Background: an optimization exercise with open tools, aiming at small area. Do not read the settings as production practice. RTL that was checked went through simulation tests only; none was proved equivalent to the original. Not every run is shown, and edits may drop behaviour that the tests do not exercise. For run 10, only the layout was checked, not whether the RTL still works.

Run 1, cell area per tile:
24 x 24 tiles, from dark purple (low) to yellow (high), 0 to 100% covered.
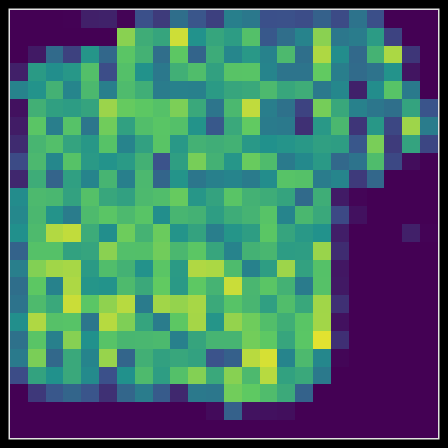
Run 1, clock network drawn from the DEF:
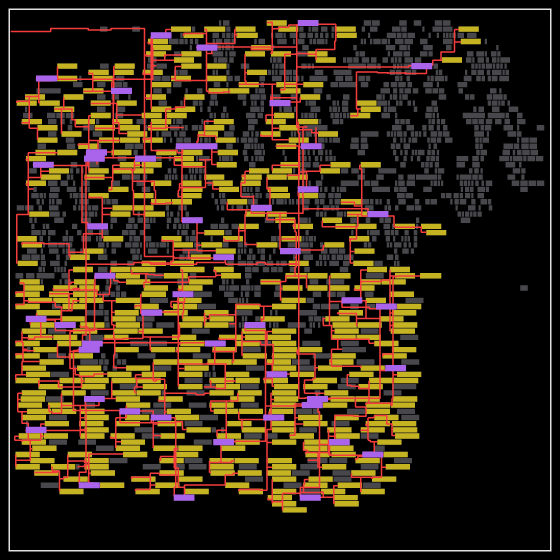
Run 1, wiring by layer:
The bar under the picture is 50 um long. Only two layers are drawn.
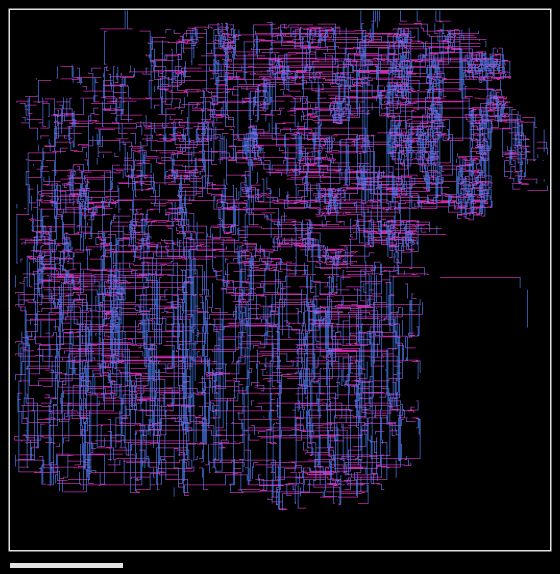
==> flow/design.v <==
`timescale 1ns / 1ps
module uart_tx (
    input clk,
    input reset,
    input tick,
    input start_trigger,
    input [7:0] data_in,
    output o_tx,
    output o_tx_done
);
    parameter IDLE = 2'b00;
    parameter START = 2'b01;
    parameter DATA = 2'b10;
    parameter STOP = 2'b11;
    reg [7:0] data_in_reg, data_in_next;
    reg [2:0] state, next_state;
    reg tx_reg, tx_next;
    reg tx_done, tx_done_next;
    reg [2:0] data_counter, data_counter_next;
    reg [3:0] tick_count_reg, tick_count_next;
    assign o_tx = tx_reg;
    assign o_tx_done = tx_done;
    always @(posedge clk, posedge reset) begin
        if (reset) begin
            state <= 1'b0;
            tx_reg <= 1'b1;
            tx_done <= 1'b0;
            data_counter <= 3'b000;
            tick_count_reg <= 4'h0;
            data_in_reg <= 0;
        end else begin
            state <= next_state;
            tx_reg <= tx_next;
            tx_done <= tx_done_next;
            data_counter <= data_counter_next;
            tick_count_reg <= tick_count_next;
            data_in_reg <= data_in_next;
        end
    end
    always @(*) begin
        next_state = state;
        tx_next = tx_reg;
        tx_done_next = tx_done;
        data_counter_next = data_counter;
        tick_count_next = tick_count_reg;
        data_in_next = data_in_reg;
        case (state)
            IDLE: begin
                tx_next = 1'b1;
                tx_done_next = 1'b0;
                tick_count_next = 4'h0;
                if (start_trigger) begin
                    next_state = START;
                    data_in_next = data_in;
                end
            end
            START: begin
                tx_done_next = 1'b1;
                tx_next = 1'b0;
                if (tick == 1'b1) begin
                    if (tick_count_reg == 4'hf) begin
                        next_state = DATA;
                        data_counter_next = 3'b000;
                        tick_count_next = 4'h0;
                    end else begin
                        tick_count_next = tick_count_reg + 1;
                    end
                end
            end
            DATA: begin
                tx_next = data_in_reg[data_counter];
                if (tick == 1'b1) begin
                    if (tick_count_reg == 4'hf) begin
                        tick_count_next = 4'h0;
                        if (data_counter == 3'b111) begin
                            next_state = STOP;
                        end else begin
                            next_state = DATA;
                            data_counter_next = data_counter + 1;
                        end
                    end else begin
                        tick_count_next = tick_count_reg + 1;
                    end
                end
            end
            STOP: begin
                tx_next = 1'b1;
                if (tick == 1'b1) begin
                    if (tick_count_reg == 4'hf) begin
                        next_state = IDLE;
                        tick_count_next = 4'h0;
                    end else begin
                        tick_count_next = tick_count_reg + 1;
                    end
                end
            end
        endcase
    end
endmodule
module uart_rx (
    input        clk,
    input        reset,
    input        tick,
    input        rx,
    output       rx_done,
    output [7:0] rx_data
);
    localparam IDLE = 2'b00;
    localparam START = 2'b01;
    localparam DATA = 2'b10;
    localparam STOP = 2'b11;
    reg [1:0] state, next_state;
    reg rx_done_reg, rx_done_next;
    reg [2:0] bit_count_reg, bit_count_next;
    reg [4:0] tick_count_reg, tick_count_next;
    reg [7:0] rx_data_reg, rx_data_next;
    assign rx_done = rx_done_reg;
    assign rx_data = rx_data_reg;
    always @(posedge clk, posedge reset) begin
        if (reset) begin
            state          <= 0;
            rx_done_reg    <= 0;
            rx_data_reg    <= 0;
            bit_count_reg  <= 0;
            tick_count_reg <= 0;
        end else begin
            state          <= next_state;
            rx_done_reg    <= rx_done_next;
            rx_data_reg    <= rx_data_next;
            bit_count_reg  <= bit_count_next;
            tick_count_reg <= tick_count_next;
        end
    end
    always @(*) begin
        next_state = state;
        tick_count_next = tick_count_reg;
        bit_count_next = bit_count_reg;
        rx_data_next = rx_data_reg;
        rx_done_next = rx_done_reg;
        case (state)
            IDLE: begin
                tick_count_next = 0;
                bit_count_next  = 0;
                rx_done_next = 0;
                if (rx == 1'b0) begin
                    next_state = START;
                end
            end
            START: begin
                if (tick == 1'b1) begin
                    if (tick_count_reg == 7) begin
                        next_state = DATA;
                        tick_count_next = 0;
                    end else begin
                        tick_count_next = tick_count_reg + 1;
                    end
                end
            end
            DATA: begin
                if (tick == 1'b1) begin
                    if (tick_count_reg == 15) begin
                        rx_data_next[bit_count_reg] = rx;
                        tick_count_next = 0;
                        if (bit_count_reg == 7) begin
                            next_state = STOP;
                            bit_count_next = 0;
                        end else begin
                            next_state = DATA;
                            bit_count_next = bit_count_reg + 1;
                        end
                    end else begin
                        tick_count_next = tick_count_reg + 1;
                    end
                end
            end
            STOP: begin
                if (tick == 1'b1) begin
                    if (tick_count_reg == 23) begin
                        rx_done_next = 1'b1;
                        next_state = IDLE;
                        tick_count_next = 0;
                    end else begin
                        tick_count_next = tick_count_reg + 1;
                    end
                end
            end
        endcase
    end
endmodule
module baud_tick_gen (
    input  clk,
    input  reset,
    output baud_tick
);
    parameter BAUD_RATE = 115200;
    localparam BAUD_COUNT = (100_000_000 / BAUD_RATE) / 16;
    reg [$clog2(BAUD_COUNT)-1 : 0] count_reg, count_next;
    reg tick_reg, tick_next;
    assign baud_tick = tick_reg;
    always @(posedge clk, posedge reset) begin
        if (reset) begin
            count_reg <= 0;
            tick_reg  <= 0;
        end else begin
            count_reg <= count_next;
            tick_reg  <= tick_next;
        end
    end
    always @(*) begin
        count_next = count_reg;
        tick_next  = tick_reg;
        if (count_reg == BAUD_COUNT - 1) begin
            count_next = 0;
            tick_next  = tick_reg + 1;
        end else begin
            count_next = count_reg + 1;
            tick_next  = 1'b0;
        end
    end
endmodule
`timescale 1ns / 1ps
module fifo (
    input clk,
    input reset,
    input  [7:0] wdata,
    input        wr,
    output       full,
    input        rd,
    output [7:0] rdata,
    output       empty
);
    wire [3:0] waddr, raddr;
    fifo_control_unit U_FIFO_CU(
        .clk(clk),
        .reset(reset),
        .wr(wr),
        .waddr(waddr),
        .full(full),
        .rd(rd),
        .raddr(raddr),
        .empty(empty)
);
    register_file U_REG_FILE(
        .clk(clk),
        .waddr(waddr),
        .wdata(wdata),
        .wr((~full & wr)),
        .raddr(raddr),
        .rdata(rdata)
);
endmodule
module register_file (
    input clk,
    input [3:0] waddr,
    input [7:0] wdata,
    input wr,
    input  [3:0] raddr,
    output [7:0] rdata
);
    reg [7:0] mem[0:15];   
    always @(posedge clk) begin
        if (wr) begin
            mem[waddr] <= wdata;
        end
    end
    assign rdata = mem[raddr];
endmodule
module fifo_control_unit (
    input clk,
    input reset,
    input wr,
    output [3:0] waddr,
    output full,
    input rd,
    output [3:0] raddr,
    output empty
);
    reg full_reg, full_next;
    reg empty_reg, empty_next;
    reg [3:0] wptr_reg, wptr_next;
    reg [3:0] rptr_reg, rptr_next;
    assign full = full_reg;
    assign empty = empty_reg;
    assign waddr = wptr_reg;
    assign raddr = rptr_reg;
    always @(posedge clk, posedge reset) begin
        if (reset) begin
            full_reg  <= 0;
            empty_reg <= 1;
            wptr_reg  <= 0;
            rptr_reg  <= 0;
        end else begin
            full_reg  <= full_next;
            empty_reg <= empty_next;
            wptr_reg  <= wptr_next;
            rptr_reg  <= rptr_next;
        end
    end
    always @(*) begin
        full_next  = full_reg;
        empty_next = empty_reg;
        wptr_next  = wptr_reg;
        rptr_next  = rptr_reg;
        case ({wr,rd})  
            2'b01: begin   
                if (empty_reg == 1'b0) begin
                    rptr_next = rptr_reg + 1;
                    full_next = 1'b0;
                    if (wptr_reg == rptr_next) begin
                        empty_next = 1'b1;
                    end
                end
            end 
            2'b10: begin  
                if (full_reg == 1'b0) begin
                    wptr_next = wptr_reg + 1;
                    empty_next = 1'b0;
                    if (wptr_next == rptr_reg) begin
                        full_next = 1'b1;
                    end
                end
            end
            2'b11: begin
                if (empty_reg == 1'b1) begin   
                    wptr_next = wptr_reg + 1;
                    empty_next = 1'b0;
                end else if (full_reg == 1'b1) begin
                    rptr_next = rptr_reg + 1;
                    full_next = 1'b0;
                end else begin
                    wptr_next = wptr_reg + 1;
                    rptr_next = rptr_reg + 1;
                    empty_next = empty_reg;
                    full_next = full_reg;
                end
            end
            default: begin
                wptr_next = wptr_reg;
                rptr_next = rptr_reg;
                full_next = full_reg;
                empty_next = empty_reg;
            end
        endcase
    end
endmodule
`timescale 1ns / 1ps
module uart_fifo (
    input  clk,
    input  reset,
    input  rx,
    input rd_en,
    output fifo_empty,
    output tx,
    output [7:0]fifo_rx_data
);
    wire w_tick;
    wire w_rx_done;
    wire w_tx_done;
    wire tx_empty;
    wire [7:0] w_rx_data;
    wire [7:0] fifo_tx_data;
    baud_tick_gen TICK_GEN (
        .clk(clk),
        .reset(reset),
        .baud_tick(w_tick)
    );
    uart_rx UART_RX (
        .clk(clk),
        .reset(reset),
        .tick(w_tick),
        .rx(rx),
        .rx_done(w_rx_done),
        .rx_data(w_rx_data)
    );
    fifo FIFO_RX (
        .clk(clk),
        .reset(reset),
        .wdata(w_rx_data),
        .wr(w_rx_done),
        .full(),
        .rd(rd_en),
        .rdata(fifo_rx_data),
        .empty(fifo_empty)
    );
    fifo FIFO_TX (
        .clk(clk),
        .reset(reset),
        .wdata(fifo_rx_data),
        .wr(~fifo_empty & rd_en),
        .full(),
        .rd(~w_tx_done),
        .rdata(fifo_tx_data),
        .empty(tx_empty)
    );
    uart_tx UART_TX (
        .clk(clk),
        .reset(reset),
        .tick(w_tick),
        .start_trigger(~tx_empty),
        .data_in(fifo_tx_data),
        .o_tx(tx),
        .o_tx_done(w_tx_done)
    );
endmodule
module command_to_btn (
    input clk,
    input reset,
    input [7:0] fifo_rx_data,
    input fifo_empty,
    output reg fifo_rd_en,
    output reg run,
    output reg clear,
    output reg hour,
    output reg min,
    output reg sec
);
    reg [3:0] state;
    parameter IDLE = 4'd0, PROCESS = 4'd1, RUN_STATE = 4'd2, CLEAR_STATE = 4'd3,
              HOUR_STATE = 4'd4, MIN_STATE = 4'd5, SEC_STATE = 4'd6, WAIT = 4'd7;
    always @(posedge clk or posedge reset) begin
        if (reset) begin
            state <= IDLE;
            fifo_rd_en <= 0;
            run <= 0;
            clear <= 0;
            hour <= 0;
            min <= 0;
            sec <= 0;
        end else begin
            case (state)
                IDLE: begin
                    if (!fifo_empty) begin
                        fifo_rd_en <= 1;
                        state <= PROCESS;
                    end
                end
                PROCESS: begin
                    fifo_rd_en <= 0;
                    case (fifo_rx_data)
                        8'h52, 8'h72: state <= RUN_STATE;   
                        8'h43, 8'h63: state <= CLEAR_STATE;   
                        8'h48, 8'h68: state <= HOUR_STATE;   
                        8'h4D, 8'h6D: state <= MIN_STATE;   
                        8'h53, 8'h73: state <= SEC_STATE;   
                        default: state <= WAIT;
                    endcase
                end
                RUN_STATE: begin
                    run   <= 1;
                    state <= WAIT;
                end
                CLEAR_STATE: begin
                    clear <= 1;
                    state <= WAIT;
                end
                HOUR_STATE: begin
                    hour  <= 1;
                    state <= WAIT;
                end
                MIN_STATE: begin
                    min   <= 1;
                    state <= WAIT;
                end
                SEC_STATE: begin
                    sec   <= 1;
                    state <= WAIT;
                end
                WAIT: begin
                    run   <= 0;
                    clear <= 0;
                    hour  <= 0;
                    min   <= 0;
                    sec   <= 0;
                    state <= IDLE;
                end
            endcase
        end
    end
endmodule
`timescale 1ns / 1ps
module btn_debounce(
    input clk,
    input reset,
    input i_btn,
    output o_btn
    );
    reg [7:0] q_reg, q_next;     
    reg edge_detect;
    wire btn_debounce;
    reg [1:0] counter;  
    reg r_1khz;
    always @(posedge clk, posedge reset) begin
        if (reset) begin
            counter <= 0;
            r_1khz <=0;
        end else begin
            if (counter == 3) begin   
                counter <= 0;
                r_1khz <= 1'b1;  
            end else begin   
                counter <= counter + 1;
                r_1khz <= 1'b0; 
            end
        end
    end
    always @(posedge clk, posedge reset) begin
        if (reset) begin
            q_reg <= 0;
        end else if (r_1khz) begin
            q_reg <= q_next;
        end
    end
    always @(*) begin
        q_next = {i_btn,q_reg[7:1]} ;    
    end
    assign btn_debounce = &q_reg;
    always @(posedge clk, posedge reset) begin
        if (reset) begin
            edge_detect <= 1'b0;
        end else begin
            edge_detect <= btn_debounce;
        end
    end
    assign o_btn = btn_debounce & (~edge_detect);
endmodule
module Top_stopwatch (
    input clk,
    input reset,
    input btnL,
    input btnR,
    input btnU,
    input btnD,
    input sw_mode,
    input sw_time_mode,
    input w_pc_run,
    input w_pc_clear,
    input w_pc_hour,
    input w_pc_min,
    input w_pc_sec,
    output [3:0] led,
    output [3:0] fnd_comm,
    output [7:0] fnd_font
);
    assign led = (sw_mode)? (sw_time_mode)?4'b1000:4'b0100:(sw_time_mode)?4'b0010:4'b0001;
    wire w_btnL, w_btnR, run, clear;
    wire btn_L, btn_R, btn_U, btn_D;
    wire [6:0] s_msec, s_sec, s_min, s_hour;
    wire [6:0] w_msec, w_sec, w_min, w_hour;
    wire [6:0] o_msec, o_sec, o_min, o_hour;
    btn_debounce U_btn_left (
        .clk  (clk),
        .reset(reset),
        .i_btn(btnL),
        .o_btn(w_btnL)
    );
    btn_debounce U_btn_right (
        .clk  (clk),
        .reset(reset),
        .i_btn(btnR),
        .o_btn(w_btnR)
    );
    btn_debounce U_btn_up (
        .clk  (clk),
        .reset(reset),
        .i_btn(btnU),
        .o_btn(w_btnU)
    );
    btn_debounce U_btn_down (
        .clk  (clk),
        .reset(reset),
        .i_btn(btnD),
        .o_btn(w_btnD)
    );
    assign btn_L = w_btnL | w_pc_run | w_pc_hour;
    assign btn_R = w_btnR | w_pc_clear;
    assign btn_U = w_btnU | w_pc_sec;
    assign btn_D = w_btnD | w_pc_min;
    stopwatch_cu Stopwatch_CU (
        .clk(clk),
        .reset(reset),
        .mode(sw_mode),
        .i_btn_run(btn_L),
        .i_btn_clear(btn_R),
        .o_run(run),
        .o_clear(clear)
    );
    stopwatch_dp Stopwatch_DP (
        .clk  (clk),
        .reset(reset),
        .run  (run),
        .clear(clear),
        .msec (s_msec),
        .sec  (s_sec),
        .min  (s_min),
        .hour (s_hour)
    );
    watch_cu U_Watch_CU (
        .clk(clk),
        .reset(reset),
        .mode(sw_mode),
        .i_btn_sec(btn_U),
        .i_btn_min(btn_D),
        .i_btn_hour(btn_L),
        .o_btn_sec(w_btn_sec),
        .o_btn_min(w_btn_min),
        .o_btn_hour(w_btn_hour)
    );
    watch_dp Watch_DP (
        .clk(clk),
        .reset(reset),
        .btn_sec(w_btn_sec),
        .btn_min(w_btn_min),
        .btn_hour(w_btn_hour),
        .msec(w_msec),
        .sec(w_sec),
        .min(w_min),
        .hour(w_hour)
    );
    mux_2x1_watch U_mux_watch_sw (
        .sel(sw_mode),
        .s_msec(s_msec),
        .s_sec(s_sec),
        .s_min(s_min),
        .s_hour(s_hour),
        .w_msec(w_msec),
        .w_sec(w_sec),
        .w_min(w_min),
        .w_hour(w_hour),
        .o_msec(o_msec),
        .o_sec(o_sec),
        .o_min(o_min),
        .o_hour(o_hour)
    );
    fnd_controller U_Fnd_Ctrl (
        .clk(clk),
        .reset(reset),
        .sw_time_mode(sw_time_mode),
        .msec(o_msec),
        .sec(o_sec),
        .min(o_min),
        .hour(o_hour),
        .fnd_font(fnd_font),
        .fnd_comm(fnd_comm)
    );
endmodule
module mux_2x1_watch (
    input sel,
    input [6:0] s_msec,
    input [6:0] s_sec,
    input [6:0] s_min,
    input [6:0] s_hour,
    input [6:0] w_msec,
    input [6:0] w_sec,
    input [6:0] w_min,
    input [6:0] w_hour,
    output reg [6:0] o_msec,
    output reg [6:0] o_sec,
    output reg [6:0] o_min,
    output reg [6:0] o_hour
);
    always @(*) begin
        case (sel)
            1'b0: begin
                o_msec = s_msec;
                o_sec  = s_sec;
                o_min  = s_min;
                o_hour = s_hour;
            end
            1'b1: begin
                o_msec = w_msec;
                o_sec  = w_sec;
                o_min  = w_min;
                o_hour = w_hour;
            end
        endcase
    end
endmodule
module watch_cu (
    input clk,
    input reset,
    input mode,
    input i_btn_sec,
    input i_btn_min,
    input i_btn_hour,
    output reg o_btn_sec,
    output reg o_btn_min,
    output reg o_btn_hour
);
    parameter WATCH = 2'b00, SEC_UP = 2'b01, MIN_UP = 2'b10, HOUR_UP = 2'b11;
    reg [1:0] state, next;
    always @(posedge clk, posedge reset) begin
        if (reset) begin
            state <= WATCH;
        end else begin
            state <= next;
        end
    end
    always @(*) begin
        next = state;
        case (state)
            WATCH: begin
                if (mode & i_btn_sec) begin
                    next = SEC_UP;
                end else if (mode & i_btn_min) begin
                    next = MIN_UP;
                end else if (mode & i_btn_hour) begin
                    next = HOUR_UP;
                end
            end
            SEC_UP: begin
                if (mode & i_btn_sec == 0) begin
                    next = WATCH;
                end
            end
            MIN_UP: begin
                if (mode & i_btn_min == 0) begin
                    next = WATCH;
                end
            end
            HOUR_UP: begin
                if (mode & i_btn_hour == 0) begin
                    next = WATCH;
                end
            end
            default: next = state;
        endcase
    end
    always @(*) begin
        o_btn_sec  = 0;
        o_btn_min  = 0;
        o_btn_hour = 0;
        case (state)
            WATCH: begin
                o_btn_sec  = 1'b0;
                o_btn_min  = 1'b0;
                o_btn_hour = 1'b0;
            end
            SEC_UP: begin
                o_btn_sec  = 1'b1;
                o_btn_min  = 1'b0;
                o_btn_hour = 1'b0;
            end
            MIN_UP: begin
                o_btn_sec  = 1'b0;
                o_btn_min  = 1'b1;
                o_btn_hour = 1'b0;
            end
            HOUR_UP: begin
                o_btn_sec  = 1'b0;
                o_btn_min  = 1'b0;
                o_btn_hour = 1'b1;
            end
        endcase
    end
endmodule
module watch_dp (
    input clk,
    input reset,
    input btn_sec,
    input btn_min,
    input btn_hour,
    output [6:0] msec,
    output [6:0] sec,
    output [6:0] min,
    output [6:0] hour
);
    wire w_clk_100hz, tick_sec, tick_min;
    clk_div_100 clk_div_100 (
        .clk  (clk),
        .reset(reset),
        .run  (1'b1),
        .clear(1'b0),
        .o_clk(w_clk_100hz)
    );
    time_show #(
        .TICK_COUNT(100),
        .INITIAL_VALUE(0)
    ) time_msec (
        .clk(clk),
        .reset(reset),
        .tick(w_clk_100hz),
        .btn_up(1'b0),
        .o_time(msec),
        .o_tick(tick_msec)
    );
    time_show #(
        .TICK_COUNT(60),
        .INITIAL_VALUE(0)
    ) time_sec (
        .clk(clk),
        .reset(reset),
        .tick(tick_msec),
        .btn_up(btn_sec),
        .o_time(sec),
        .o_tick(tick_sec)
    );
    time_show #(
        .TICK_COUNT(60),
        .INITIAL_VALUE(0)
    ) time_min (
        .clk(clk),
        .reset(reset),
        .tick(tick_sec),
        .btn_up(btn_min),
        .o_time(min),
        .o_tick(tick_min)
    );
    time_show #(
        .TICK_COUNT(24),
        .INITIAL_VALUE(12)
    ) time_hour (
        .clk(clk),
        .reset(reset),
        .tick(tick_min),
        .btn_up(btn_hour),
        .o_time(hour),
        .o_tick()
    );
endmodule
module time_show (
    input clk,
    input reset,
    input tick,
    input btn_up,
    output [6:0] o_time,
    output o_tick
);
    parameter TICK_COUNT = 100, INITIAL_VALUE = 0;
    reg [$clog2(TICK_COUNT)-1:0] count_reg, count_next;
    reg tick_reg, tick_next;
    assign o_time = count_reg;
    assign o_tick = tick_reg;
    always @(posedge clk, posedge reset) begin
        if (reset) begin
            count_reg <= INITIAL_VALUE;
            tick_reg  <= 0;
        end else begin
            count_reg <= count_next;
            tick_reg  <= tick_next;
        end
    end
    always @(*) begin
        count_next = count_reg;
        tick_next  = 1'b0;
        if (btn_up) begin
            count_next = count_reg + 1;
        end
        if (tick) begin
            if (count_reg == TICK_COUNT - 1) begin
                count_next = 0;
                tick_next  = 1'b1;
            end else begin
                count_next = count_reg + 1;
                tick_next  = 1'b0;
            end
        end
        if (count_next >= TICK_COUNT) begin
            count_next = 0;
            tick_next  = 1'b1;
        end
    end
endmodule
module stopwatch_cu (
    input clk,
    input reset,
    input mode,
    input i_btn_run,
    input i_btn_clear,
    output reg o_run,
    output reg o_clear
);
    parameter STOP = 2'b00, RUN = 2'b01, CLEAR = 2'b10;
    reg [1:0] state, next;
    always @(posedge clk, posedge reset) begin
        if (reset) begin
            state <= STOP;
        end else begin
            state <= next;
        end
    end
    always @(*) begin
        next = state;
        case (state)
            STOP: begin
                if (!mode & i_btn_run) begin
                    next = RUN;
                end else if (!mode & i_btn_clear) begin
                    next = CLEAR;
                end
            end
            RUN: begin
                if (!mode & i_btn_run) begin
                    next = STOP;
                end
            end
            CLEAR: begin
                if (!mode & i_btn_clear == 0) begin
                    next = STOP;
                end
            end
            default: next = state;
        endcase
    end
    always @(*) begin
        o_run   = 0;
        o_clear = 0;
        case (state)
            STOP: begin
                o_run   = 1'b0;
                o_clear = 1'b0;
            end
            RUN: begin
                o_run   = 1'b1;
                o_clear = 1'b0;
            end
            CLEAR: begin
                o_clear = 1'b1;
            end
        endcase
    end
endmodule
module stopwatch_dp (
    input clk,
    input reset,
    input run,
    input clear,
    output [6:0] msec,
    output [6:0] sec,
    output [6:0] min,
    output [6:0] hour
);
    wire w_clk_100hz, tick_sec, tick_min;
    clk_div_100 clk_div_100 (
        .clk  (clk),
        .reset(reset),
        .run  (run),
        .clear(clear),
        .o_clk(w_clk_100hz)
    );
    time_counter #(
        .TICK_COUNT(100)
    ) time_counter_msec (
        .clk(clk),
        .reset(reset),
        .tick(w_clk_100hz),
        .clear(clear),
        .o_time(msec),
        .o_tick(tick_msec)
    );
    time_counter #(
        .TICK_COUNT(60)
    ) time_counter_sec (
        .clk(clk),
        .reset(reset),
        .tick(tick_msec),
        .clear(clear),
        .o_time(sec),
        .o_tick(tick_sec)
    );
    time_counter #(
        .TICK_COUNT(60)
    ) time_counter_min (
        .clk(clk),
        .reset(reset),
        .tick(tick_sec),
        .clear(clear),
        .o_time(min),
        .o_tick(tick_min)
    );
    time_counter #(
        .TICK_COUNT(24)
    ) time_counter_hour (
        .clk(clk),
        .reset(reset),
        .tick(tick_min),
        .clear(clear),
        .o_time(hour),
        .o_tick()
    );
endmodule
module time_counter (
    input clk,
    input reset,
    input tick,
    input clear,
    output [6:0] o_time,
    output o_tick
);
    parameter TICK_COUNT = 100;
    reg [$clog2(TICK_COUNT)-1:0] count_reg, count_next;
    reg tick_reg, tick_next;
    assign o_time = count_reg;
    assign o_tick = tick_reg;
    always @(posedge clk, posedge reset) begin
        if (reset) begin
            count_reg <= 0;
            tick_reg  <= 0;
        end else begin
            count_reg <= count_next;
            tick_reg  <= tick_next;
        end
    end
    always @(*) begin
        count_next = count_reg;
        tick_next  = 1'b0;
        if (clear) begin
            count_next = 0;
        end else if (tick) begin
            if (count_reg == TICK_COUNT - 1) begin
                count_next = 0;
                tick_next  = 1'b1;
            end else begin
                count_next = count_reg + 1;
                tick_next  = 1'b0;
            end
        end
    end
endmodule
module clk_div_100 (
    input  clk,
    input  reset,
    input  run,
    input  clear,
    output o_clk
);
    parameter FCOUNT = 4;   
    reg [$clog2(FCOUNT)-1:0] count_reg, count_next;
    reg clk_reg, clk_next;
    assign o_clk = clk_reg;
    always @(posedge clk, posedge reset) begin
        if (reset) begin
            count_reg <= 0;
            clk_reg   <= 0;
        end else begin
            count_reg <= count_next;
            clk_reg   <= clk_next;
        end
    end
    always @(*) begin
        count_next = count_reg;
        clk_next   = clk_reg;
        if (clear == 1'b1) begin
            count_next = 0;
            clk_next   = 0;
        end else if (run == 1'b1) begin
            if (count_reg == FCOUNT - 1) begin
                count_next = 0;
                clk_next   = 1'b1;
            end else begin
                count_next = count_reg + 1;
                clk_next   = 1'b0;
            end
        end
    end
endmodule
`timescale 1ns / 1ps
module fnd_controller (
    input clk,
    input reset,
    input sw_time_mode,
    input [6:0] msec,
    input [6:0] sec,
    input [6:0] min,
    input [6:0] hour,
    output [7:0] fnd_font,
    output [3:0] fnd_comm
);
    wire [3:0]  w_bcd, w_bcd1, w_bcd2, w_dot,
                w_digit_msec_1, w_digit_msec_10, 
                w_digit_sec_1, w_digit_sec_10,
                w_digit_min_1, w_digit_min_10,
                w_digit_hour_1, w_digit_hour_10;
    wire [2:0] w_seg_sel;
    wire w_clk_100hz;
    clk_divider U_Clk_Divider (
        .clk  (clk),
        .reset(reset),
        .o_clk(w_clk_100hz)
    );
    counter_8 U_Counter_8 (
        .clk  (clk),
        .en   (w_clk_100hz),
        .reset(reset),
        .o_sel(w_seg_sel)
    );
    decoder_3x8 U_decoder_3x8 (
        .seg_sel (w_seg_sel),
        .seg_comm(fnd_comm)
    );
    digit_splitter U_Msec_ds (
        .bcd(msec),
        .digit_1(w_digit_msec_1),
        .digit_10(w_digit_msec_10)
    );
    digit_splitter U_sec_ds (
        .bcd(sec),
        .digit_1(w_digit_sec_1),
        .digit_10(w_digit_sec_10)
    );
    digit_splitter U_min_ds (
        .bcd(min),
        .digit_1(w_digit_min_1),
        .digit_10(w_digit_min_10)
    );
    digit_splitter U_hour_ds (
        .bcd(hour),
        .digit_1(w_digit_hour_1),
        .digit_10(w_digit_hour_10)
    );
    comparator_msec U_Comp_dot (
        .msec(msec),
        .dot (w_dot)
    );
    mux_8x1 U_Mux_8x1_msec_sec (
        .sel(w_seg_sel),
        .x_0(w_digit_msec_1),
        .x_1(w_digit_msec_10),
        .x_2(w_digit_sec_1),
        .x_3(w_digit_sec_10),
        .x_4(4'ha),
        .x_5(4'ha),
        .x_6(w_dot),
        .x_7(4'ha),
        .y  (w_bcd1)
    );
    mux_8x1 U_Mux_8x1_min_hour (
        .sel(w_seg_sel),
        .x_0(w_digit_min_1),
        .x_1(w_digit_min_10),
        .x_2(w_digit_hour_1),
        .x_3(w_digit_hour_10),
        .x_4(4'ha),
        .x_5(4'ha),
        .x_6(w_dot),
        .x_7(4'ha),
        .y  (w_bcd2)
    );
    mux_2x1 U_mux_2x1 (
        .sel(sw_time_mode),
        .x_0(w_bcd1),
        .x_1(w_bcd2),
        .y  (w_bcd)
    );
    bcdtoseg U_bcdtoseg (
        .bcd(w_bcd),     
        .seg(fnd_font)
    );
endmodule
module clk_divider (
    input  clk,
    input  reset,
    output o_clk
);
    parameter FCOUNT = 16;   
    reg [$clog2(FCOUNT)-1:0] r_counter;
    reg r_clk;
    assign o_clk = r_clk;
    always @(posedge clk, posedge reset) begin
        if (reset) begin  
            r_counter <= 0;   
            r_clk <= 1'b0;
        end else begin
            if (r_counter == FCOUNT - 1) begin
                r_counter <= 0;
                r_clk <= 1'b1;   
            end else begin
                r_counter <= r_counter + 1;
                r_clk <= 1'b0;   
            end
        end
    end
endmodule
module comparator_msec (
    input  [6:0] msec,
    output [3:0] dot
);
    assign dot = (msec < 50) ? 4'hf : 4'ha;
endmodule
module counter_8 (
    input        clk,
    input        en,
    input        reset,
    output [3:0] o_sel
);
    reg [3:0] r_counter;
    assign o_sel = r_counter;
    always @(posedge clk, posedge reset) begin
        if (reset) begin
            r_counter <= 0;
        end else if (en) begin
            r_counter <= r_counter + 1;
        end
    end
endmodule
module digit_splitter (
    input  [6:0] bcd,
    output [3:0] digit_1,
    output [3:0] digit_10
);
    assign digit_1  = bcd % 10;   
    assign digit_10 = bcd / 10 % 10;   
endmodule
module decoder_3x8 (
    input [2:0] seg_sel,
    output reg [3:0] seg_comm
);
    always @(seg_sel) begin
        case (seg_sel)
            3'b000:  seg_comm = 4'b1110;
            3'b001:  seg_comm = 4'b1101;
            3'b010:  seg_comm = 4'b1011;
            3'b011:  seg_comm = 4'b0111;
            3'b100:  seg_comm = 4'b1110;
            3'b101:  seg_comm = 4'b1101;
            3'b110:  seg_comm = 4'b1011;
            3'b111:  seg_comm = 4'b0111;
            default: seg_comm = 4'b1110;
        endcase
    end
endmodule
module mux_8x1 (
    input [2:0] sel,
    input [3:0] x_0,
    input [3:0] x_1,
    input [3:0] x_2,
    input [3:0] x_3,
    input [3:0] x_4,
    input [3:0] x_5,
    input [3:0] x_6,
    input [3:0] x_7,
    output reg [3:0] y
);
    always @(*) begin
        case (sel)
            3'b000:  y = x_0;
            3'b001:  y = x_1;
            3'b010:  y = x_2;
            3'b011:  y = x_3;
            3'b100:  y = x_4;
            3'b101:  y = x_5;
            3'b110:  y = x_6;
            3'b111:  y = x_7;
            default: y = 4'bx;
        endcase
    end
endmodule
module mux_2x1 (
    input sel,
    input [3:0] x_0,
    input [3:0] x_1,
    output reg [3:0] y
);
    always @(*) begin
        case (sel)
            1'b0: y = x_0;
            1'b1: y = x_1;
            default: y = 4'bx;
        endcase
    end
endmodule
module bcdtoseg (
    input [3:0] bcd,   
    output reg [7:0] seg
);
    always @(bcd) begin
        case (bcd)
            4'h0: seg = 8'hc0;
            4'h1: seg = 8'hF9;
            4'h2: seg = 8'hA4;
            4'h3: seg = 8'hB0;
            4'h4: seg = 8'h99;
            4'h5: seg = 8'h92;
            4'h6: seg = 8'h82;
            4'h7: seg = 8'hf8;
            4'h8: seg = 8'h80;
            4'h9: seg = 8'h90;
            4'hf: seg = 8'h7f;  
            default: seg = 8'hff;  
        endcase
    end
endmodule
`timescale 1ns / 1ps
module Top_project (
    input clk,
    input reset,
    input [1:0] sw,
    input btnL,
    btnR,
    btnU,
    btnD,
    input rx,
    output tx,
    output [3:0] led,
    output [3:0] fnd_comm,
    output [7:0] fnd_font
);
    wire [7:0] fifo_rx_data;
    wire fifo_empty, fifo_rd_en;
    wire run, clear, hour, min, sec;
    uart_fifo UART_FIFO (
        .clk(clk),
        .reset(reset),
        .rx(rx),
        .tx(tx),
        .fifo_rx_data(fifo_rx_data),
        .fifo_empty(fifo_empty),
        .rd_en(fifo_rd_en)
    );
    command_to_btn CMD_PROC (
        .clk(clk),
        .reset(reset),
        .fifo_rx_data(fifo_rx_data),
        .fifo_empty(fifo_empty),
        .fifo_rd_en(fifo_rd_en),
        .run(run),
        .clear(clear),
        .hour(hour),
        .min(min),
        .sec(sec)
    );
    Top_stopwatch STOPWATCH (
        .clk(clk),
        .reset(reset),
        .btnL(btnL),
        .btnR(btnR),
        .btnU(btnU),
        .btnD(btnD),
        .sw_mode(sw[1]),
        .sw_time_mode(sw[0]),
        .w_pc_run(run),
        .w_pc_clear(clear),
        .w_pc_hour(hour),
        .w_pc_min(min),
        .w_pc_sec(sec),
        .led(led),
        .fnd_comm(fnd_comm),
        .fnd_font(fnd_font)
    );
endmodule
==> flow/run.sh <==
#!/bin/bash
# synth_recipe.tcl (not shown) runs the flow's synth.tcl, then flattens the netlist and writes it again
# the make line also repeats each setting of config.mk as NAME=value (left out here)
make -C /OpenROAD-flow-scripts/flow DESIGN_CONFIG=/design/flow/config.mk WORK_HOME=/design/flow/orfs CLKGATE_MAP_FILE= SYNTH_SCRIPT=/design/flow/synth_recipe.tcl finish
==> flow/config.mk <==
export PLATFORM = sky130hd
export DESIGN_NAME = Top_project
export DESIGN_NICKNAME = Top_project
export VERILOG_FILES = /design/flow/design.v
export SDC_FILE = /design/flow/constraint.sdc
export NUM_CORES = 4
export LEC_CHECK = 0
export CAP_MARGIN = 20
export CORE_MARGIN = 2
export CORE_UTILIZATION = 40
export SLEW_MARGIN = 20
==> flow/constraint.sdc <==
create_clock -name core_clock -period 12.0 [get_ports {clk}]
set_input_delay 2.4000 -clock core_clock [delete_from_list [all_inputs] [get_ports {clk}]]
set_output_delay 2.4000 -clock core_clock [all_outputs]
set_load 0.01 [all_outputs]
==> results.txt, run 1 <==
register area 12600 sq um; top_reg_cell synth edfxtp_1; WHS Path Cells 1; grt ovf 0; crit path time final 10420 ps; EDFF count, synth 256; wire length on met2 21.1 mm; Least-Margin Pin Slew about 1100 ps; CTS max path bufs 3; IO buf count 25; status no timing/DRC/antenna violations; Most Frequent Cell on Critical Path ha_1; critical path data arrival time 8020 ps; Worst R2R Start UART_FIFO.FIFO_RX.U_FIFO_CU.rptr_reg[0]; setup ws final 1580 ps; number of global-route vias before repair 13270; Mapped Avg Cell Area 13.2 sq um; clk_skew about 27 ps; Async S/R FF share, synth 43.1%; Required @ worst endpoint between 9000 and 10000 ps; CTS tree done; DRT iter0 DRCs approximately 970; Setup Total Neg Slack 0 ps; Multi-In Gates 1079; Critical Path Max Stage Delay 780 ps; complex-gate fraction of the synthesized area 8.94%; Boundary Pins 26; Simple-Gate Fraction of Synth Area between 10 and 15%; Final setup viols 0; Fin Hold WS 423 ps; mapped cell area 22000 sq um; fin crit share 86.8%; fin util 45.5%; Max-Cap Viols 0; fillers 4805; critical hold path startpoint STOPWATCH.U_btn_left.counter[0]; RSZ-0062 raised after global routing no; later-pin clock latency in the skew report 590 ps; Die Area 56800 sq um; fraction of area in registers roughly half; number of synthesis warnings 31; Post-DP Area 22900 sq um; number of detailed-route iterations in the first pass 5; DP Wirelength 29.9 mm; slowest stage cell, crit path mux4_2; CTS Buf Count 47; CP max FO 26
Back to the opening pictures, 'cell area per tile':
emptiest ninth of the die = lower right
mean over tiles = 42%
fullest tile = 96%
nearly empty tiles = 23%
tiles over 75% full = 10%

Back to the opening pictures, 'clock network drawn from the DEF':
red -> clock wires  # length 5510 um
purple -> cells driving clock nets  # count 47
yellow -> flip-flops  # count 450
routed clock nets = 48

Back to the opening pictures, 'wiring by layer':
magenta -> met1  # wire length 20.8 mm
blue -> met2  # wire length 21.1 mm
DR vias: 13382
GRT Util Overall: 16.1%

Run 1, signal wires on met2:
Cells faint in the background.
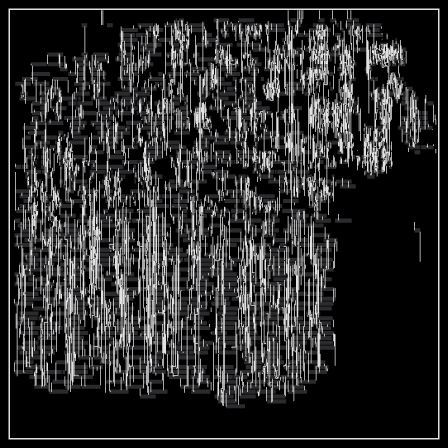

==> run 2: a larger rewrite; changed files in full <==
==> flow/design.v <==
`timescale 1ns / 1ps
module Top_project (
    input clk,
    input reset,
    input [1:0] sw,
    input btnL,
    btnR,
    btnU,
    btnD,
    input rx,
    output tx,
    output [3:0] led,
    output [3:0] fnd_comm,
    output [7:0] fnd_font
);
    wire mode = sw[1];
    assign led = mode ? (sw[0] ? 4'b1000 : 4'b0100) : (sw[0] ? 4'b0010 : 4'b0001);
    reg started;
    reg [6:0] cp;
    always @(posedge clk, posedge reset) begin
        if (reset) begin
            started <= 1'b0;
            cp <= 7'd0;
        end else begin
            started <= 1'b1;
            if (started) cp <= cp + 7'd1;
        end
    end
    wire t4 = &cp[1:0];
    wire [2:0] sel = cp[6:4];
    reg [5:0] bc;
    always @(posedge clk, posedge reset) begin
        if (reset) bc <= 6'd0;
        else if (bc == 6'd53) bc <= 6'd0;
        else bc <= bc + 6'd1;
    end
    wire tick = started & (bc == 6'd0);
    reg [7:0] rn;
    reg [7:0] rdata;
    wire r_idle = (rn[7:4] == 4'd0) & ~rn[3];
    wire r_end = tick & (rn == 8'd167);
    wire r_sample = tick & (rn[3:0] == 4'hf) & (rn[7:4] != 4'd0) & (rn[7:4] <= 4'd8);
    always @(posedge clk, posedge reset) begin
        if (reset) rn <= 8'd0;
        else if (r_idle) begin
            if (!rx) rn <= 8'd8;
        end else if (r_end) rn <= 8'd0;
        else if (tick) rn <= rn + 8'd1;
    end
    always @(posedge clk) begin
        if (r_sample) rdata <= {rx, rdata[7:1]};
    end
    reg rf;
    always @(posedge clk, posedge reset) begin
        if (reset) rf <= 1'b0;
        else if (r_end) rf <= 1'b1;
        else if (tick) rf <= 1'b0;
    end
    wire t_load = rf & (bc == 6'd4);
    wire c_pulse = rf & (bc == 6'd5);
    reg [7:0] tn;
    reg [7:0] tdata;
    reg tx_reg;
    wire [3:0] th = tn[7:4];
    wire t_idle = th[3] & th[1];
    always @(posedge clk, posedge reset) begin
        if (reset) begin
            tn <= 8'd160;
            tx_reg <= 1'b1;
        end else begin
            if (t_load) tn <= 8'd0;
            else if (tick & ~t_idle) tn <= tn + 8'd1;
            tx_reg <= (th[3] & (th[1] | th[0])) | ((th != 4'd0) & tdata[0]);
        end
    end
    always @(posedge clk) begin
        if (t_load) tdata <= rdata;
        else if (tick & (tn[3:0] == 4'hf) & (th != 4'd0)) tdata <= {1'b0, tdata[7:1]};
    end
    assign tx = tx_reg;
    wire cmd_hi = (rdata[7:6] == 2'b01);
    wire [3:0] cl = rdata[3:0];
    wire c_L = c_pulse & cmd_hi & ((rdata[4] & cl == 4'h2) | (~rdata[4] & cl == 4'h8));
    wire c_R = c_pulse & cmd_hi & ~rdata[4] & (cl == 4'h3);
    wire c_U = c_pulse & cmd_hi & rdata[4] & (cl == 4'h3);
    wire c_D = c_pulse & cmd_hi & ~rdata[4] & (cl == 4'hd);
    wire d_L, d_R, d_U, d_D;
    debounce U_dL (.clk(clk), .reset(reset), .t4(t4), .i_btn(btnL), .o_btn(d_L));
    debounce U_dR (.clk(clk), .reset(reset), .t4(t4), .i_btn(btnR), .o_btn(d_R));
    debounce U_dU (.clk(clk), .reset(reset), .t4(t4), .i_btn(btnU), .o_btn(d_U));
    debounce U_dD (.clk(clk), .reset(reset), .t4(t4), .i_btn(btnD), .o_btn(d_D));
    wire b_L = d_L | c_L;
    wire b_R = d_R | c_R;
    wire b_U = d_U | c_U;
    wire b_D = d_D | c_D;
    reg s_run, s_clr;
    always @(posedge clk, posedge reset) begin
        if (reset) begin
            s_run <= 1'b0;
            s_clr <= 1'b0;
        end else if (!mode) begin
            if (s_run) begin
                if (b_L) s_run <= 1'b0;
            end else if (s_clr) begin
                if (!b_R) s_clr <= 1'b0;
            end else if (b_L) s_run <= 1'b1;
            else if (b_R) s_clr <= 1'b1;
        end
    end
    reg [1:0] sd;
    reg s_tick;
    always @(posedge clk, posedge reset) begin
        if (reset) begin
            sd <= 2'd0;
            s_tick <= 1'b0;
        end else if (s_clr) begin
            sd <= 2'd0;
            s_tick <= 1'b0;
        end else if (s_run) begin
            sd <= sd + 2'd1;
            s_tick <= &sd;
        end
    end
    wire [3:0] s_ms1, s_ms10, s_s1, s_m1, s_h1;
    wire [2:0] s_s10, s_m10;
    wire [1:0] s_h10;
    wire s_c0, s_c1, s_c2;
    bcd_cnt #(.T(9), .WT(4), .TT(9)) S_MS (.clk(clk), .reset(reset), .clr(s_clr), .inc(s_tick),
        .ones(s_ms1), .tens(s_ms10), .carry(s_c0));
    bcd_cnt #(.T(9), .WT(3), .TT(5)) S_S (.clk(clk), .reset(reset), .clr(s_clr), .inc(s_c0),
        .ones(s_s1), .tens(s_s10), .carry(s_c1));
    bcd_cnt #(.T(9), .WT(3), .TT(5)) S_M (.clk(clk), .reset(reset), .clr(s_clr), .inc(s_c1),
        .ones(s_m1), .tens(s_m10), .carry(s_c2));
    bcd_cnt #(.T(3), .WT(2), .TT(2)) S_H (.clk(clk), .reset(reset), .clr(s_clr), .inc(s_c2),
        .ones(s_h1), .tens(s_h10), .carry());
    reg [1:0] ws;
    always @(posedge clk, posedge reset) begin
        if (reset) ws <= 2'd0;
        else if (mode) begin
            case (ws)
                2'd0: ws <= b_U ? 2'd1 : b_D ? 2'd2 : b_L ? 2'd3 : 2'd0;
                2'd1: if (!b_U) ws <= 2'd0;
                2'd2: if (!b_D) ws <= 2'd0;
                2'd3: if (!b_L) ws <= 2'd0;
            endcase
        end
    end
    wire [3:0] w_ms1, w_ms10, w_s1, w_m1, w_h1;
    wire [2:0] w_s10, w_m10;
    wire [1:0] w_h10;
    wire w_c0, w_c1, w_c2;
    bcd_cnt #(.T(9), .WT(4), .TT(9)) W_MS (.clk(clk), .reset(reset), .clr(1'b0), .inc(t4),
        .ones(w_ms1), .tens(w_ms10), .carry(w_c0));
    bcd_cnt #(.T(9), .WT(3), .TT(5)) W_S (.clk(clk), .reset(reset), .clr(1'b0),
        .inc(w_c0 | (ws == 2'd1)), .ones(w_s1), .tens(w_s10), .carry(w_c1));
    bcd_cnt #(.T(9), .WT(3), .TT(5)) W_M (.clk(clk), .reset(reset), .clr(1'b0),
        .inc(w_c1 | (ws == 2'd2)), .ones(w_m1), .tens(w_m10), .carry(w_c2));
    bcd_cnt #(.T(3), .WT(2), .TT(2), .R1(2), .R10(1)) W_H (.clk(clk), .reset(reset), .clr(1'b0),
        .inc(w_c2 | (ws == 2'd3)), .ones(w_h1), .tens(w_h10), .carry());
    assign fnd_comm = ~(4'b0001 << sel[1:0]);
    wire [3:0] ms1 = mode ? w_ms1 : s_ms1;
    wire [3:0] ms10 = mode ? w_ms10 : s_ms10;
    wire [3:0] s1 = mode ? w_s1 : s_s1;
    wire [2:0] s10 = mode ? w_s10 : s_s10;
    wire [3:0] m1 = mode ? w_m1 : s_m1;
    wire [2:0] m10 = mode ? w_m10 : s_m10;
    wire [3:0] h1 = mode ? w_h1 : s_h1;
    wire [1:0] h10 = mode ? w_h10 : s_h10;
    reg [3:0] digit;
    always @(*) begin
        case ({sw[0], sel[1:0]})
            3'd0: digit = ms1;
            3'd1: digit = ms10;
            3'd2: digit = s1;
            3'd3: digit = {1'b0, s10};
            3'd4: digit = m1;
            3'd5: digit = m10;
            3'd6: digit = h1;
            default: digit = {2'b00, h10};
        endcase
    end
    reg [6:0] seg;
    always @(*) begin
        case (digit)
            4'd0: seg = 7'h40;
            4'd1: seg = 7'h79;
            4'd2: seg = 7'h24;
            4'd3: seg = 7'h30;
            4'd4: seg = 7'h19;
            4'd5: seg = 7'h12;
            4'd6: seg = 7'h02;
            4'd7: seg = 7'h78;
            4'd8: seg = 7'h00;
            default: seg = 7'h10;
        endcase
    end
    wire dot = (sel[1:0] == 2'd2) & (ms10 < 4'd5);
    assign fnd_font = sel[2] ? {~dot, 7'h7f} : {1'b1, seg};
endmodule
module debounce (
    input clk,
    input reset,
    input t4,
    input i_btn,
    output o_btn
);
    reg [3:0] n;
    always @(posedge clk, posedge reset) begin
        if (reset) n <= 4'd0;
        else if (n == 4'd8) n <= 4'd9;
        else if (t4) begin
            if (!i_btn) n <= 4'd0;
            else if (n != 4'd9) n <= n + 4'd1;
        end
    end
    assign o_btn = (n == 4'd8);
endmodule
module bcd_cnt #(
    parameter T = 9,
    parameter WT = 4,
    parameter TT = 9,
    parameter R1 = 0,
    parameter R10 = 0
) (
    input clk,
    input reset,
    input clr,
    input inc,
    output reg [3:0] ones,
    output [WT-1:0] tens,
    output reg carry
);
    reg [WT-1:0] t;
    assign tens = t;
    wire top = (t == TT) & (ones == T);
    always @(posedge clk, posedge reset) begin
        if (reset) begin
            ones <= R1;
            t <= R10;
            carry <= 1'b0;
        end else if (clr) begin
            ones <= 4'd0;
            t <= 0;
            carry <= 1'b0;
        end else begin
            carry <= inc & top;
            if (inc) begin
                if (top) begin
                    ones <= 4'd0;
                    t <= 0;
                end else if (ones == 4'd9) begin
                    ones <= 4'd0;
                    t <= t + 1'b1;
                end else ones <= ones + 4'd1;
            end
        end
    end
endmodule
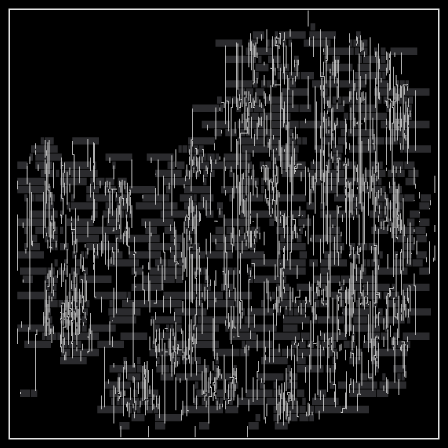
Run 2: signal wires on met2
Cells faint in the background.
nets with wire on the layer = 676
wire length on this layer = 7240 um
longest straight run = 61.9 um
main direction = vertical
DR vias: 5716
routed wire length: 15.3 mm
GR Util met2: 26.5%

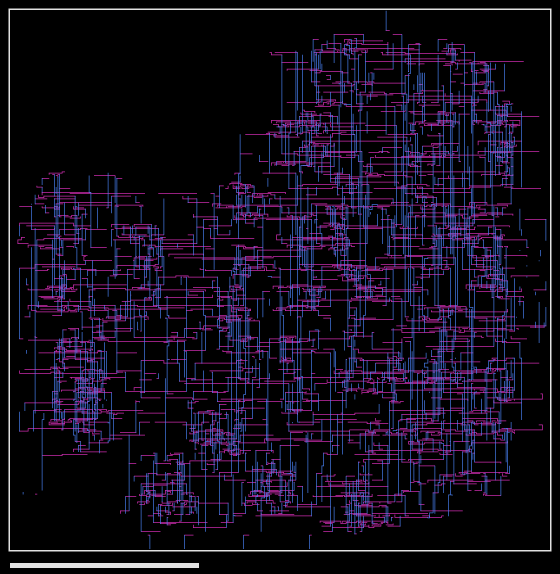
Run 2: wiring by layer
The bar under the picture is 50 um long. Only two layers are drawn.
magenta -> met1  # wire length 7280 um
blue -> met2  # wire length 7240 um

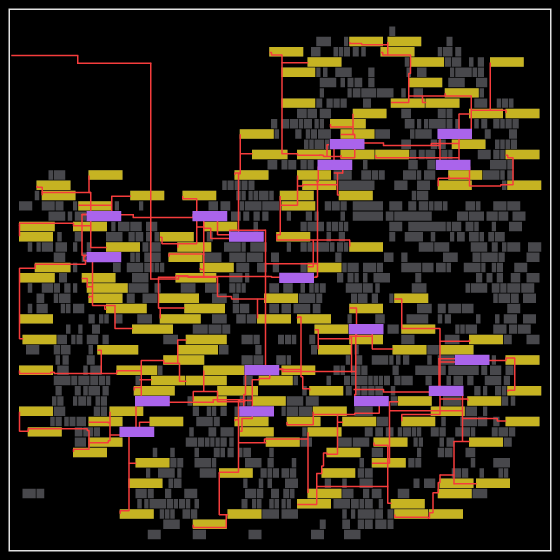
Run 2: clock network drawn from the DEF
red -> clock wires  # length 1870 um
yellow -> flip-flops  # count 133
purple -> cells driving clock nets  # count 17
flops lie = all over the die

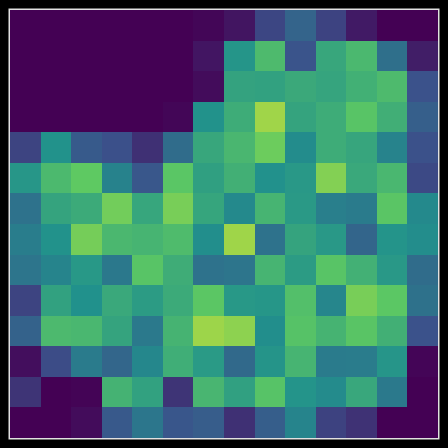
Run 2: cell area per tile
14 x 14 tiles, from dark purple (low) to yellow (high), 0 to 100% covered.
densest ninth of the die = centre
nearly empty tiles = 18%
tiles over 75% full = 5.1%
core outline area: 18800 sq um
fin util: 46.1%
Starting Density: 41.0%

==> run 2 against run 1 <==
Still clean on timing, DRC and antenna. Global-route usage grew 0.17 points. Critical endpoint is now fnd_font[3]. Area after synthesis shrank 65%. Flip-flop and latch count shrank 317. Critical path depth shrank 7.
==> results.txt, run 2 <==
DP Wirelength 10.8 mm (-64%); wire length on met2 7.24 mm (-66%); WHS Path Cells 0 (-1); GRT Util Overall 16.2% (+0.17 points); EDFF count, synth 16 (-94%); Boundary Pins 26 (unchanged); fin crit share 64.9% (-22 points); critical path data arrival time 5390 ps (-2630 ps); later-pin clock latency in the skew report 410 ps (-180 ps); Least-Margin Pin Slew 1030 ps (-38.7 ps); Final setup viols 0 (unchanged); CP max FO 22 (-15%); CTS max path bufs 2 (-1); Most Frequent Cell on Critical Path clkdlybuf4s50_1; RSZ-0062 raised after global routing no; CTS Buf Count 17 (-64%); Simple-Gate Fraction of Synth Area 21.3% (+11 points); top_reg_cell synth dfrtp_1; Die Area 20400 sq um (-64%); Max-Cap Viols 0 (unchanged); crit path time final 7790 ps (-2630 ps); fraction of area in registers 39.4% (-12 points); clk_skew 8.76 ps (-18.7 ps); DRT iter0 DRCs 274 (-72%); Multi-In Gates 606 (-44%); status no timing/DRC/antenna violations; Setup Total Neg Slack 0 ps (unchanged); Required @ worst endpoint 9600 ps (about the same); CTS tree done; fillers 1771 (-63%); number of synthesis warnings 6 (-81%); register area 3410 sq um (-73%); slowest stage cell, crit path mux4_2
## Run 3: files that changed since run 2, shown whole
==> flow/design.v <==
`timescale 1ns / 1ps
module Top_project (
    input clk,
    input reset,
    input [1:0] sw,
    input btnL,
    btnR,
    btnU,
    btnD,
    input rx,
    output tx,
    output [3:0] led,
    output [3:0] fnd_comm,
    output [7:0] fnd_font
);
    wire mode = sw[1];
    assign led = {mode & sw[0], mode & ~sw[0], ~mode & sw[0], ~mode & ~sw[0]};
    reg started;
    reg [1:0] cq;
    always @(posedge clk, posedge reset) begin
        if (reset) begin
            started <= 1'b0;
            cq <= 2'd0;
        end else begin
            started <= 1'b1;
            cq <= {cq[1] ^ (started & cq[0]), cq[0] ^ started};
        end
    end
    wire t4 = cq[1] & cq[0];
    wire [3:0] w_ms1, w_ms10;
    wire w_ms1_wrap = t4 & w_ms1[3] & w_ms1[0];
    wire w_c0_next = w_ms1_wrap & w_ms10[3] & w_ms10[0];
    digit10 W_MS1 (.clk(clk), .reset(reset), .clr(1'b0), .e(t4), .q(w_ms1));
    digit10 W_MS10 (.clk(clk), .reset(reset), .clr(1'b0), .e(w_ms1_wrap), .q(w_ms10));
    wire t16 = t4 & w_ms1[0] & (w_ms1[1] ^ w_ms10[0]);
    reg [2:0] sel;
    always @(posedge clk, posedge reset) begin
        if (reset) sel <= 3'd0;
        else sel <= {sel[2] ^ (t16 & sel[1] & sel[0]), sel[1] ^ (t16 & sel[0]), sel[0] ^ t16};
    end
    reg [5:0] bc;
    wire bc_top = bc[5] & bc[4] & bc[2] & bc[0];   
    always @(posedge clk, posedge reset) begin
        if (reset) bc <= 6'd0;
        else if (bc_top) bc <= 6'd0;
        else bc <= bc + 6'd1;
    end
    wire bc_lo0 = ~bc[5] & ~bc[4] & ~bc[3];
    wire tick = started & bc_lo0 & ~bc[2] & ~bc[1] & ~bc[0];
    wire bc4 = bc_lo0 & bc[2] & ~bc[1] & ~bc[0];
    wire bc5 = bc_lo0 & bc[2] & ~bc[1] & bc[0];
    reg [3:0] rh, rl;
    reg [7:0] rdata;
    wire r_idle = ~rl[3] & (rh == 4'd0);
    wire r_end = tick & rh[3] & rh[1] & ~rl[3] & rl[2] & rl[1] & rl[0];
    wire rl15 = &rl;
    wire r_sample = tick & rl15 & (rh[3] ? ~rh[1] & ~rh[0] : (rh[2] | rh[1] | rh[0]));
    always @(posedge clk, posedge reset) begin
        if (reset) begin
            rh <= 4'd0;
            rl <= 4'd0;
        end else if (r_idle) begin
            rl[3] <= ~rx;
        end else if (r_end) begin
            rh <= 4'd0;
            rl <= 4'd0;
        end else if (tick) begin
            rl <= rl + 4'd1;
            if (rl15) rh <= rh + 4'd1;
        end
    end
    always @(posedge clk) begin
        if (r_sample) rdata <= {rx, rdata[7:1]};
    end
    reg [3:0] th, tl;
    reg [7:0] tdata;
    reg tx_reg;
    wire t_idle = th[3] & th[1];
    wire t_load = th[3] & th[1] & th[0] & bc4;
    wire c_pulse = (th == 4'd0) & (tl == 4'd0) & bc5;
    wire tl15 = &tl;
    always @(posedge clk, posedge reset) begin
        if (reset) begin
            th <= 4'd10;
            tl <= 4'd0;
            tx_reg <= 1'b1;
        end else begin
            if (r_end) begin
                th <= 4'd11;
                tl <= 4'd0;
            end else if (t_load) begin
                th <= 4'd0;
            end else if (tick & ~t_idle) begin
                tl <= tl + 4'd1;
                if (tl15) th <= th + 4'd1;
            end
            tx_reg <= (th[3] & (th[1] | th[0])) | ((th != 4'd0) & tdata[0]);
        end
    end
    always @(posedge clk) begin
        if (t_load) tdata <= rdata;
        else if (tick & tl15 & (th != 4'd0)) tdata <= {1'b0, tdata[7:1]};
    end
    assign tx = tx_reg;
    wire c_v = c_pulse & ~rdata[7] & rdata[6];
    wire c_L = c_v & ((rdata[4] & rdata[3:0] == 4'h2) | (~rdata[4] & rdata[3:0] == 4'h8));
    wire c_R = c_v & ~rdata[4] & (rdata[3:0] == 4'h3);
    wire c_U = c_v & rdata[4] & (rdata[3:0] == 4'h3);
    wire c_D = c_v & ~rdata[4] & (rdata[3:0] == 4'hd);
    wire d_L, d_R, d_U, d_D;
    debounce U_dL (.clk(clk), .reset(reset), .t4(t4), .i_btn(btnL), .o_btn(d_L));
    debounce U_dR (.clk(clk), .reset(reset), .t4(t4), .i_btn(btnR), .o_btn(d_R));
    debounce U_dU (.clk(clk), .reset(reset), .t4(t4), .i_btn(btnU), .o_btn(d_U));
    debounce U_dD (.clk(clk), .reset(reset), .t4(t4), .i_btn(btnD), .o_btn(d_D));
    wire b_L = d_L | c_L;
    wire b_R = d_R | c_R;
    wire b_U = d_U | c_U;
    wire b_D = d_D | c_D;
    reg s_run, s_clr;
    always @(posedge clk, posedge reset) begin
        if (reset) begin
            s_run <= 1'b0;
            s_clr <= 1'b0;
        end else if (!mode) begin
            s_run <= s_run ? ~b_L : (~s_clr & b_L);
            s_clr <= s_clr ? b_R : (~s_run & ~b_L & b_R);
        end
    end
    reg [1:0] sd;
    reg s_tick;
    always @(posedge clk, posedge reset) begin
        if (reset) begin
            sd <= 2'd0;
            s_tick <= 1'b0;
        end else begin
            sd <= {~s_clr & (sd[1] ^ (s_run & sd[0])), ~s_clr & (sd[0] ^ s_run)};
            s_tick <= ~s_clr & (s_run ? sd[1] & sd[0] : s_tick);
        end
    end
    wire [3:0] s_ms1, s_ms10, s_s1, s_m1, s_h1;
    wire [2:0] s_s10, s_m10;
    wire [1:0] s_h10;
    reg s_c0, s_c1, s_c2;
    wire s_ms1_wrap = s_tick & s_ms1[3] & s_ms1[0];
    wire s_s1_wrap = s_c0 & s_s1[3] & s_s1[0];
    wire s_m1_wrap = s_c1 & s_m1[3] & s_m1[0];
    digit10 S_MS1 (.clk(clk), .reset(reset), .clr(s_clr), .e(s_tick), .q(s_ms1));
    digit10 S_MS10 (.clk(clk), .reset(reset), .clr(s_clr), .e(s_ms1_wrap), .q(s_ms10));
    digit10 S_S1 (.clk(clk), .reset(reset), .clr(s_clr), .e(s_c0), .q(s_s1));
    digit6 S_S10 (.clk(clk), .reset(reset), .clr(s_clr), .e(s_s1_wrap), .q(s_s10));
    digit10 S_M1 (.clk(clk), .reset(reset), .clr(s_clr), .e(s_c1), .q(s_m1));
    digit6 S_M10 (.clk(clk), .reset(reset), .clr(s_clr), .e(s_m1_wrap), .q(s_m10));
    hours #(.R1(4'd0), .R10(2'd0)) S_H (.clk(clk), .reset(reset), .clr(s_clr), .e(s_c2),
        .ones(s_h1), .tens(s_h10));
    always @(posedge clk, posedge reset) begin
        if (reset) begin
            s_c0 <= 1'b0;
            s_c1 <= 1'b0;
            s_c2 <= 1'b0;
        end else begin
            s_c0 <= ~s_clr & s_ms1_wrap & s_ms10[3] & s_ms10[0];
            s_c1 <= ~s_clr & s_s1_wrap & s_s10[2] & s_s10[0];
            s_c2 <= ~s_clr & s_m1_wrap & s_m10[2] & s_m10[0];
        end
    end
    reg [1:0] ws;
    always @(posedge clk, posedge reset) begin
        if (reset) ws <= 2'd0;
        else if (mode) begin
            case (ws)
                2'd0: ws <= b_U ? 2'd1 : b_D ? 2'd2 : b_L ? 2'd3 : 2'd0;
                2'd1: if (!b_U) ws <= 2'd0;
                2'd2: if (!b_D) ws <= 2'd0;
                2'd3: if (!b_L) ws <= 2'd0;
            endcase
        end
    end
    wire [3:0] w_s1, w_m1, w_h1;
    wire [2:0] w_s10, w_m10;
    wire [1:0] w_h10;
    reg w_c0, w_c1, w_c2;
    wire w_s_e = w_c0 | (~ws[1] & ws[0]);
    wire w_m_e = w_c1 | (ws[1] & ~ws[0]);
    wire w_h_e = w_c2 | (ws[1] & ws[0]);
    wire w_s1_wrap = w_s_e & w_s1[3] & w_s1[0];
    wire w_m1_wrap = w_m_e & w_m1[3] & w_m1[0];
    digit10 W_S1 (.clk(clk), .reset(reset), .clr(1'b0), .e(w_s_e), .q(w_s1));
    digit6 W_S10 (.clk(clk), .reset(reset), .clr(1'b0), .e(w_s1_wrap), .q(w_s10));
    digit10 W_M1 (.clk(clk), .reset(reset), .clr(1'b0), .e(w_m_e), .q(w_m1));
    digit6 W_M10 (.clk(clk), .reset(reset), .clr(1'b0), .e(w_m1_wrap), .q(w_m10));
    hours #(.R1(4'd2), .R10(2'd1)) W_H (.clk(clk), .reset(reset), .clr(1'b0), .e(w_h_e),
        .ones(w_h1), .tens(w_h10));
    always @(posedge clk, posedge reset) begin
        if (reset) begin
            w_c0 <= 1'b0;
            w_c1 <= 1'b0;
            w_c2 <= 1'b0;
        end else begin
            w_c0 <= w_c0_next;
            w_c1 <= w_s1_wrap & w_s10[2] & w_s10[0];
            w_c2 <= w_m1_wrap & w_m10[2] & w_m10[0];
        end
    end
    assign fnd_comm = {~(sel[1] & sel[0]), ~(sel[1] & ~sel[0]), ~(~sel[1] & sel[0]), ~(~sel[1] & ~sel[0])};
    wire [3:0] ms1 = mode ? w_ms1 : s_ms1;
    wire [3:0] ms10 = mode ? w_ms10 : s_ms10;
    wire [3:0] s1 = mode ? w_s1 : s_s1;
    wire [2:0] s10 = mode ? w_s10 : s_s10;
    wire [3:0] m1 = mode ? w_m1 : s_m1;
    wire [2:0] m10 = mode ? w_m10 : s_m10;
    wire [3:0] h1 = mode ? w_h1 : s_h1;
    wire [1:0] h10 = mode ? w_h10 : s_h10;
    reg [3:0] d;
    always @(*) begin
        case ({sw[0], sel[1:0]})
            3'd0: d = ms1;
            3'd1: d = ms10;
            3'd2: d = s1;
            3'd3: d = {1'b0, s10};
            3'd4: d = m1;
            3'd5: d = {1'b0, m10};
            3'd6: d = h1;
            default: d = {2'b00, h10};
        endcase
    end
    wire [6:0] seg;
    assign seg[0] = (d[2] & ~d[1] & ~d[0]) | (~d[3] & ~d[2] & ~d[1] & d[0]);
    assign seg[1] = (d[2] & ~d[1] & d[0]) | (d[2] & d[1] & ~d[0]);
    assign seg[2] = ~d[2] & d[1] & ~d[0];
    assign seg[3] = (d[2] & ~d[1] & ~d[0]) | (d[2] & d[1] & d[0]) | (~d[3] & ~d[2] & ~d[1] & d[0]);
    assign seg[4] = d[0] | (d[2] & ~d[1]);
    assign seg[5] = (d[1] & d[0]) | (~d[2] & d[1]) | (~d[3] & ~d[2] & d[0]);
    assign seg[6] = (d[2] & d[1] & d[0]) | (~d[3] & ~d[2] & ~d[1]);
    wire lt50 = ~ms10[3] & ~(ms10[2] & (ms10[1] | ms10[0]));
    wire dot = sel[2] & sel[1] & ~sel[0] & lt50;
    assign fnd_font = {~dot, seg | {7{sel[2]}}};
endmodule
module debounce (
    input clk,
    input reset,
    input t4,
    input i_btn,
    output o_btn
);
    reg [3:0] n;
    wire s1 = t4 & i_btn;
    wire s0 = t4 & ~i_btn;
    always @(posedge clk, posedge reset) begin
        if (reset) n <= 4'd0;
        else if (n[3]) n <= {~s0, 2'b00, ~s0};
        else n <= {s1 & n[2] & n[1] & n[0],
                   t4 ? s1 & (n[2] ^ (n[1] & n[0])) : n[2],
                   t4 ? s1 & (n[1] ^ n[0]) : n[1],
                   t4 ? s1 & ~n[0] : n[0]};
    end
    assign o_btn = n[3] & ~n[0];
endmodule
module digit10 (
    input clk,
    input reset,
    input clr,
    input e,
    output reg [3:0] q
);
    always @(posedge clk, posedge reset) begin
        if (reset) q <= 4'd0;
        else q <= {4{~clr}} & {q[3] ^ (e & q[0] & (q[3] | (q[2] & q[1]))),
                              q[2] ^ (e & q[1] & q[0]),
                              q[1] ^ (e & q[0] & ~q[3]),
                              q[0] ^ e};
    end
endmodule
module digit6 (
    input clk,
    input reset,
    input clr,
    input e,
    output reg [2:0] q
);
    always @(posedge clk, posedge reset) begin
        if (reset) q <= 3'd0;
        else q <= {3{~clr}} & {q[2] ^ (e & q[0] & (q[2] | q[1])),
                              q[1] ^ (e & q[0] & ~q[2]),
                              q[0] ^ e};
    end
endmodule
module hours #(
    parameter [3:0] R1 = 4'd0,
    parameter [1:0] R10 = 2'd0
) (
    input clk,
    input reset,
    input clr,
    input e,
    output reg [3:0] ones,
    output reg [1:0] tens
);
    wire o9 = ones[3] & ones[0];
    wire top = tens[1] & ones[1] & ones[0];
    always @(posedge clk, posedge reset) begin
        if (reset) begin
            ones <= R1;
            tens <= R10;
        end else begin
            ones <= {4{~clr}} & {ones[3] ^ (e & ones[0] & (ones[3] | (ones[2] & ones[1]))),
                                 ones[2] ^ (e & ones[1] & ones[0] & ~tens[1]),
                                 ones[1] ^ (e & ones[0] & ~ones[3]),
                                 ones[0] ^ e};
            tens <= {2{~clr}} & {tens[1] ^ (e & ((o9 & tens[0]) | top)),
                                 tens[0] ^ (e & o9)};
        end
    end
endmodule
==> flow/config.mk <==
export PLATFORM = sky130hd
export DESIGN_NAME = Top_project
export DESIGN_NICKNAME = Top_project
export VERILOG_FILES = /design/flow/design.v
export SDC_FILE = /design/flow/constraint.sdc
export NUM_CORES = 4
export LEC_CHECK = 0
export CAP_MARGIN = 20
export CORE_MARGIN = 2
export CORE_UTILIZATION = 40
export CTS_BUF_LIST = sky130_fd_sc_hd__clkbuf_4
export CTS_CLUSTER_SIZE = 40
export SLEW_MARGIN = 20
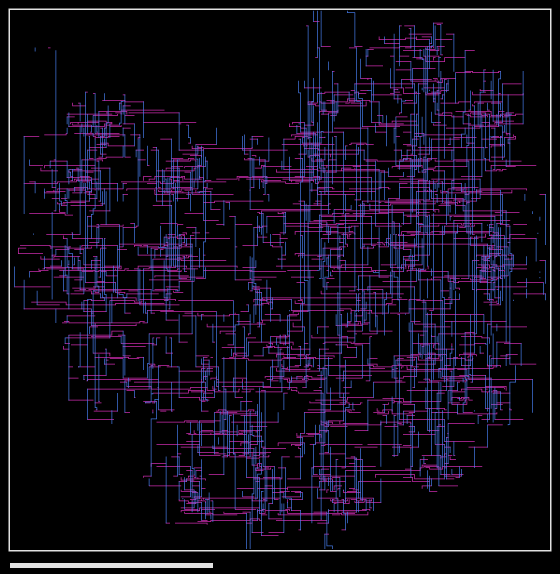
Run 3: wiring by layer
The bar under the picture is 50 um long. Only two layers are drawn.
magenta -> met1  # wire length 6070 um
blue -> met2  # wire length 6220 um

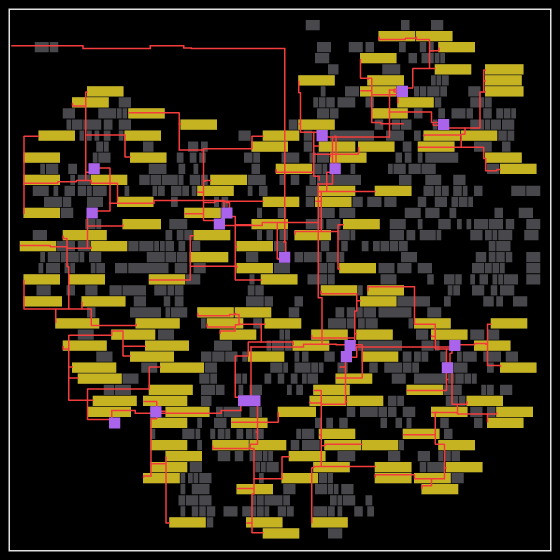
Run 3: clock network drawn from the DEF
purple -> cells driving clock nets  # count 17
red -> clock wires  # length 1650 um
yellow -> flip-flops  # count 130
flops lie = all over the die
later-pin clock latency in the skew report: 510 ps
clk_skew: 20.3 ps

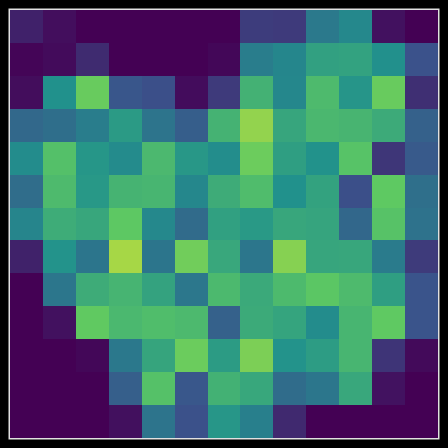
Run 3: cell area per tile
13 x 13 tiles, from dark purple (low) to yellow (high), 0 to 100% covered.
nearly empty tiles = 16%
fullest tile = 86%
emptiest ninth of the die = lower left
tiles over 75% full = 6.5%
mean over tiles = 40%

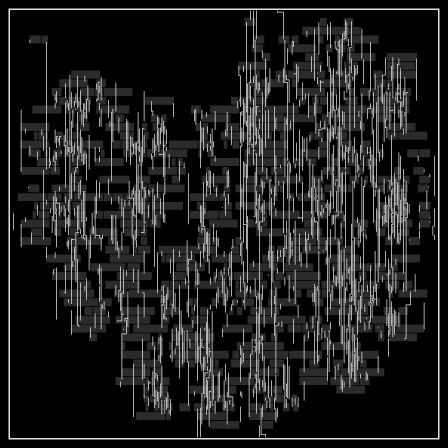
Run 3: signal wires on met2
Cells faint in the background.
share of all routed wire = 48%
wire length on this layer = 6220 um
longest straight run = 45.6 um
routed wire length: 13.0 mm
GR Util met2: 25.2%
DR vias: 4556

==> run 3 against run 2 <==
Critical endpoint unchanged. Via count decreased by 20%. Flip-flop and latch count down 3. Fmax up 0.86%. Still clean. First-iteration DRC count grew 15%.
==> results.txt, run 3 <==
status no timing/DRC/antenna violations; instance count on the critical path 9; fin crit share 64.4% (-0.55 points); Final setup viols 0 (unchanged); fin util 44.9% (-1.2 points); WHS Path Cells 0 (unchanged); GRT Util Overall 15.8% (-0.43 points); CTS Buf Count 17 (unchanged); Worst R2R Start bc[3]; Area contributors post-synth dfrtp_1 41%, edfxtp_1 7.2%, ha_1 5.5%; number of synthesis warnings 6 (unchanged); Setup Total Neg Slack 0 ps (unchanged); EDFF count, synth 16 (unchanged); largest registers rdata x8, tdata x8, bc x6; Multi-In Gates 439 (-28%); setup ws final about 4300 ps; Simple-Gate Fraction of Synth Area 19.1% (-2.2 points); Max-Cap Viols 0 (unchanged); synthesis-stage register bit count 130; post-CTS sizing 0; CTS max path bufs 2 (unchanged); slowest stage cell, crit path clkdlybuf4s50_1; Area Overhead vs Synth 10.8%; crit path time final 7720 ps (-66.5 ps); core outline area 16400 sq um (-13%); number of global-route vias before repair 4540; Starting Density 40.5% (-0.51 points); wire length on met2 6.22 mm (-14%); Boundary Pins 26 (unchanged); register area 3340 sq um (-2.2%); placed cell count between 800 and 900; Crit Path Category in2out; Setup Buffers After CTS 0; Least-Margin Pin Slew 852 ps (-180 ps); DP Wirelength 9.13 mm (-15%); top_reg_cell synth dfrtp_1; CTS tree done; Most Frequent Cell on Critical Path clkdlybuf4s50_1; RSZ-0062 raised after global routing no; Die Area 17700 sq um (-14%); Required @ worst endpoint 9600 ps (about the same); most frequent cells in the layout 108 x dfrtp_1, 53 x nor2_1, 34 x o21ai_0; DRT iter0 DRCs 315 (+15%); Hold Vio Cnt, Final 0; vias per std cell 5.24; CLK BUF 22; critical path data arrival time 5320 ps (-70 ps); fraction of area in registers 45.4% (+6.0 points); fillers 1534 (-13%)
==> run 4: changes to the inputs <==
--- a/flow/config.mk
+++ b/flow/config.mk
@@ -8,6 +8,4 @@
 export CAP_MARGIN = 20
 export CORE_MARGIN = 2
 export CORE_UTILIZATION = 40
-export CTS_BUF_LIST = sky130_fd_sc_hd__clkbuf_4
-export CTS_CLUSTER_SIZE = 40
 export SLEW_MARGIN = 20
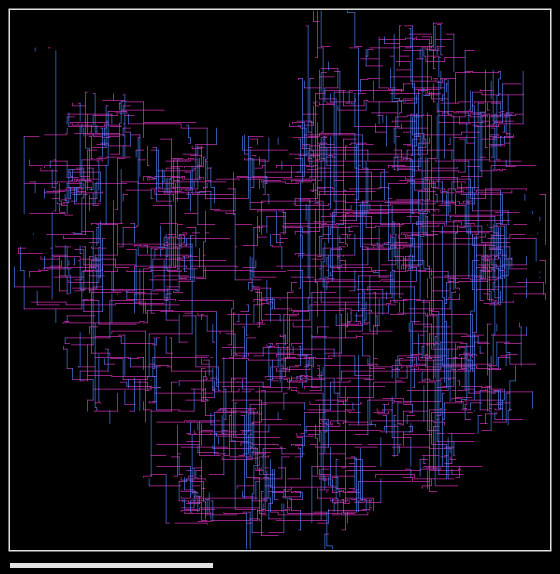
Run 4: wiring by layer
The bar under the picture is 50 um long. Only two layers are drawn.
magenta -> met1  # wire length 6160 um
blue -> met2  # wire length 6420 um

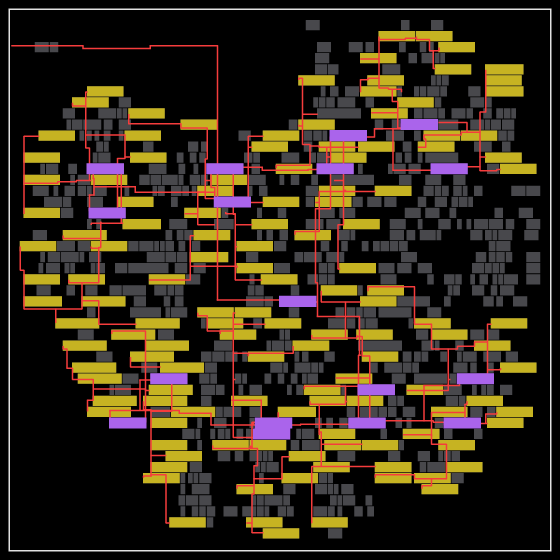
Run 4: clock network drawn from the DEF
yellow -> flip-flops  # count 130
purple -> cells driving clock nets  # count 17
red -> clock wires  # length 1770 um
flops lie = all over the die
routed clock nets = 18
later-pin clock latency in the skew report: 420 ps
clk_skew: 10.3 ps

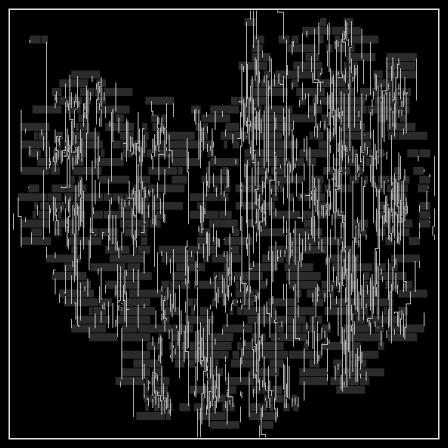
Run 4: signal wires on met2
Cells faint in the background.
nets with wire on the layer = 572
wire length on this layer = 6420 um
share of all routed wire = 49%
GR Util met2: 25.7%
routed wire length: 13.2 mm
DR vias: 4531

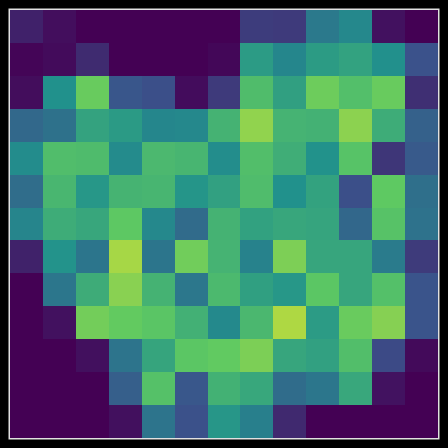
Run 4: cell area per tile
13 x 13 tiles, from dark purple (low) to yellow (high), 0 to 100% covered.
fullest tile = 88%
mean over tiles = 42%
tiles over 75% full = 9.5%

==> run 4 against run 3 <==
Critical endpoint unchanged. Sequential share of layout area down 1.8 points. Design area up 4.2%. Routed wire length up 1.6%. Global-route usage up 0.33 points. Core utilization up 1.9 points. Register-to-register slack about the same. Synthesized cell count unchanged. Via count down 0.55%.
==> results.txt, run 4 <==
synthesis-stage register bit count 130 (unchanged); Hold Vio Cnt, Final 0 (unchanged); RSZ-0062 raised after global routing no; WHS Path Cells 0 (unchanged); CLK BUF 25 (+14%); number of global-route vias before repair 4561 (+0.46%); status no timing/DRC/antenna violations; vias per std cell 5.21 (-0.55%); Worst R2R Start bc[3]; Area contributors post-synth dfrtp_1 41%, edfxtp_1 7.2%, ha_1 5.5%; placed cell count 839 (unchanged); fin crit share 64.4% (about the same); CTS Buf Count 17 (unchanged); Die Area 17700 sq um (unchanged); largest registers rdata x8, tdata x8, bc x6; CTS max path bufs 2 (unchanged); Final setup viols 0 (unchanged); wire length on met2 6.42 mm (+3.1%); Max-Cap Viols 0 (unchanged); slowest stage cell, crit path clkdlybuf4s50_1; Starting Density 40.5% (unchanged); Setup Buffers After CTS 0 (unchanged); CTS tree done; Required @ worst endpoint 9600 ps (about the same); Least-Margin Pin Slew 848 ps (-3.92 ps); Most Frequent Cell on Critical Path clkdlybuf4s50_1; fraction of area in registers 43.5% (-1.8 points); GRT Util Overall 16.1% (+0.33 points); Area Overhead vs Synth 15.4%; setup ws final 4280 ps (-1.73 ps); Boundary Pins 26 (unchanged); fillers 1501 (-2.2%); Simple-Gate Fraction of Synth Area 19.1% (unchanged); instance count on the critical path 9 (unchanged); Setup Total Neg Slack 0 ps (unchanged); top_reg_cell synth dfrtp_1; crit path time final 7720 ps (+1.73 ps); number of synthesis warnings 6 (unchanged); Multi-In Gates 439 (unchanged); core outline area 16400 sq um (unchanged); fin util 46.8% (+1.9 points); critical path data arrival time 5320 ps (about the same)
==> run 5: changes to the inputs <==
==> flow/flow/run.sh (new file) <==
#!/bin/bash
# Standard layout flow, unchanged.
bash standard.sh > standard.log 2>&1
==> flow/standard.sh (new file) <==
#!/bin/bash
# synth_recipe.tcl (not shown) runs the flow's synth.tcl, then flattens the netlist and writes it again
# the make line also repeats each setting of config.mk as NAME=value (left out here)
make -C /OpenROAD-flow-scripts/flow DESIGN_CONFIG=/design/flow/config.mk WORK_HOME=/design/flow/orfs CLKGATE_MAP_FILE= SYNTH_SCRIPT=/design/flow/synth_recipe.tcl "${@:-finish}"
removed: flow/run.sh
==> run 5 against run 4 <==
First-iteration DRC count stayed put. Count of clock-buffer cells in the layout stayed put. Flip-flop and latch count stayed put. Cell count stayed put. Synthesized cell count stayed put. Global-route usage stayed put. Register-to-register slack hardly changed. Critical path type unchanged. Highest routed layer unchanged.
==> results.txt, run 5 <==
clk_skew 10.3 ps (unchanged); vias per std cell 5.21 (unchanged); Required @ worst endpoint 9600 ps (about the same); CTS max path bufs 2 (unchanged); WHS Path Cells 0 (unchanged); DR vias 4531 (unchanged); Setup Buffers After CTS 0 (unchanged); fraction of area in registers 43.5% (unchanged); CTS tree done; Area contributors post-synth dfrtp_1 41%, edfxtp_1 7.2%, ha_1 5.5%; fin util 46.8% (unchanged); top_reg_cell synth dfrtp_1; CLK BUF 25 (unchanged); instance count on the critical path 9 (unchanged); Worst R2R Start bc[3]; CTS Buf Count 17 (unchanged); fillers 1501 (unchanged); Starting Density 40.5% (unchanged); critical path data arrival time 5320 ps (about the same); number of synthesis warnings 6 (unchanged); status no timing/DRC/antenna violations; Simple-Gate Fraction of Synth Area 19.1% (unchanged); Most Frequent Cell on Critical Path clkdlybuf4s50_1; RSZ-0062 raised after global routing no; Setup Total Neg Slack 0 ps (unchanged); Least-Margin Pin Slew 848 ps (unchanged); placed cell count 839 (unchanged); Multi-In Gates 439 (unchanged); GR Util met2 25.7% (unchanged); largest registers rdata x8, tdata x8, bc x6; synthesis-stage register bit count 130 (unchanged)
==> run 6: changes to the inputs <==
--- a/flow/design.v
+++ b/flow/design.v
@@ -49,6 +49,7 @@
     wire tick = started & bc_lo0 & ~bc[2] & ~bc[1] & ~bc[0];
     wire bc4 = bc_lo0 & bc[2] & ~bc[1] & ~bc[0];
     wire bc5 = bc_lo0 & bc[2] & ~bc[1] & bc[0];
+    wire bc1 = bc_lo0 & ~bc[2] & ~bc[1] & bc[0];
     reg [3:0] rh, rl;
     reg [7:0] rdata;
     wire r_idle = ~rl[3] & (rh == 4'd0);
@@ -73,33 +74,31 @@
         if (r_sample) rdata <= {rx, rdata[7:1]};
     end
     reg [3:0] th, tl;
-    reg [7:0] tdata;
+    reg [2:0] tp;
     reg tx_reg;
     wire t_idle = th[3] & th[1];
     wire t_load = th[3] & th[1] & th[0] & bc4;
-    wire c_pulse = (th == 4'd0) & (tl == 4'd0) & bc5;
-    wire tl15 = &tl;
+    wire tl0 = (tl == 4'd0);
+    wire c_pulse = (th == 4'd0) & tl0 & bc5;
+    wire t_data = (th != 4'd0) & ~(th[3] & (th[1] | th[0]));   
+    wire t_read = bc1 & tl0 & t_data;
     always @(posedge clk, posedge reset) begin
         if (reset) begin
             th <= 4'd10;
-            tl <= 4'd0;
             tx_reg <= 1'b1;
         end else begin
-            if (r_end) begin
-                th <= 4'd11;
-                tl <= 4'd0;
-            end else if (t_load) begin
-                th <= 4'd0;
-            end else if (tick & ~t_idle) begin
-                tl <= tl + 4'd1;
-                if (tl15) th <= th + 4'd1;
-            end
-            tx_reg <= (th[3] & (th[1] | th[0])) | ((th != 4'd0) & tdata[0]);
+            if (r_end) th <= 4'd11;
+            else if (t_load) th <= 4'd0;
+            else if (tick & ~t_idle & (&tl)) th <= th + 4'd1;
+            if ((bc1 & tl0) | c_pulse) tx_reg <= (th[3] & (th[1] | th[0])) | ((th != 4'd0) & rdata[tp]);
         end
     end
     always @(posedge clk) begin
-        if (t_load) tdata <= rdata;
-        else if (tick & tl15 & (th != 4'd0)) tdata <= {1'b0, tdata[7:1]};
+        if (r_end) tl <= 4'd0;
+        else if (tick & ~t_idle) tl <= tl + 4'd1;
+        if (r_end) tp <= 3'd0;
+        else if (t_read) tp <= tp + 3'd1;
+        else if (r_sample) tp <= tp - 3'd1;
     end
     assign tx = tx_reg;
     wire c_v = c_pulse & ~rdata[7] & rdata[6];
@@ -202,27 +201,17 @@
         end
     end
     assign fnd_comm = {~(sel[1] & sel[0]), ~(sel[1] & ~sel[0]), ~(~sel[1] & sel[0]), ~(~sel[1] & ~sel[0])};
-    wire [3:0] ms1 = mode ? w_ms1 : s_ms1;
     wire [3:0] ms10 = mode ? w_ms10 : s_ms10;
-    wire [3:0] s1 = mode ? w_s1 : s_s1;
-    wire [2:0] s10 = mode ? w_s10 : s_s10;
-    wire [3:0] m1 = mode ? w_m1 : s_m1;
-    wire [2:0] m10 = mode ? w_m10 : s_m10;
-    wire [3:0] h1 = mode ? w_h1 : s_h1;
-    wire [1:0] h10 = mode ? w_h10 : s_h10;
-    reg [3:0] d;
+    reg [3:0] a0, a1, b0, b1;
     always @(*) begin
-        case ({sw[0], sel[1:0]})
-            3'd0: d = ms1;
-            3'd1: d = ms10;
-            3'd2: d = s1;
-            3'd3: d = {1'b0, s10};
-            3'd4: d = m1;
-            3'd5: d = {1'b0, m10};
-            3'd6: d = h1;
-            default: d = {2'b00, h10};
+        case (sel[1:0])
+            2'd0: begin a0 = s_ms1; a1 = s_m1; b0 = w_ms1; b1 = w_m1; end
+            2'd1: begin a0 = s_ms10; a1 = {1'b0, s_m10}; b0 = w_ms10; b1 = {1'b0, w_m10}; end
+            2'd2: begin a0 = s_s1; a1 = s_h1; b0 = w_s1; b1 = w_h1; end
+            default: begin a0 = {1'b0, s_s10}; a1 = {2'b00, s_h10}; b0 = {1'b0, w_s10}; b1 = {2'b00, w_h10}; end
         endcase
     end
+    wire [3:0] d = mode ? (sw[0] ? b1 : b0) : (sw[0] ? a1 : a0);
     wire [6:0] seg;
     assign seg[0] = (d[2] & ~d[1] & ~d[0]) | (~d[3] & ~d[2] & ~d[1] & d[0]);
     assign seg[1] = (d[2] & ~d[1] & d[0]) | (d[2] & d[1] & ~d[0]);
==> flow/run.sh (new file) <==
#!/bin/bash
# synth_recipe.tcl (not shown) runs the flow's synth.tcl, then flattens the netlist and writes it again
# the make line also repeats each setting of config.mk as NAME=value (left out here)
make -C /OpenROAD-flow-scripts/flow DESIGN_CONFIG=/design/flow/config.mk WORK_HOME=/design/flow/orfs CLKGATE_MAP_FILE= SYNTH_SCRIPT=/design/flow/synth_recipe.tcl finish
--- a/flow/config.mk
+++ b/flow/config.mk
@@ -8,4 +8,5 @@
 export CAP_MARGIN = 20
 export CORE_MARGIN = 2
 export CORE_UTILIZATION = 40
+export CTS_BUF_LIST = sky130_fd_sc_hd__clkbuf_4
 export SLEW_MARGIN = 20
removed: flow/flow/run.sh
removed: flow/standard.sh
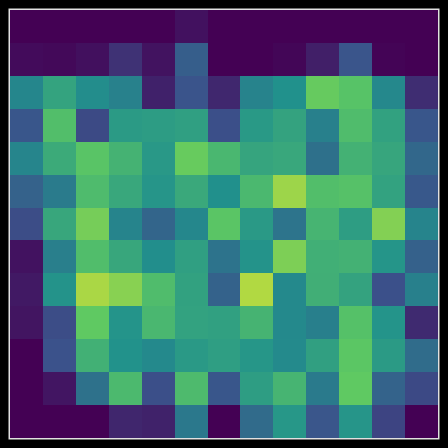
Run 6: cell area per tile
13 x 13 tiles, from dark purple (low) to yellow (high), 0 to 100% covered.
nearly empty tiles = 14%
fullest tile = 88%
tiles over 75% full = 6.5%
mean over tiles = 40%
Starting Density: 40.8%
core outline area: 15800 sq um
fin util: 45.6%

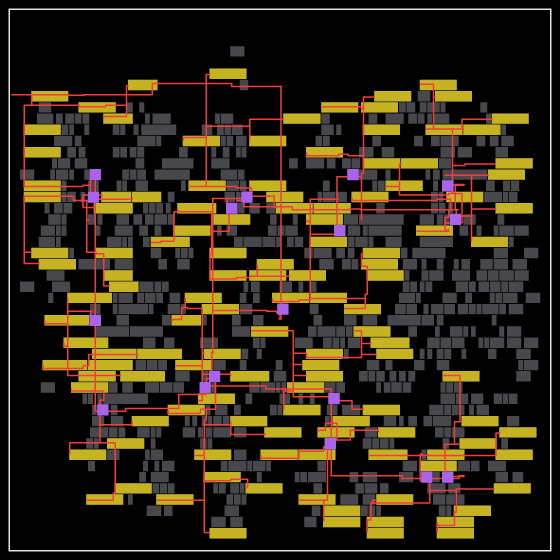
Run 6: clock network drawn from the DEF
red -> clock wires  # length 1730 um
purple -> cells driving clock nets  # count 17
yellow -> flip-flops  # count 125
flops lie = all over the die
routed clock nets = 18
later-pin clock latency in the skew report: 540 ps
clk_skew: 16.2 ps

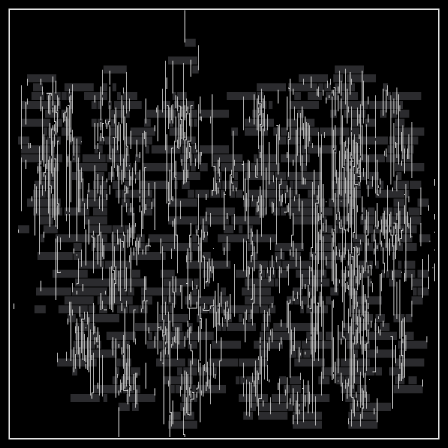
Run 6: signal wires on met2
Cells faint in the background.
share of all routed wire = 49%
nets with wire on the layer = 595
wire length on this layer = 6470 um
GR Util met2: 28.3%
routed wire length: 13.1 mm
DR vias: 4597

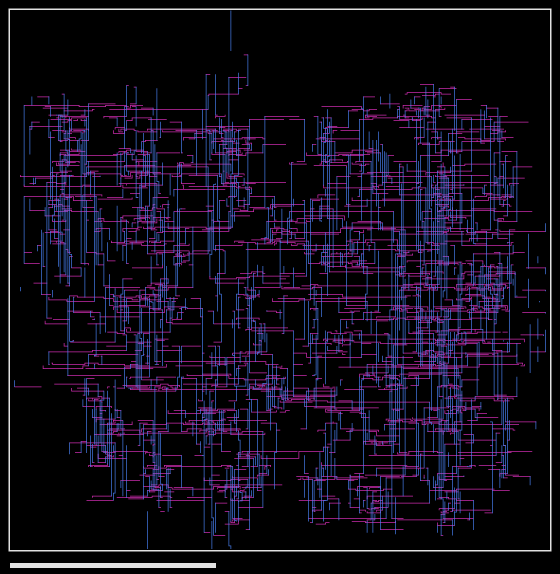
Run 6: wiring by layer
The bar under the picture is 50 um long. Only two layers are drawn.
magenta -> met1  # wire length 5980 um
blue -> met2  # wire length 6470 um

==> run 6 against run 5 <==
Core utilization fell by 1.1 points. Worst hold slack better by 15 ps. Critical path depth is 1 lower. Synthesized cell count grew 2.3%. Setup slack got worse by 140 ps. Count of clock-buffer cells in the layout fell by 4. Still clean. First-iteration DRC count fell by 19%. Cell count increased by 1.7%. Via count rose by 1.5%.
==> results.txt, run 6 <==
instance count on the critical path 8 (-1); fraction of area in registers 43.5% (-0.049 points); top-count cell post-synth dfrtp_1; CTS max path bufs 2 (unchanged); Worst R2R Start bc[4]; Cell Chain, Critical Path clkdlybuf4s50_1 > nor3b_1 > o21ai_0 > o221ai_1 > o22ai_1 > mux2_2 > o21ai_0 > clkdlybuf4s50_1; largest registers rdata x8, bc x6; fillers 1508 (+0.47%); CTS Buf Count 17 (unchanged); IO buf count 25; WHS Path Cells 0 (unchanged); placed cell count 852 (+1.5%); n_taps 216; critical path data arrival time 5460 ps (+140 ps); DRT iter0 DRCs 241; Antenna Cells 1; status no timing/DRC/antenna violations; Final setup viols 0; top_reg_cell synth dfrtp_1; Required @ worst endpoint 9600 ps (about the same); synthesis-stage register bit count 125 (-3.8%); number of synthesis warnings 6 (unchanged); Hold Path Class reg2reg; Area contributors post-synth dfrtp_1 41%, ha_1 5.6%, xnor2_1 4.1%; CTS tree done; Multi-In Gates 452 (+3.0%)
==> run 7: changes to the inputs <==
==> flow/flow/run.sh (new file) <==
#!/bin/bash
# The standard layout flow (standard.sh, unchanged synthesis), with:
# - port buffers of the smallest buffer cell,
# - a clock tree of clkbuf_4 without dummy loads,
# - downsizing of non-critical cells after global routing.
bash standard.sh \
  "BUFFER_PORTS_ARGS=-buffer_cell sky130_fd_sc_hd__buf_1" \
  "CTS_ARGS=-sink_clustering_enable -repair_clock_nets -buf_list sky130_fd_sc_hd__clkbuf_4 -dont_use_dummy_load" \
  "RECOVER_POWER=100" \
  finish > standard.log 2>&1
==> flow/standard.sh (new file) <==
#!/bin/bash
# synth_recipe.tcl (not shown) runs the flow's synth.tcl, then flattens the netlist and writes it again
# the make line also repeats each setting of config.mk as NAME=value (left out here)
make -C /OpenROAD-flow-scripts/flow DESIGN_CONFIG=/design/flow/config.mk WORK_HOME=/design/flow/orfs CLKGATE_MAP_FILE= SYNTH_SCRIPT=/design/flow/synth_recipe.tcl "${@:-finish}"
--- a/flow/config.mk
+++ b/flow/config.mk
@@ -8,5 +8,4 @@
 export CAP_MARGIN = 20
 export CORE_MARGIN = 2
 export CORE_UTILIZATION = 40
-export CTS_BUF_LIST = sky130_fd_sc_hd__clkbuf_4
 export SLEW_MARGIN = 20
removed: flow/run.sh
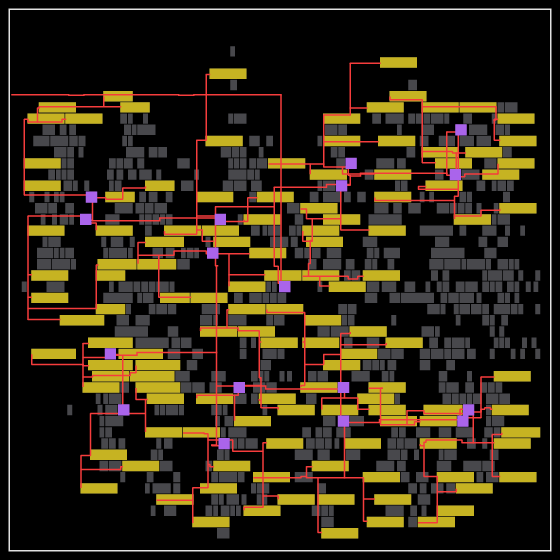
Run 7: clock network drawn from the DEF
yellow -> flip-flops  # count 125
red -> clock wires  # length 1630 um
purple -> cells driving clock nets  # count 17
routed clock nets = 18

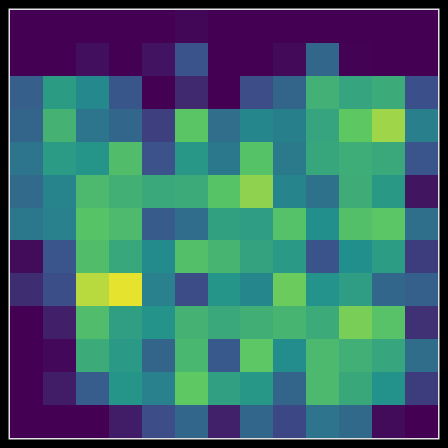
Run 7: cell area per tile
13 x 13 tiles, from dark purple (low) to yellow (high), 0 to 100% covered.
mean over tiles = 38%
densest ninth of the die = centre
fullest tile = 96%
emptiest ninth of the die = top centre
nearly empty tiles = 18%
tiles over 75% full = 3.6%

==> run 7 against run 6 <==
Now fails the layout checks on capacitance limit, slew limit. Clock skew grew 12 ps. Via count is essentially flat. First-iteration DRC count shrank 3.3%. Register-to-register slack lost 910 ps. Non-clock buffer count shrank 1. Flip-flop and latch count is the same. Critical endpoint unchanged. Largest cell class unchanged.
==> results.txt, run 7 <==
Required @ worst endpoint 9600 ps (about the same); GR Util met2 27.3% (-1.0 points); Antenna Cells 0 (-1); Starting Density 40.8% (unchanged); critical path data arrival time 4690 ps (-770 ps); synthesis-stage register bit count 125 (unchanged); fraction of area in registers 46.0% (+2.5 points); CTS Buf Count 17 (unchanged); clk_skew 28.3 ps (+12.1 ps); Worst R2R Start bc[4]; WHS Path Cells 1 (+1); instance count on the critical path 8 (unchanged); RD Place Congestion 0.818; DRT iter0 DRCs 233 (-3.3%); fin util 43.1% (-2.5 points); number of synthesis warnings 6 (unchanged); IO buf count 25 (unchanged); Fail Reasons capacitance limit, slew limit; top-area cell type share of the netlist area 40.7%; status finished with violations; later-pin clock latency in the skew report 520 ps (-20 ps); placed cell count 851 (-0.12%); Boundary Pins 26; Hold Path Class reg2reg; Final setup viols 0 (unchanged); DR vias 4598 (+0.022%); Final Max Tran Viols about 120; Multi-In Gates 452 (unchanged); n_taps 216 (unchanged); top_reg_cell synth dfrtp_1; fillers 1535 (+1.8%); Max-Cap Viols 3; core outline area 15800 sq um (unchanged); CTS tree done; largest registers rdata x8, bc x6; multi-input combinational area share between 40 and 50%; CTS max path bufs 2 (unchanged); M1 wire length 5.87 mm
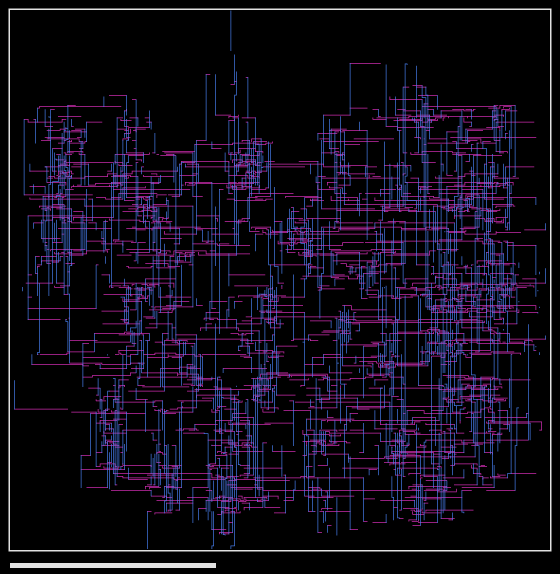
Run 7: wiring by layer
The bar under the picture is 50 um long. Only two layers are drawn.
blue -> met2  # wire length 6390 um
magenta -> met1  # wire length 5870 um
GRT Util Overall: 16.3%
routed wire length: 12.9 mm

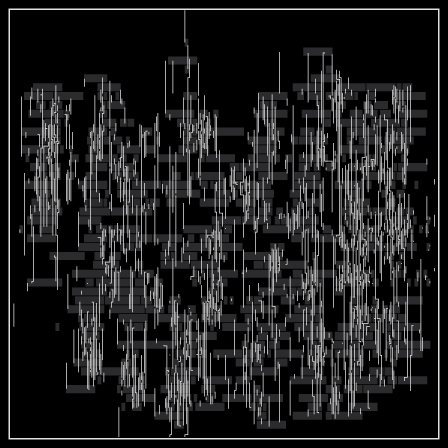
Run 7: signal wires on met2
Cells faint in the background.
main direction = vertical
share of all routed wire = 50%
nets with wire on the layer = 587

==> run 8: changes to the inputs <==
==> flow/flow/run.sh (replaced) <==
#!/bin/bash
# The standard layout flow (standard.sh, unchanged synthesis), with:
# - port buffers of the smallest buffer cell,
# - a clock tree of clkbuf_4 without dummy loads.
bash standard.sh \
  "BUFFER_PORTS_ARGS=-buffer_cell sky130_fd_sc_hd__buf_1" \
  "CTS_ARGS=-sink_clustering_enable -repair_clock_nets -buf_list sky130_fd_sc_hd__clkbuf_4 -dont_use_dummy_load" \
  finish > standard.log 2>&1
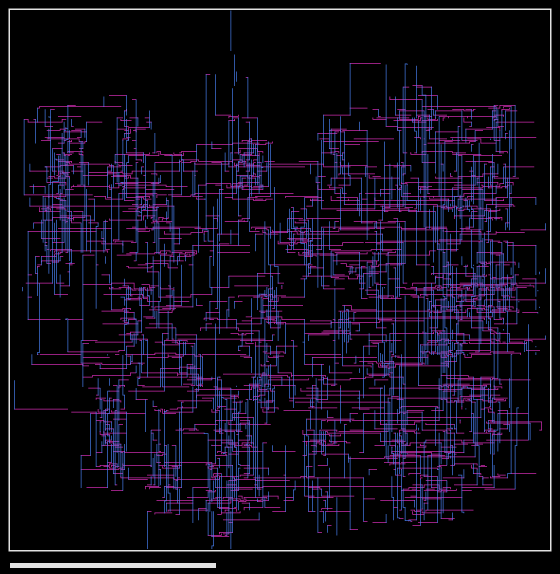
Run 8: wiring by layer
The bar under the picture is 50 um long. Only two layers are drawn.
magenta -> met1  # wire length 5800 um
blue -> met2  # wire length 6380 um
routed wire length: 12.9 mm
DR WL/cell: 14.8 um

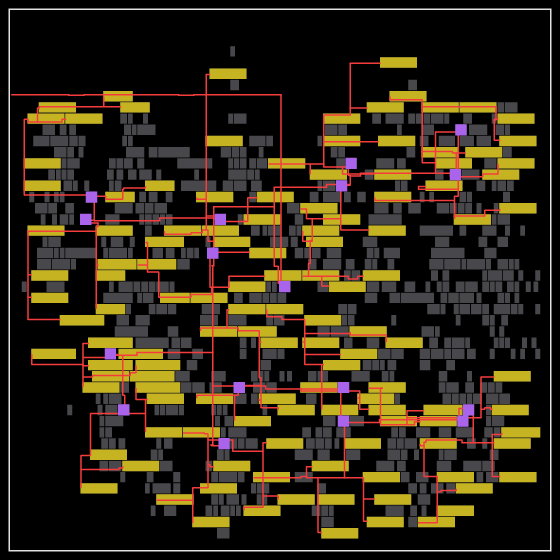
Run 8: clock network drawn from the DEF
purple -> cells driving clock nets  # count 17
yellow -> flip-flops  # count 125
red -> clock wires  # length 1620 um
flops lie = all over the die
routed clock nets = 18

==> run 8 against run 7 <==
The run now finishes clean. Global-route usage is the same. First-iteration DRC count grew 4.7%. Die area is the same. Count of clock-buffer cells in the layout is the same. Area after synthesis is the same. Flip-flop and latch count is the same.
==> results.txt, run 8 <==
Largest register FFs 8; instance count on the critical path 8 (unchanged); WHS Path Cells 1 (unchanged); Final Max Tran Viols 0 (-100%); Boundary Pins 26 (unchanged); largest registers rdata x8, bc x6; multi-input combinational area share 45.5% (+0.50 points); Critical Path Max Stage Delay 540 ps; top-area cell type share of the netlist area 40.7% (unchanged); critical path data arrival time 4690 ps (about the same); Crit path max-delay family buffers and inverters; CTS max path bufs 2 (unchanged); DRT iter0 DRCs 244 (+4.7%); n_taps 216 (unchanged); top_reg_cell synth dfrtp_1; clk_skew 30.6 ps (+2.33 ps); Max-Cap Viols 0 (-3); later-pin clock latency in the skew report 520 ps (about the same); synthesis-stage register bit count 125 (unchanged); CTS tree done; status no timing/DRC/antenna violations; CLK BUF 17; Cells after Synth between 600 and 700; core outline area 15800 sq um (unchanged); RD Place Congestion 0.818 (unchanged); fillers 1522 (-0.85%); Required @ worst endpoint 9600 ps (about the same); fraction of area in registers 45.5% (-0.47 points); Final setup viols 0 (unchanged); placed cell count 851 (unchanged); CTS Buf Count 17 (unchanged); number of synthesis warnings 6 (unchanged); GRT Util Overall 16.3% (unchanged); M1 wire length 5.80 mm (-1.2%); Starting Density 40.8% (unchanged); IO buf count 25 (unchanged)
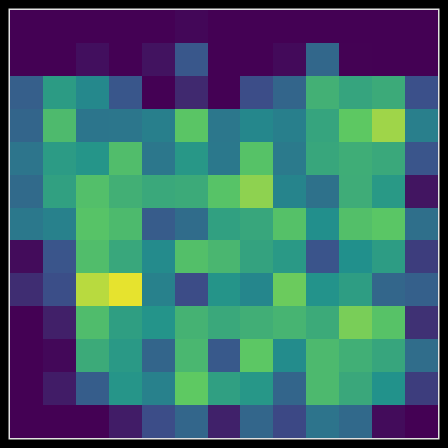
Run 8: cell area per tile
13 x 13 tiles, from dark purple (low) to yellow (high), 0 to 100% covered.
densest ninth of the die = centre
nearly empty tiles = 18%
tiles over 75% full = 3.6%
fin util: 43.6%

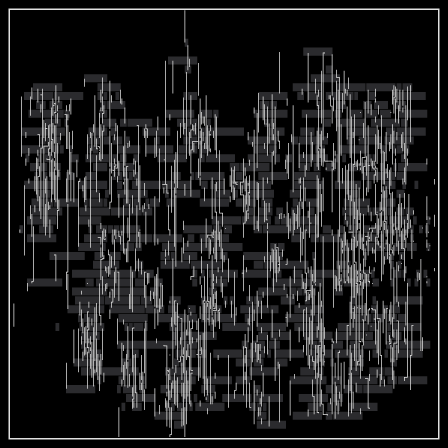
Run 8: signal wires on met2
Cells faint in the background.
share of all routed wire = 50%
nets with wire on the layer = 587
GR Util met2: 27.3%
DR vias: 4607

==> run 9: changes to the inputs <==
--- a/flow/design.v
+++ b/flow/design.v
@@ -14,17 +14,13 @@
     output [7:0] fnd_font
 );
     wire mode = sw[1];
+    reg [5:0] bc;
     assign led = {mode & sw[0], mode & ~sw[0], ~mode & sw[0], ~mode & ~sw[0]};
-    reg started;
     reg [1:0] cq;
-    always @(posedge clk, posedge reset) begin
-        if (reset) begin
-            started <= 1'b0;
-            cq <= 2'd0;
-        end else begin
-            started <= 1'b1;
-            cq <= {cq[1] ^ (started & cq[0]), cq[0] ^ started};
-        end
+    wire first = (cq == 2'd0) & (bc == 6'd0);
+    always @(posedge clk, posedge reset) begin
+        if (reset) cq <= 2'd0;
+        else cq <= {cq[1] ^ (~first & cq[0]), cq[0] ^ ~first};
     end
     wire t4 = cq[1] & cq[0];
     wire [3:0] w_ms1, w_ms10;
@@ -38,7 +34,6 @@
         if (reset) sel <= 3'd0;
         else sel <= {sel[2] ^ (t16 & sel[1] & sel[0]), sel[1] ^ (t16 & sel[0]), sel[0] ^ t16};
     end
-    reg [5:0] bc;
     wire bc_top = bc[5] & bc[4] & bc[2] & bc[0];   
     always @(posedge clk, posedge reset) begin
         if (reset) bc <= 6'd0;
@@ -46,7 +41,7 @@
         else bc <= bc + 6'd1;
     end
     wire bc_lo0 = ~bc[5] & ~bc[4] & ~bc[3];
-    wire tick = started & bc_lo0 & ~bc[2] & ~bc[1] & ~bc[0];
+    wire tick = (cq != 2'd0) & bc_lo0 & ~bc[2] & ~bc[1] & ~bc[0];
     wire bc4 = bc_lo0 & bc[2] & ~bc[1] & ~bc[0];
     wire bc5 = bc_lo0 & bc[2] & ~bc[1] & bc[0];
     wire bc1 = bc_lo0 & ~bc[2] & ~bc[1] & bc[0];
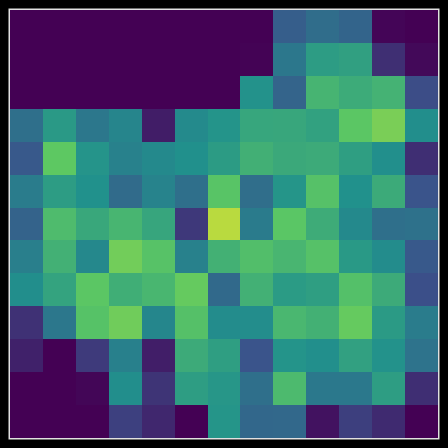
Run 9: cell area per tile
13 x 13 tiles, from dark purple (low) to yellow (high), 0 to 100% covered.
fullest tile = 89%
mean over tiles = 39%
emptiest ninth of the die = upper left
nearly empty tiles = 20%
core outline area: 15900 sq um
Starting Density: 40.9%
fin util: 43.5%

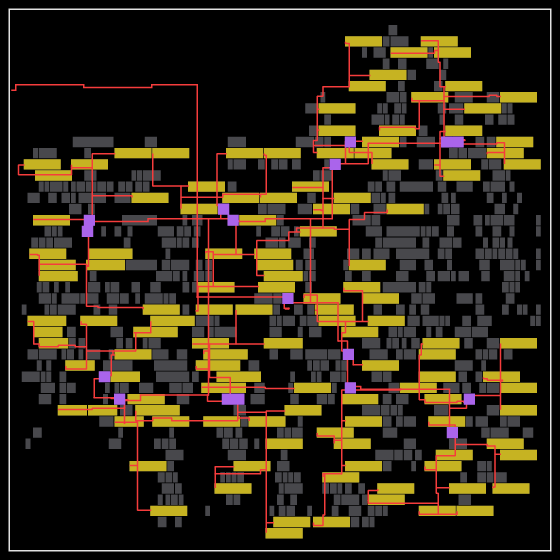
Run 9: clock network drawn from the DEF
yellow -> flip-flops  # count 124
red -> clock wires  # length 1550 um
purple -> cells driving clock nets  # count 17
flops lie = all over the die
routed clock nets = 18

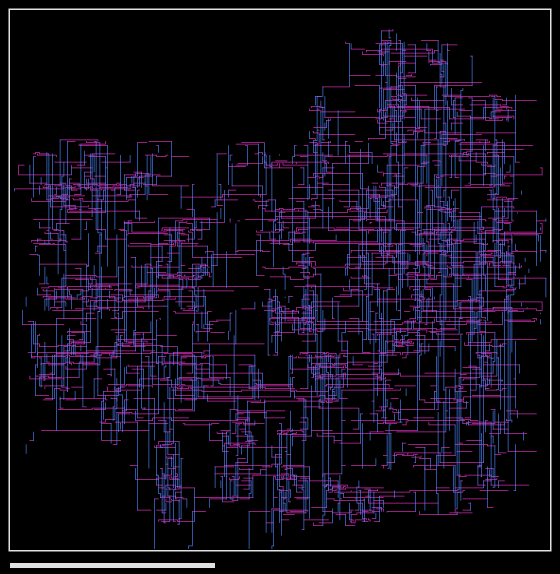
Run 9: wiring by layer
The bar under the picture is 50 um long. Only two layers are drawn.
blue -> met2  # wire length 6480 um
magenta -> met1  # wire length 6180 um

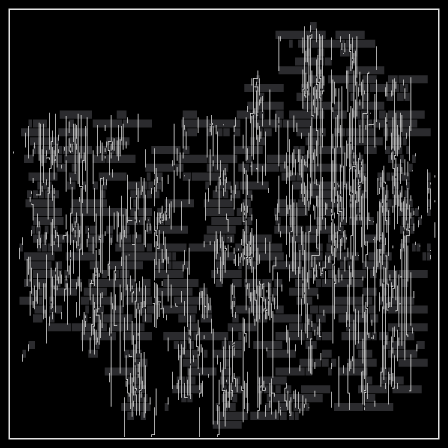
Run 9: signal wires on met2
Cells faint in the background.
wire length on this layer = 6480 um
nets with wire on the layer = 600
share of all routed wire = 49%
main direction = vertical
routed wire length: 13.4 mm
GR Util met2: 27.1%
DR vias: 4697

==> run 9 against run 8 <==
Routed wire length is 3.8% higher. Core utilization is 0.087 points lower. Design area is 0.16% higher. Count of clock-buffer cells in the layout stayed put. Flip-flop and latch count is 1 lower. First-iteration DRC count is 13% lower. Synthesized cell count is 1.1% higher. Critical path type unchanged. Largest cell class is now multi-input gates.
==> results.txt, run 9 <==
status no timing/DRC/antenna violations; placed cell count 856 (+0.59%); synthesis-stage register bit count 124 (-0.80%); CLK BUF 17 (unchanged); Cells after Synth 633 (+1.1%); Final Max Tran Viols 0 (unchanged); IO buf count 25 (unchanged); n_taps 216 (unchanged); Buf+Inv Stages, Crit Path 2; CTS tree done; later-pin clock latency in the skew report 520 ps (about the same); largest family of logic cells by synthesized area simple AND/OR/NAND/NOR gates; GRT Util Overall 16.1% (-0.20 points); multi-input combinational area share 45.5% (about the same); DR WL/cell 15.3 um (+3.1%); top-area cell type share of the netlist area 40.1% (-0.58 points); Most Frequent Cell on Critical Path buf_1; Setup crit end fnd_font[6]; fraction of area in registers 45.1% (-0.44 points); area share of xor/xnor cells in the synthesized design 5.53%; DRT iter0 DRCs 213 (-13%); critical path data arrival time 4810 ps (+120 ps); Die Y 131 um; Fin Hold WS 478 ps; Largest register FFs 8 (unchanged); Final setup viols 0 (unchanged); antenna violations before repair 1; fillers 1535 (+0.85%); Antenna Cells 1; RD Place Congestion 0.840 (+2.8%); clk_skew 37.9 ps (+7.25 ps); CTS Buf Count 17 (unchanged); M1 wire length 6.18 mm (+6.5%); Boundary Pins 26 (unchanged); Worst setup startpoint sw[1]; Required @ worst endpoint 9600 ps (about the same); Crit path max-delay family compound AO/OA/AOI/OAI gates; largest registers rdata x8, bc x6; Max-Cap Viols 0 (unchanged); Row Count 46; most frequent cells in the layout 103 x dfrtp_1, 47 x nor2_1, 44 x nand3_1; CTS max path bufs 2 (unchanged); CTS root buf clkbuf_4; Critical Path Max Stage Delay 720 ps (+180 ps); number of synthesis warnings 6 (unchanged)
==> run 10: changes to the inputs <==
--- a/flow/design.v
+++ b/flow/design.v
@@ -88,9 +88,12 @@
             if ((bc1 & tl0) | c_pulse) tx_reg <= (th[3] & (th[1] | th[0])) | ((th != 4'd0) & rdata[tp]);
         end
     end
+    always @(posedge clk, posedge reset) begin
+        if (reset) tl <= 4'd0;
+        else if (r_end) tl <= 4'd0;
+        else if (tick & ~t_idle) tl <= tl + 4'd1;
+    end
     always @(posedge clk) begin
-        if (r_end) tl <= 4'd0;
-        else if (tick & ~t_idle) tl <= tl + 4'd1;
         if (r_end) tp <= 3'd0;
         else if (t_read) tp <= tp + 3'd1;
         else if (r_sample) tp <= tp - 3'd1;
==> flow/flow/run.sh (replaced) <==
#!/bin/bash
# The standard layout flow (standard.sh, unchanged synthesis), with port
# buffers of the smallest buffer cell and a custom clock tree.
bash standard.sh \
  "BUFFER_PORTS_ARGS=-buffer_cell sky130_fd_sc_hd__buf_1" \
  "CTS_ARGS=-sink_clustering_enable -repair_clock_nets -buf_list sky130_fd_sc_hd__clkbuf_4 -dont_use_dummy_load" \
  finish > standard.log 2>&1
--- a/flow/config.mk
+++ b/flow/config.mk
@@ -7,5 +7,5 @@
 export LEC_CHECK = 0
 export CAP_MARGIN = 20
 export CORE_MARGIN = 2
-export CORE_UTILIZATION = 40
+export CORE_UTILIZATION = 70
 export SLEW_MARGIN = 20
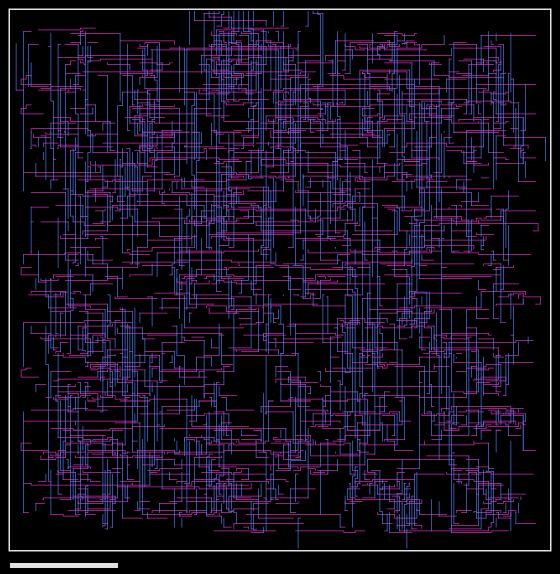
Run 10: wiring by layer
The bar under the picture is 20 um long. Only two layers are drawn.
blue -> met2  # wire length 5830 um
magenta -> met1  # wire length 6020 um
GRT Util Overall: 26.7%
DR vias: 4629
routed wire length: 12.5 mm
DR WL/cell: 16.4 um

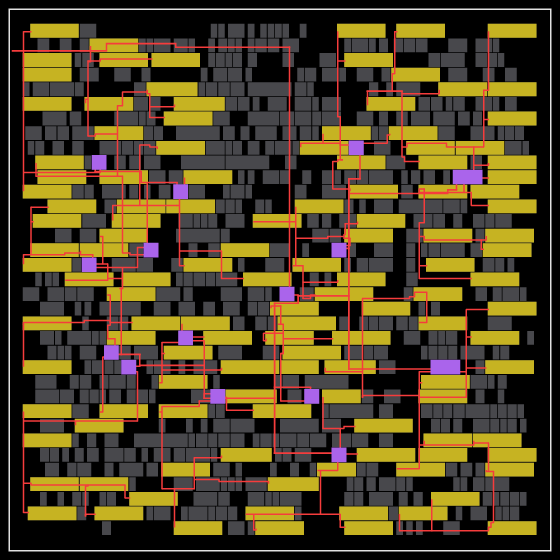
Run 10: clock network drawn from the DEF
yellow -> flip-flops  # count 124
red -> clock wires  # length 1430 um
purple -> cells driving clock nets  # count 17
flops lie = all over the die

==> run 10 against run 9 <==
Register-to-register slack better by 90 ps. Worst hold slack worse by 25 ps. Count of clock-buffer cells in the layout unchanged. Area after synthesis up 0.27%. Die area down 42%. Largest cell class unchanged.
==> results.txt, run 10 <==
n_taps 111 (-49%); fillers 675 (-56%); most frequent cells in the layout 107 x dfrtp_1, 57 x nor2_1, 37 x a21oi_1, 37 x inv_1; Boundary Pins 26 (unchanged); CLK BUF 17 (unchanged); Largest register FFs 8 (unchanged); DRT iter0 DRCs 207 (-2.8%); Antenna Cells 0 (-1); Critical Path Max Stage Delay 600 ps (-120 ps); clk_skew 43.0 ps (+5.06 ps); antenna violations before repair 0 (-1); number of synthesis warnings 6 (unchanged); status no timing/DRC/antenna violations; CTS Buf Count 17 (unchanged); IO buf count 25 (unchanged); synthesis-stage register bit count 124 (unchanged); Row Count 35 (-24%); DR DRC count 0; CTS tree done; Die Y 100 um (-24%); Fin Hold WS 453 ps (-24.8 ps); Max-Cap Viols 0 (unchanged); Buf+Inv Stages, Crit Path 4 (+2); placed cell count 745 (-13%); area share of xor/xnor cells in the synthesized design 5.79% (+0.25 points); RD Place Congestion 0.840 (about the same); Worst setup startpoint sw[1]; largest registers rdata x8, bc x6; Final setup viols 0 (unchanged); Cells after Synth 624 (-1.4%); multi-input combinational area share 46.2% (+0.77 points); CTS max path bufs 2 (unchanged); critical path data arrival time 4630 ps (-180 ps); M1 wire length 6.02 mm (-2.6%); CTS root buf clkbuf_4; fraction of area in registers 46.1% (+1.0 points)
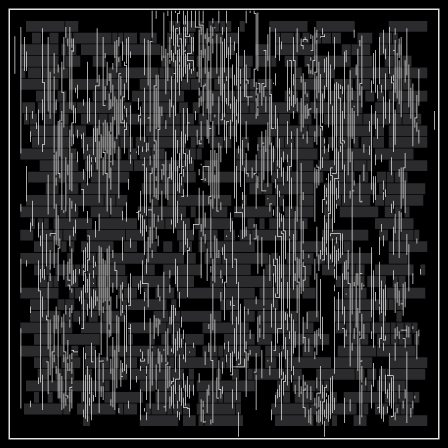
Run 10: signal wires on met2
Cells faint in the background.
wire length on this layer = 5830 um
nets with wire on the layer = 590
GR Util met2: 41.1%

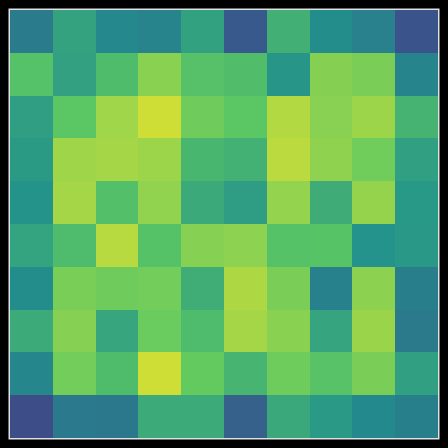
Run 10: cell area per tile
10 x 10 tiles, from dark purple (low) to yellow (high), 0 to 100% covered.
fullest tile = 93%
tiles over 75% full = 38%
mean over tiles = 66%
core outline area: 9110 sq um
Starting Density: 71.5%
fin util: 74.6%

==> run 11: changes to the inputs <==
--- a/flow/design.v
+++ b/flow/design.v
@@ -88,12 +88,9 @@
             if ((bc1 & tl0) | c_pulse) tx_reg <= (th[3] & (th[1] | th[0])) | ((th != 4'd0) & rdata[tp]);
         end
     end
-    always @(posedge clk, posedge reset) begin
-        if (reset) tl <= 4'd0;
-        else if (r_end) tl <= 4'd0;
+    always @(posedge clk) begin
+        if (r_end) tl <= 4'd0;
         else if (tick & ~t_idle) tl <= tl + 4'd1;
-    end
-    always @(posedge clk) begin
         if (r_end) tp <= 3'd0;
         else if (t_read) tp <= tp + 3'd1;
         else if (r_sample) tp <= tp - 3'd1;
==> flow/flow/run.sh (replaced) <==
#!/bin/bash
# The standard layout flow (standard.sh, unchanged synthesis), with port
# buffers of the smallest buffer cell and a custom clock tree.
bash standard.sh \
  "BUFFER_PORTS_ARGS=-buffer_cell sky130_fd_sc_hd__buf_1" \
  "CTS_ARGS=-sink_clustering_enable -repair_clock_nets -buf_list sky130_fd_sc_hd__clkbuf_8 -sink_clustering_size 30 -sink_clustering_max_diameter 150 -dont_use_dummy_load" \
  finish > standard.log 2>&1
--- a/flow/config.mk
+++ b/flow/config.mk
@@ -7,5 +7,5 @@
 export LEC_CHECK = 0
 export CAP_MARGIN = 20
 export CORE_MARGIN = 2
-export CORE_UTILIZATION = 70
+export CORE_UTILIZATION = 40
 export SLEW_MARGIN = 20
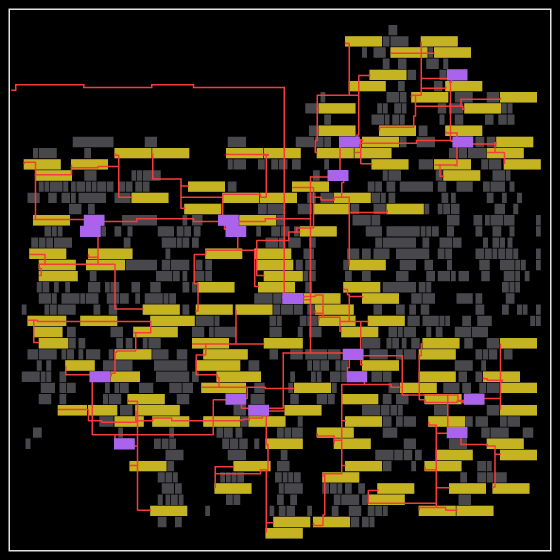
Run 11: clock network drawn from the DEF
purple -> cells driving clock nets  # count 17
yellow -> flip-flops  # count 124
red -> clock wires  # length 1560 um
flops lie = all over the die

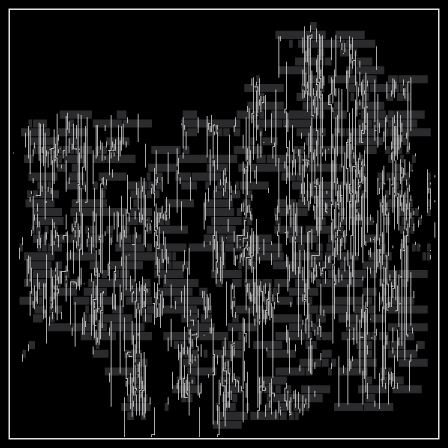
Run 11: signal wires on met2
Cells faint in the background.
share of all routed wire = 49%
nets with wire on the layer = 600
wire length on this layer = 6530 um

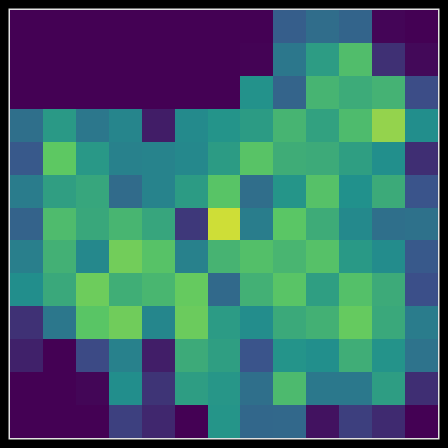
Run 11: cell area per tile
13 x 13 tiles, from dark purple (low) to yellow (high), 0 to 100% covered.
emptiest ninth of the die = upper left
nearly empty tiles = 20%
mean over tiles = 39%
fullest tile = 93%
tiles over 75% full = 4.7%

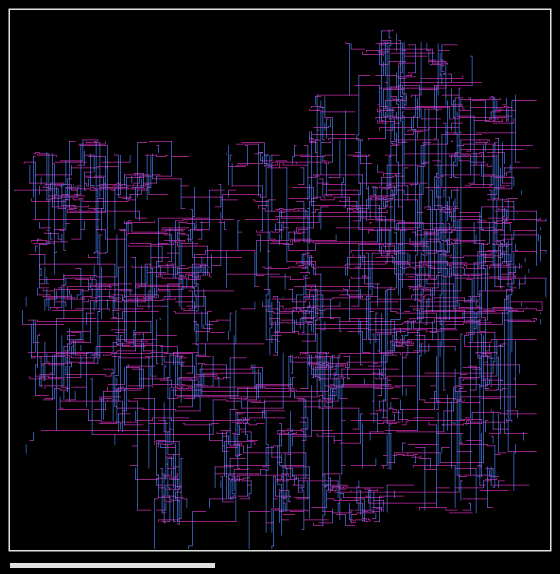
Run 11: wiring by layer
The bar under the picture is 50 um long. Only two layers are drawn.
blue -> met2  # wire length 6530 um
magenta -> met1  # wire length 6200 um

==> run 11 against run 10 <==
Via count increased by 1.9%. Non-clock buffer count unchanged. Area after synthesis decreased by 0.27%. Synthesized cell count increased by 1.4%. Global-route usage decreased by 10 points. Critical endpoint is now fnd_font[6]. Die area increased by 71%. Setup slack got worse by 170 ps. Design area increased by 3.2%. Routed wire length increased by 7.2%. Count of clock-buffer cells in the layout unchanged.
==> results.txt, run 11 <==
routed wire length 13.4 mm (+7.2%); CTS max path bufs 2 (unchanged); CTS tree done; Die Y 131 um (+31%); Critical Path Max Stage Delay 710 ps (+110 ps); CTS Buf Count 17 (unchanged); CTS root buf clkbuf_8; placed cell count 856 (+15%); Worst setup startpoint sw[1]; area share of xor/xnor cells in the synthesized design 5.53% (-0.25 points); Antenna Cells 0 (unchanged); Post-Place Setup Slack 4830 ps; Row Count 46 (+31%); critical path data arrival time 4790 ps (+160 ps); synthesis-stage register bit count 124 (unchanged); multi-input combinational area share 44.8% (-1.4 points); M1 wire length 6.20 mm (+3.0%); largest registers rdata x8, bc x6; GRT Util Overall 16.3% (-10 points); DR vias 4715 (+1.9%); Max-Cap Viols 0 (unchanged); Fin Hold WS 472 ps (+18.8 ps); DRT iter0 DRCs 279 (+35%); DR WL/cell 15.4 um (-6.4%); Cells after Synth 633 (+1.4%); Buf+Inv Stages, Crit Path 2 (-2); CLK BUF 17 (unchanged); DR DRC count 0 (unchanged); fin util 44.2% (-30 points); status no timing/DRC/antenna violations; most frequent cells in the layout 103 x dfrtp_1, 47 x nor2_1, 44 x nand3_1; antenna violations before repair 0 (unchanged); met3 usage 4.78%; Post-DP Area 6780 sq um; number of synthesis warnings 6 (unchanged); Starting Density 40.9% (-31 points); RD Place Congestion 0.840 (about the same)
==> run 12: changes to the inputs <==
--- a/flow/design.v
+++ b/flow/design.v
@@ -17,7 +17,8 @@
     reg [5:0] bc;
     assign led = {mode & sw[0], mode & ~sw[0], ~mode & sw[0], ~mode & ~sw[0]};
     reg [1:0] cq;
-    wire first = (cq == 2'd0) & (bc == 6'd0);
+    wire bc0 = ~bc[4] & ~bc[3] & ~bc[2] & ~bc[1] & ~bc[0];
+    wire first = (cq == 2'd0) & bc0;
     always @(posedge clk, posedge reset) begin
         if (reset) cq <= 2'd0;
         else cq <= {cq[1] ^ (~first & cq[0]), cq[0] ^ ~first};
@@ -34,38 +35,43 @@
         if (reset) sel <= 3'd0;
         else sel <= {sel[2] ^ (t16 & sel[1] & sel[0]), sel[1] ^ (t16 & sel[0]), sel[0] ^ t16};
     end
-    wire bc_top = bc[5] & bc[4] & bc[2] & bc[0];   
+    wire bc_wrap = ~bc[5] & bc[4] & bc[3] & ~bc[2] & ~bc[1] & bc[0];   
     always @(posedge clk, posedge reset) begin
         if (reset) bc <= 6'd0;
-        else if (bc_top) bc <= 6'd0;
-        else bc <= bc + 6'd1;
+        else bc <= {6{~bc_wrap}} & {bc[4:0], ~(bc[5] ^ bc[4])};
     end
-    wire bc_lo0 = ~bc[5] & ~bc[4] & ~bc[3];
-    wire tick = (cq != 2'd0) & bc_lo0 & ~bc[2] & ~bc[1] & ~bc[0];
-    wire bc4 = bc_lo0 & bc[2] & ~bc[1] & ~bc[0];
-    wire bc5 = bc_lo0 & bc[2] & ~bc[1] & bc[0];
-    wire bc1 = bc_lo0 & ~bc[2] & ~bc[1] & bc[0];
-    reg [3:0] rh, rl;
+    wire tick = (cq != 2'd0) & bc0;
+    wire bc1 = ~bc[5] & ~bc[4] & ~bc[3] & ~bc[2] & ~bc[1] & bc[0];
+    wire bc4 = ~bc[5] & ~bc[4] & bc[3] & bc[2] & bc[1] & bc[0];
+    wire bc5 = bc[4] & bc[3] & bc[2] & bc[1] & bc[0];
+    reg [3:0] rh;
+    reg rl3;
+    reg [2:0] rlo;
+    wire [3:0] rl = {rl3, rlo};
     reg [7:0] rdata;
-    wire r_idle = ~rl[3] & (rh == 4'd0);
+    wire r_idle = ~rl3 & (rh == 4'd0);
     wire r_end = tick & rh[3] & rh[1] & ~rl[3] & rl[2] & rl[1] & rl[0];
     wire rl15 = &rl;
     wire r_sample = tick & rl15 & (rh[3] ? ~rh[1] & ~rh[0] : (rh[2] | rh[1] | rh[0]));
     always @(posedge clk, posedge reset) begin
         if (reset) begin
             rh <= 4'd0;
-            rl <= 4'd0;
+            rl3 <= 1'b0;
         end else if (r_idle) begin
-            rl[3] <= ~rx;
+            rl3 <= ~rx;
         end else if (r_end) begin
             rh <= 4'd0;
-            rl <= 4'd0;
+            rl3 <= 1'b0;
         end else if (tick) begin
-            rl <= rl + 4'd1;
+            rl3 <= rl3 ^ (&rlo);
             if (rl15) rh <= rh + 4'd1;
         end
     end
     always @(posedge clk) begin
+        if (r_idle | r_end) rlo <= 3'd0;
+        else if (tick) rlo <= rlo + 3'd1;
+    end
+    always @(posedge clk) begin
         if (r_sample) rdata <= {rx, rdata[7:1]};
     end
     reg [3:0] th, tl;
@@ -88,9 +94,12 @@
             if ((bc1 & tl0) | c_pulse) tx_reg <= (th[3] & (th[1] | th[0])) | ((th != 4'd0) & rdata[tp]);
         end
     end
-    always @(posedge clk) begin
-        if (r_end) tl <= 4'd0;
+    always @(posedge clk, posedge reset) begin
+        if (reset) tl <= 4'd0;
+        else if (r_end) tl <= 4'd0;
         else if (tick & ~t_idle) tl <= tl + 4'd1;
+    end
+    always @(posedge clk) begin
         if (r_end) tp <= 3'd0;
         else if (t_read) tp <= tp + 3'd1;
         else if (r_sample) tp <= tp - 3'd1;
==> flow/flow/run.sh (replaced) <==
#!/bin/bash
# The standard layout flow (standard.sh, unchanged synthesis), with:
# - port buffers of the smallest buffer cell,
# - a clock tree of clkbuf_4 without dummy loads.
bash standard.sh \
  "BUFFER_PORTS_ARGS=-buffer_cell sky130_fd_sc_hd__buf_1" \
  "CTS_ARGS=-sink_clustering_enable -repair_clock_nets -buf_list sky130_fd_sc_hd__clkbuf_4 -dont_use_dummy_load" \
  finish > standard.log 2>&1
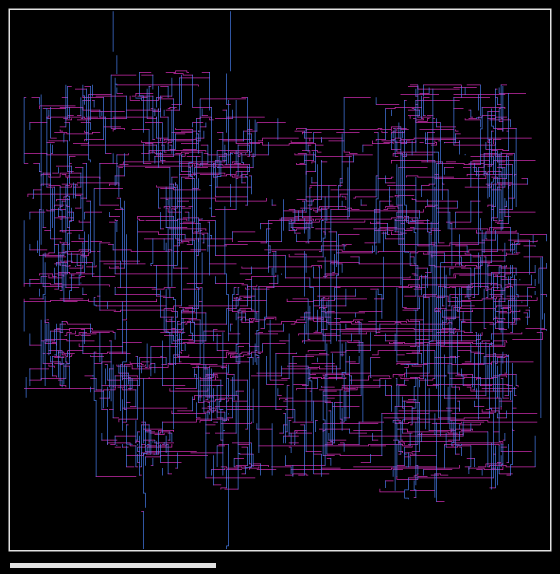
Run 12: wiring by layer
The bar under the picture is 50 um long. Only two layers are drawn.
blue -> met2  # wire length 6030 um
magenta -> met1  # wire length 5930 um
DR vias: 4496
GRT Util Overall: 15.6%

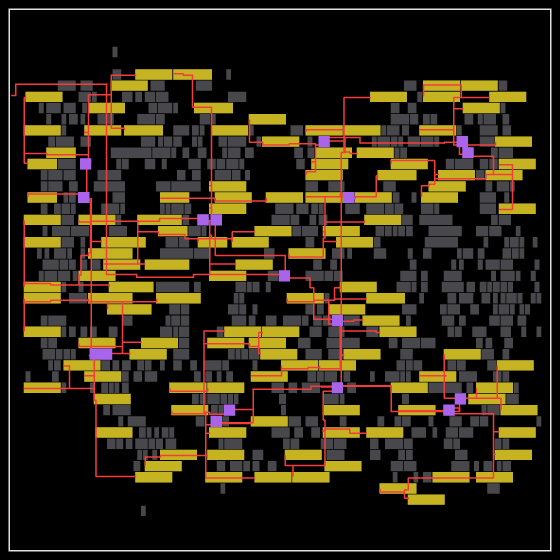
Run 12: clock network drawn from the DEF
yellow -> flip-flops  # count 124
purple -> cells driving clock nets  # count 17
red -> clock wires  # length 1560 um
flops lie = all over the die
routed clock nets = 18

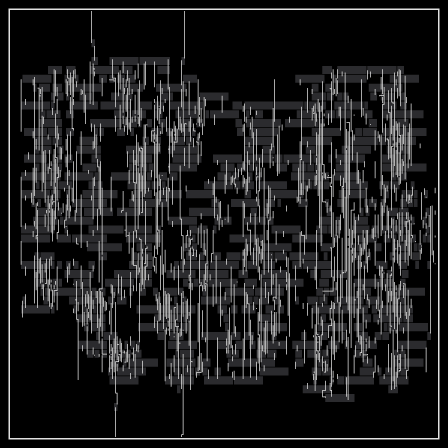
Run 12: signal wires on met2
Cells faint in the background.
nets with wire on the layer = 584
wire length on this layer = 6030 um
share of all routed wire = 48%
GR Util met2: 25.5%
routed wire length: 12.6 mm

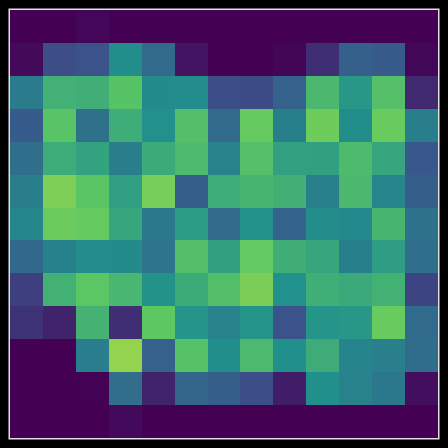
Run 12: cell area per tile
13 x 13 tiles, from dark purple (low) to yellow (high), 0 to 100% covered.
tiles over 75% full = 6.5%
emptiest ninth of the die = lower left
mean over tiles = 39%
nearly empty tiles = 20%
fullest tile = 83%
core outline area: 15900 sq um
fin util: 43.5%
Starting Density: 40.8%

==> run 12 against run 11 <==
First-iteration DRC count increased by 20%. Design area fell by 1.4%. Still clean on timing, DRC and antenna. Global-route usage is 0.68 points lower. Sequential share of layout area is 0.68 points higher. Critical path type unchanged.
==> results.txt, run 12 <==
Post-DP Area 6790 sq um (+0.11%); antenna violations before repair 0 (unchanged); CTS root buf clkbuf_4; CTS max path bufs 2 (unchanged); DRT iter0 DRCs 334 (+20%); met3 usage 4.28% (-0.50 points); DR DRC count 0 (unchanged); CTS tree done; RD Place Congestion 0.837 (-0.39%); area share of xor/xnor cells in the synthesized design 5.68% (+0.15 points); placed cell count 841 (-1.8%); CTS Buf Count 17 (unchanged); Fin Hold WS 463 ps (-8.63 ps); DR WL/cell 14.7 um (-4.5%); seq_cells approximately 120; Post-Place Setup Slack 4910 ps (+81.9 ps); status no timing/DRC/antenna violations; Worst setup startpoint sw[1]; Die Y 131 um (about the same); multi-input combinational area share 44.9% (+0.089 points); CLK BUF 17 (unchanged); number of synthesis warnings 6 (unchanged); Cells after Synth 616 (-2.7%); critical path data arrival time 4270 ps (-520 ps); synthesis-stage register bit count 124 (unchanged); Buf+Inv Stages, Crit Path 2 (unchanged); Row Count 46 (unchanged); Max-Cap Viols 0 (unchanged)

[re-timing with driven ports]
In the flow no input, the clock included, has a driving cell. The finished layouts below were timed again as built, in two steps. Step 1 sets driving cells, clkbuf_16 on the clock port and buf_2 on the other inputs (assumed; they add their load-dependent delay and slew). Step 2 moves the port delays by t, midway between the first and last clock arrival at a register: inputs arrive t later, outputs are due t later. That takes back most of the time a late clock gives input paths. Three values: ideal ports, drivers, drivers and shift; two values: the first two.
| run | t (ns) | setup WS [ns] | clock arrival spread, ns | pins driven straight from the clock port |
|---|---|---|---|---|
| run 1 | 0.631 | 1.585 / 1.560 / 1.560 | 0.032 / 0.031 | 1 |
| run 2 | 0.450 | 4.211 / 4.186 / 4.186 | 0.009 / 0.009 | 1 |
| run 3 | 0.540 | 4.277 / 4.250 / 4.250 | 0.025 / 0.025 | 1 |
| run 4 | 0.453 | 4.275 / 4.248 / 4.248 | 0.012 / 0.012 | 1 |
| run 5 | 0.453 | 4.275 / 4.248 / 4.248 | 0.012 / 0.012 | 1 |
| run 6 | 0.571 | 4.137 / 4.109 / 4.109 | 0.016 / 0.017 | 1 |
| run 7 | 0.535 | 4.911 / 4.884 / 4.884 | 0.028 / 0.028 | 1 |
| run 8 | 0.538 | 4.914 / 4.887 / 4.887 | 0.031 / 0.030 | 1 |
| run 9 | 0.538 | 4.788 / 4.761 / 4.761 | 0.038 / 0.038 | 1 |
| run 10 | 0.528 | 4.971 / 4.942 / 4.942 | 0.050 / 0.050 | 1 |
| run 11 | 0.456 | 4.805 / 4.778 / 4.778 | 0.022 / 0.021 | 1 |
| run 12 | 0.541 | 5.327 / 5.299 / 5.299 | 0.032 / 0.032 | 1 |
For run 10, which loses most, drivers alone change the setup slack by -0.029 ns; drivers and shift together by -0.029 ns.
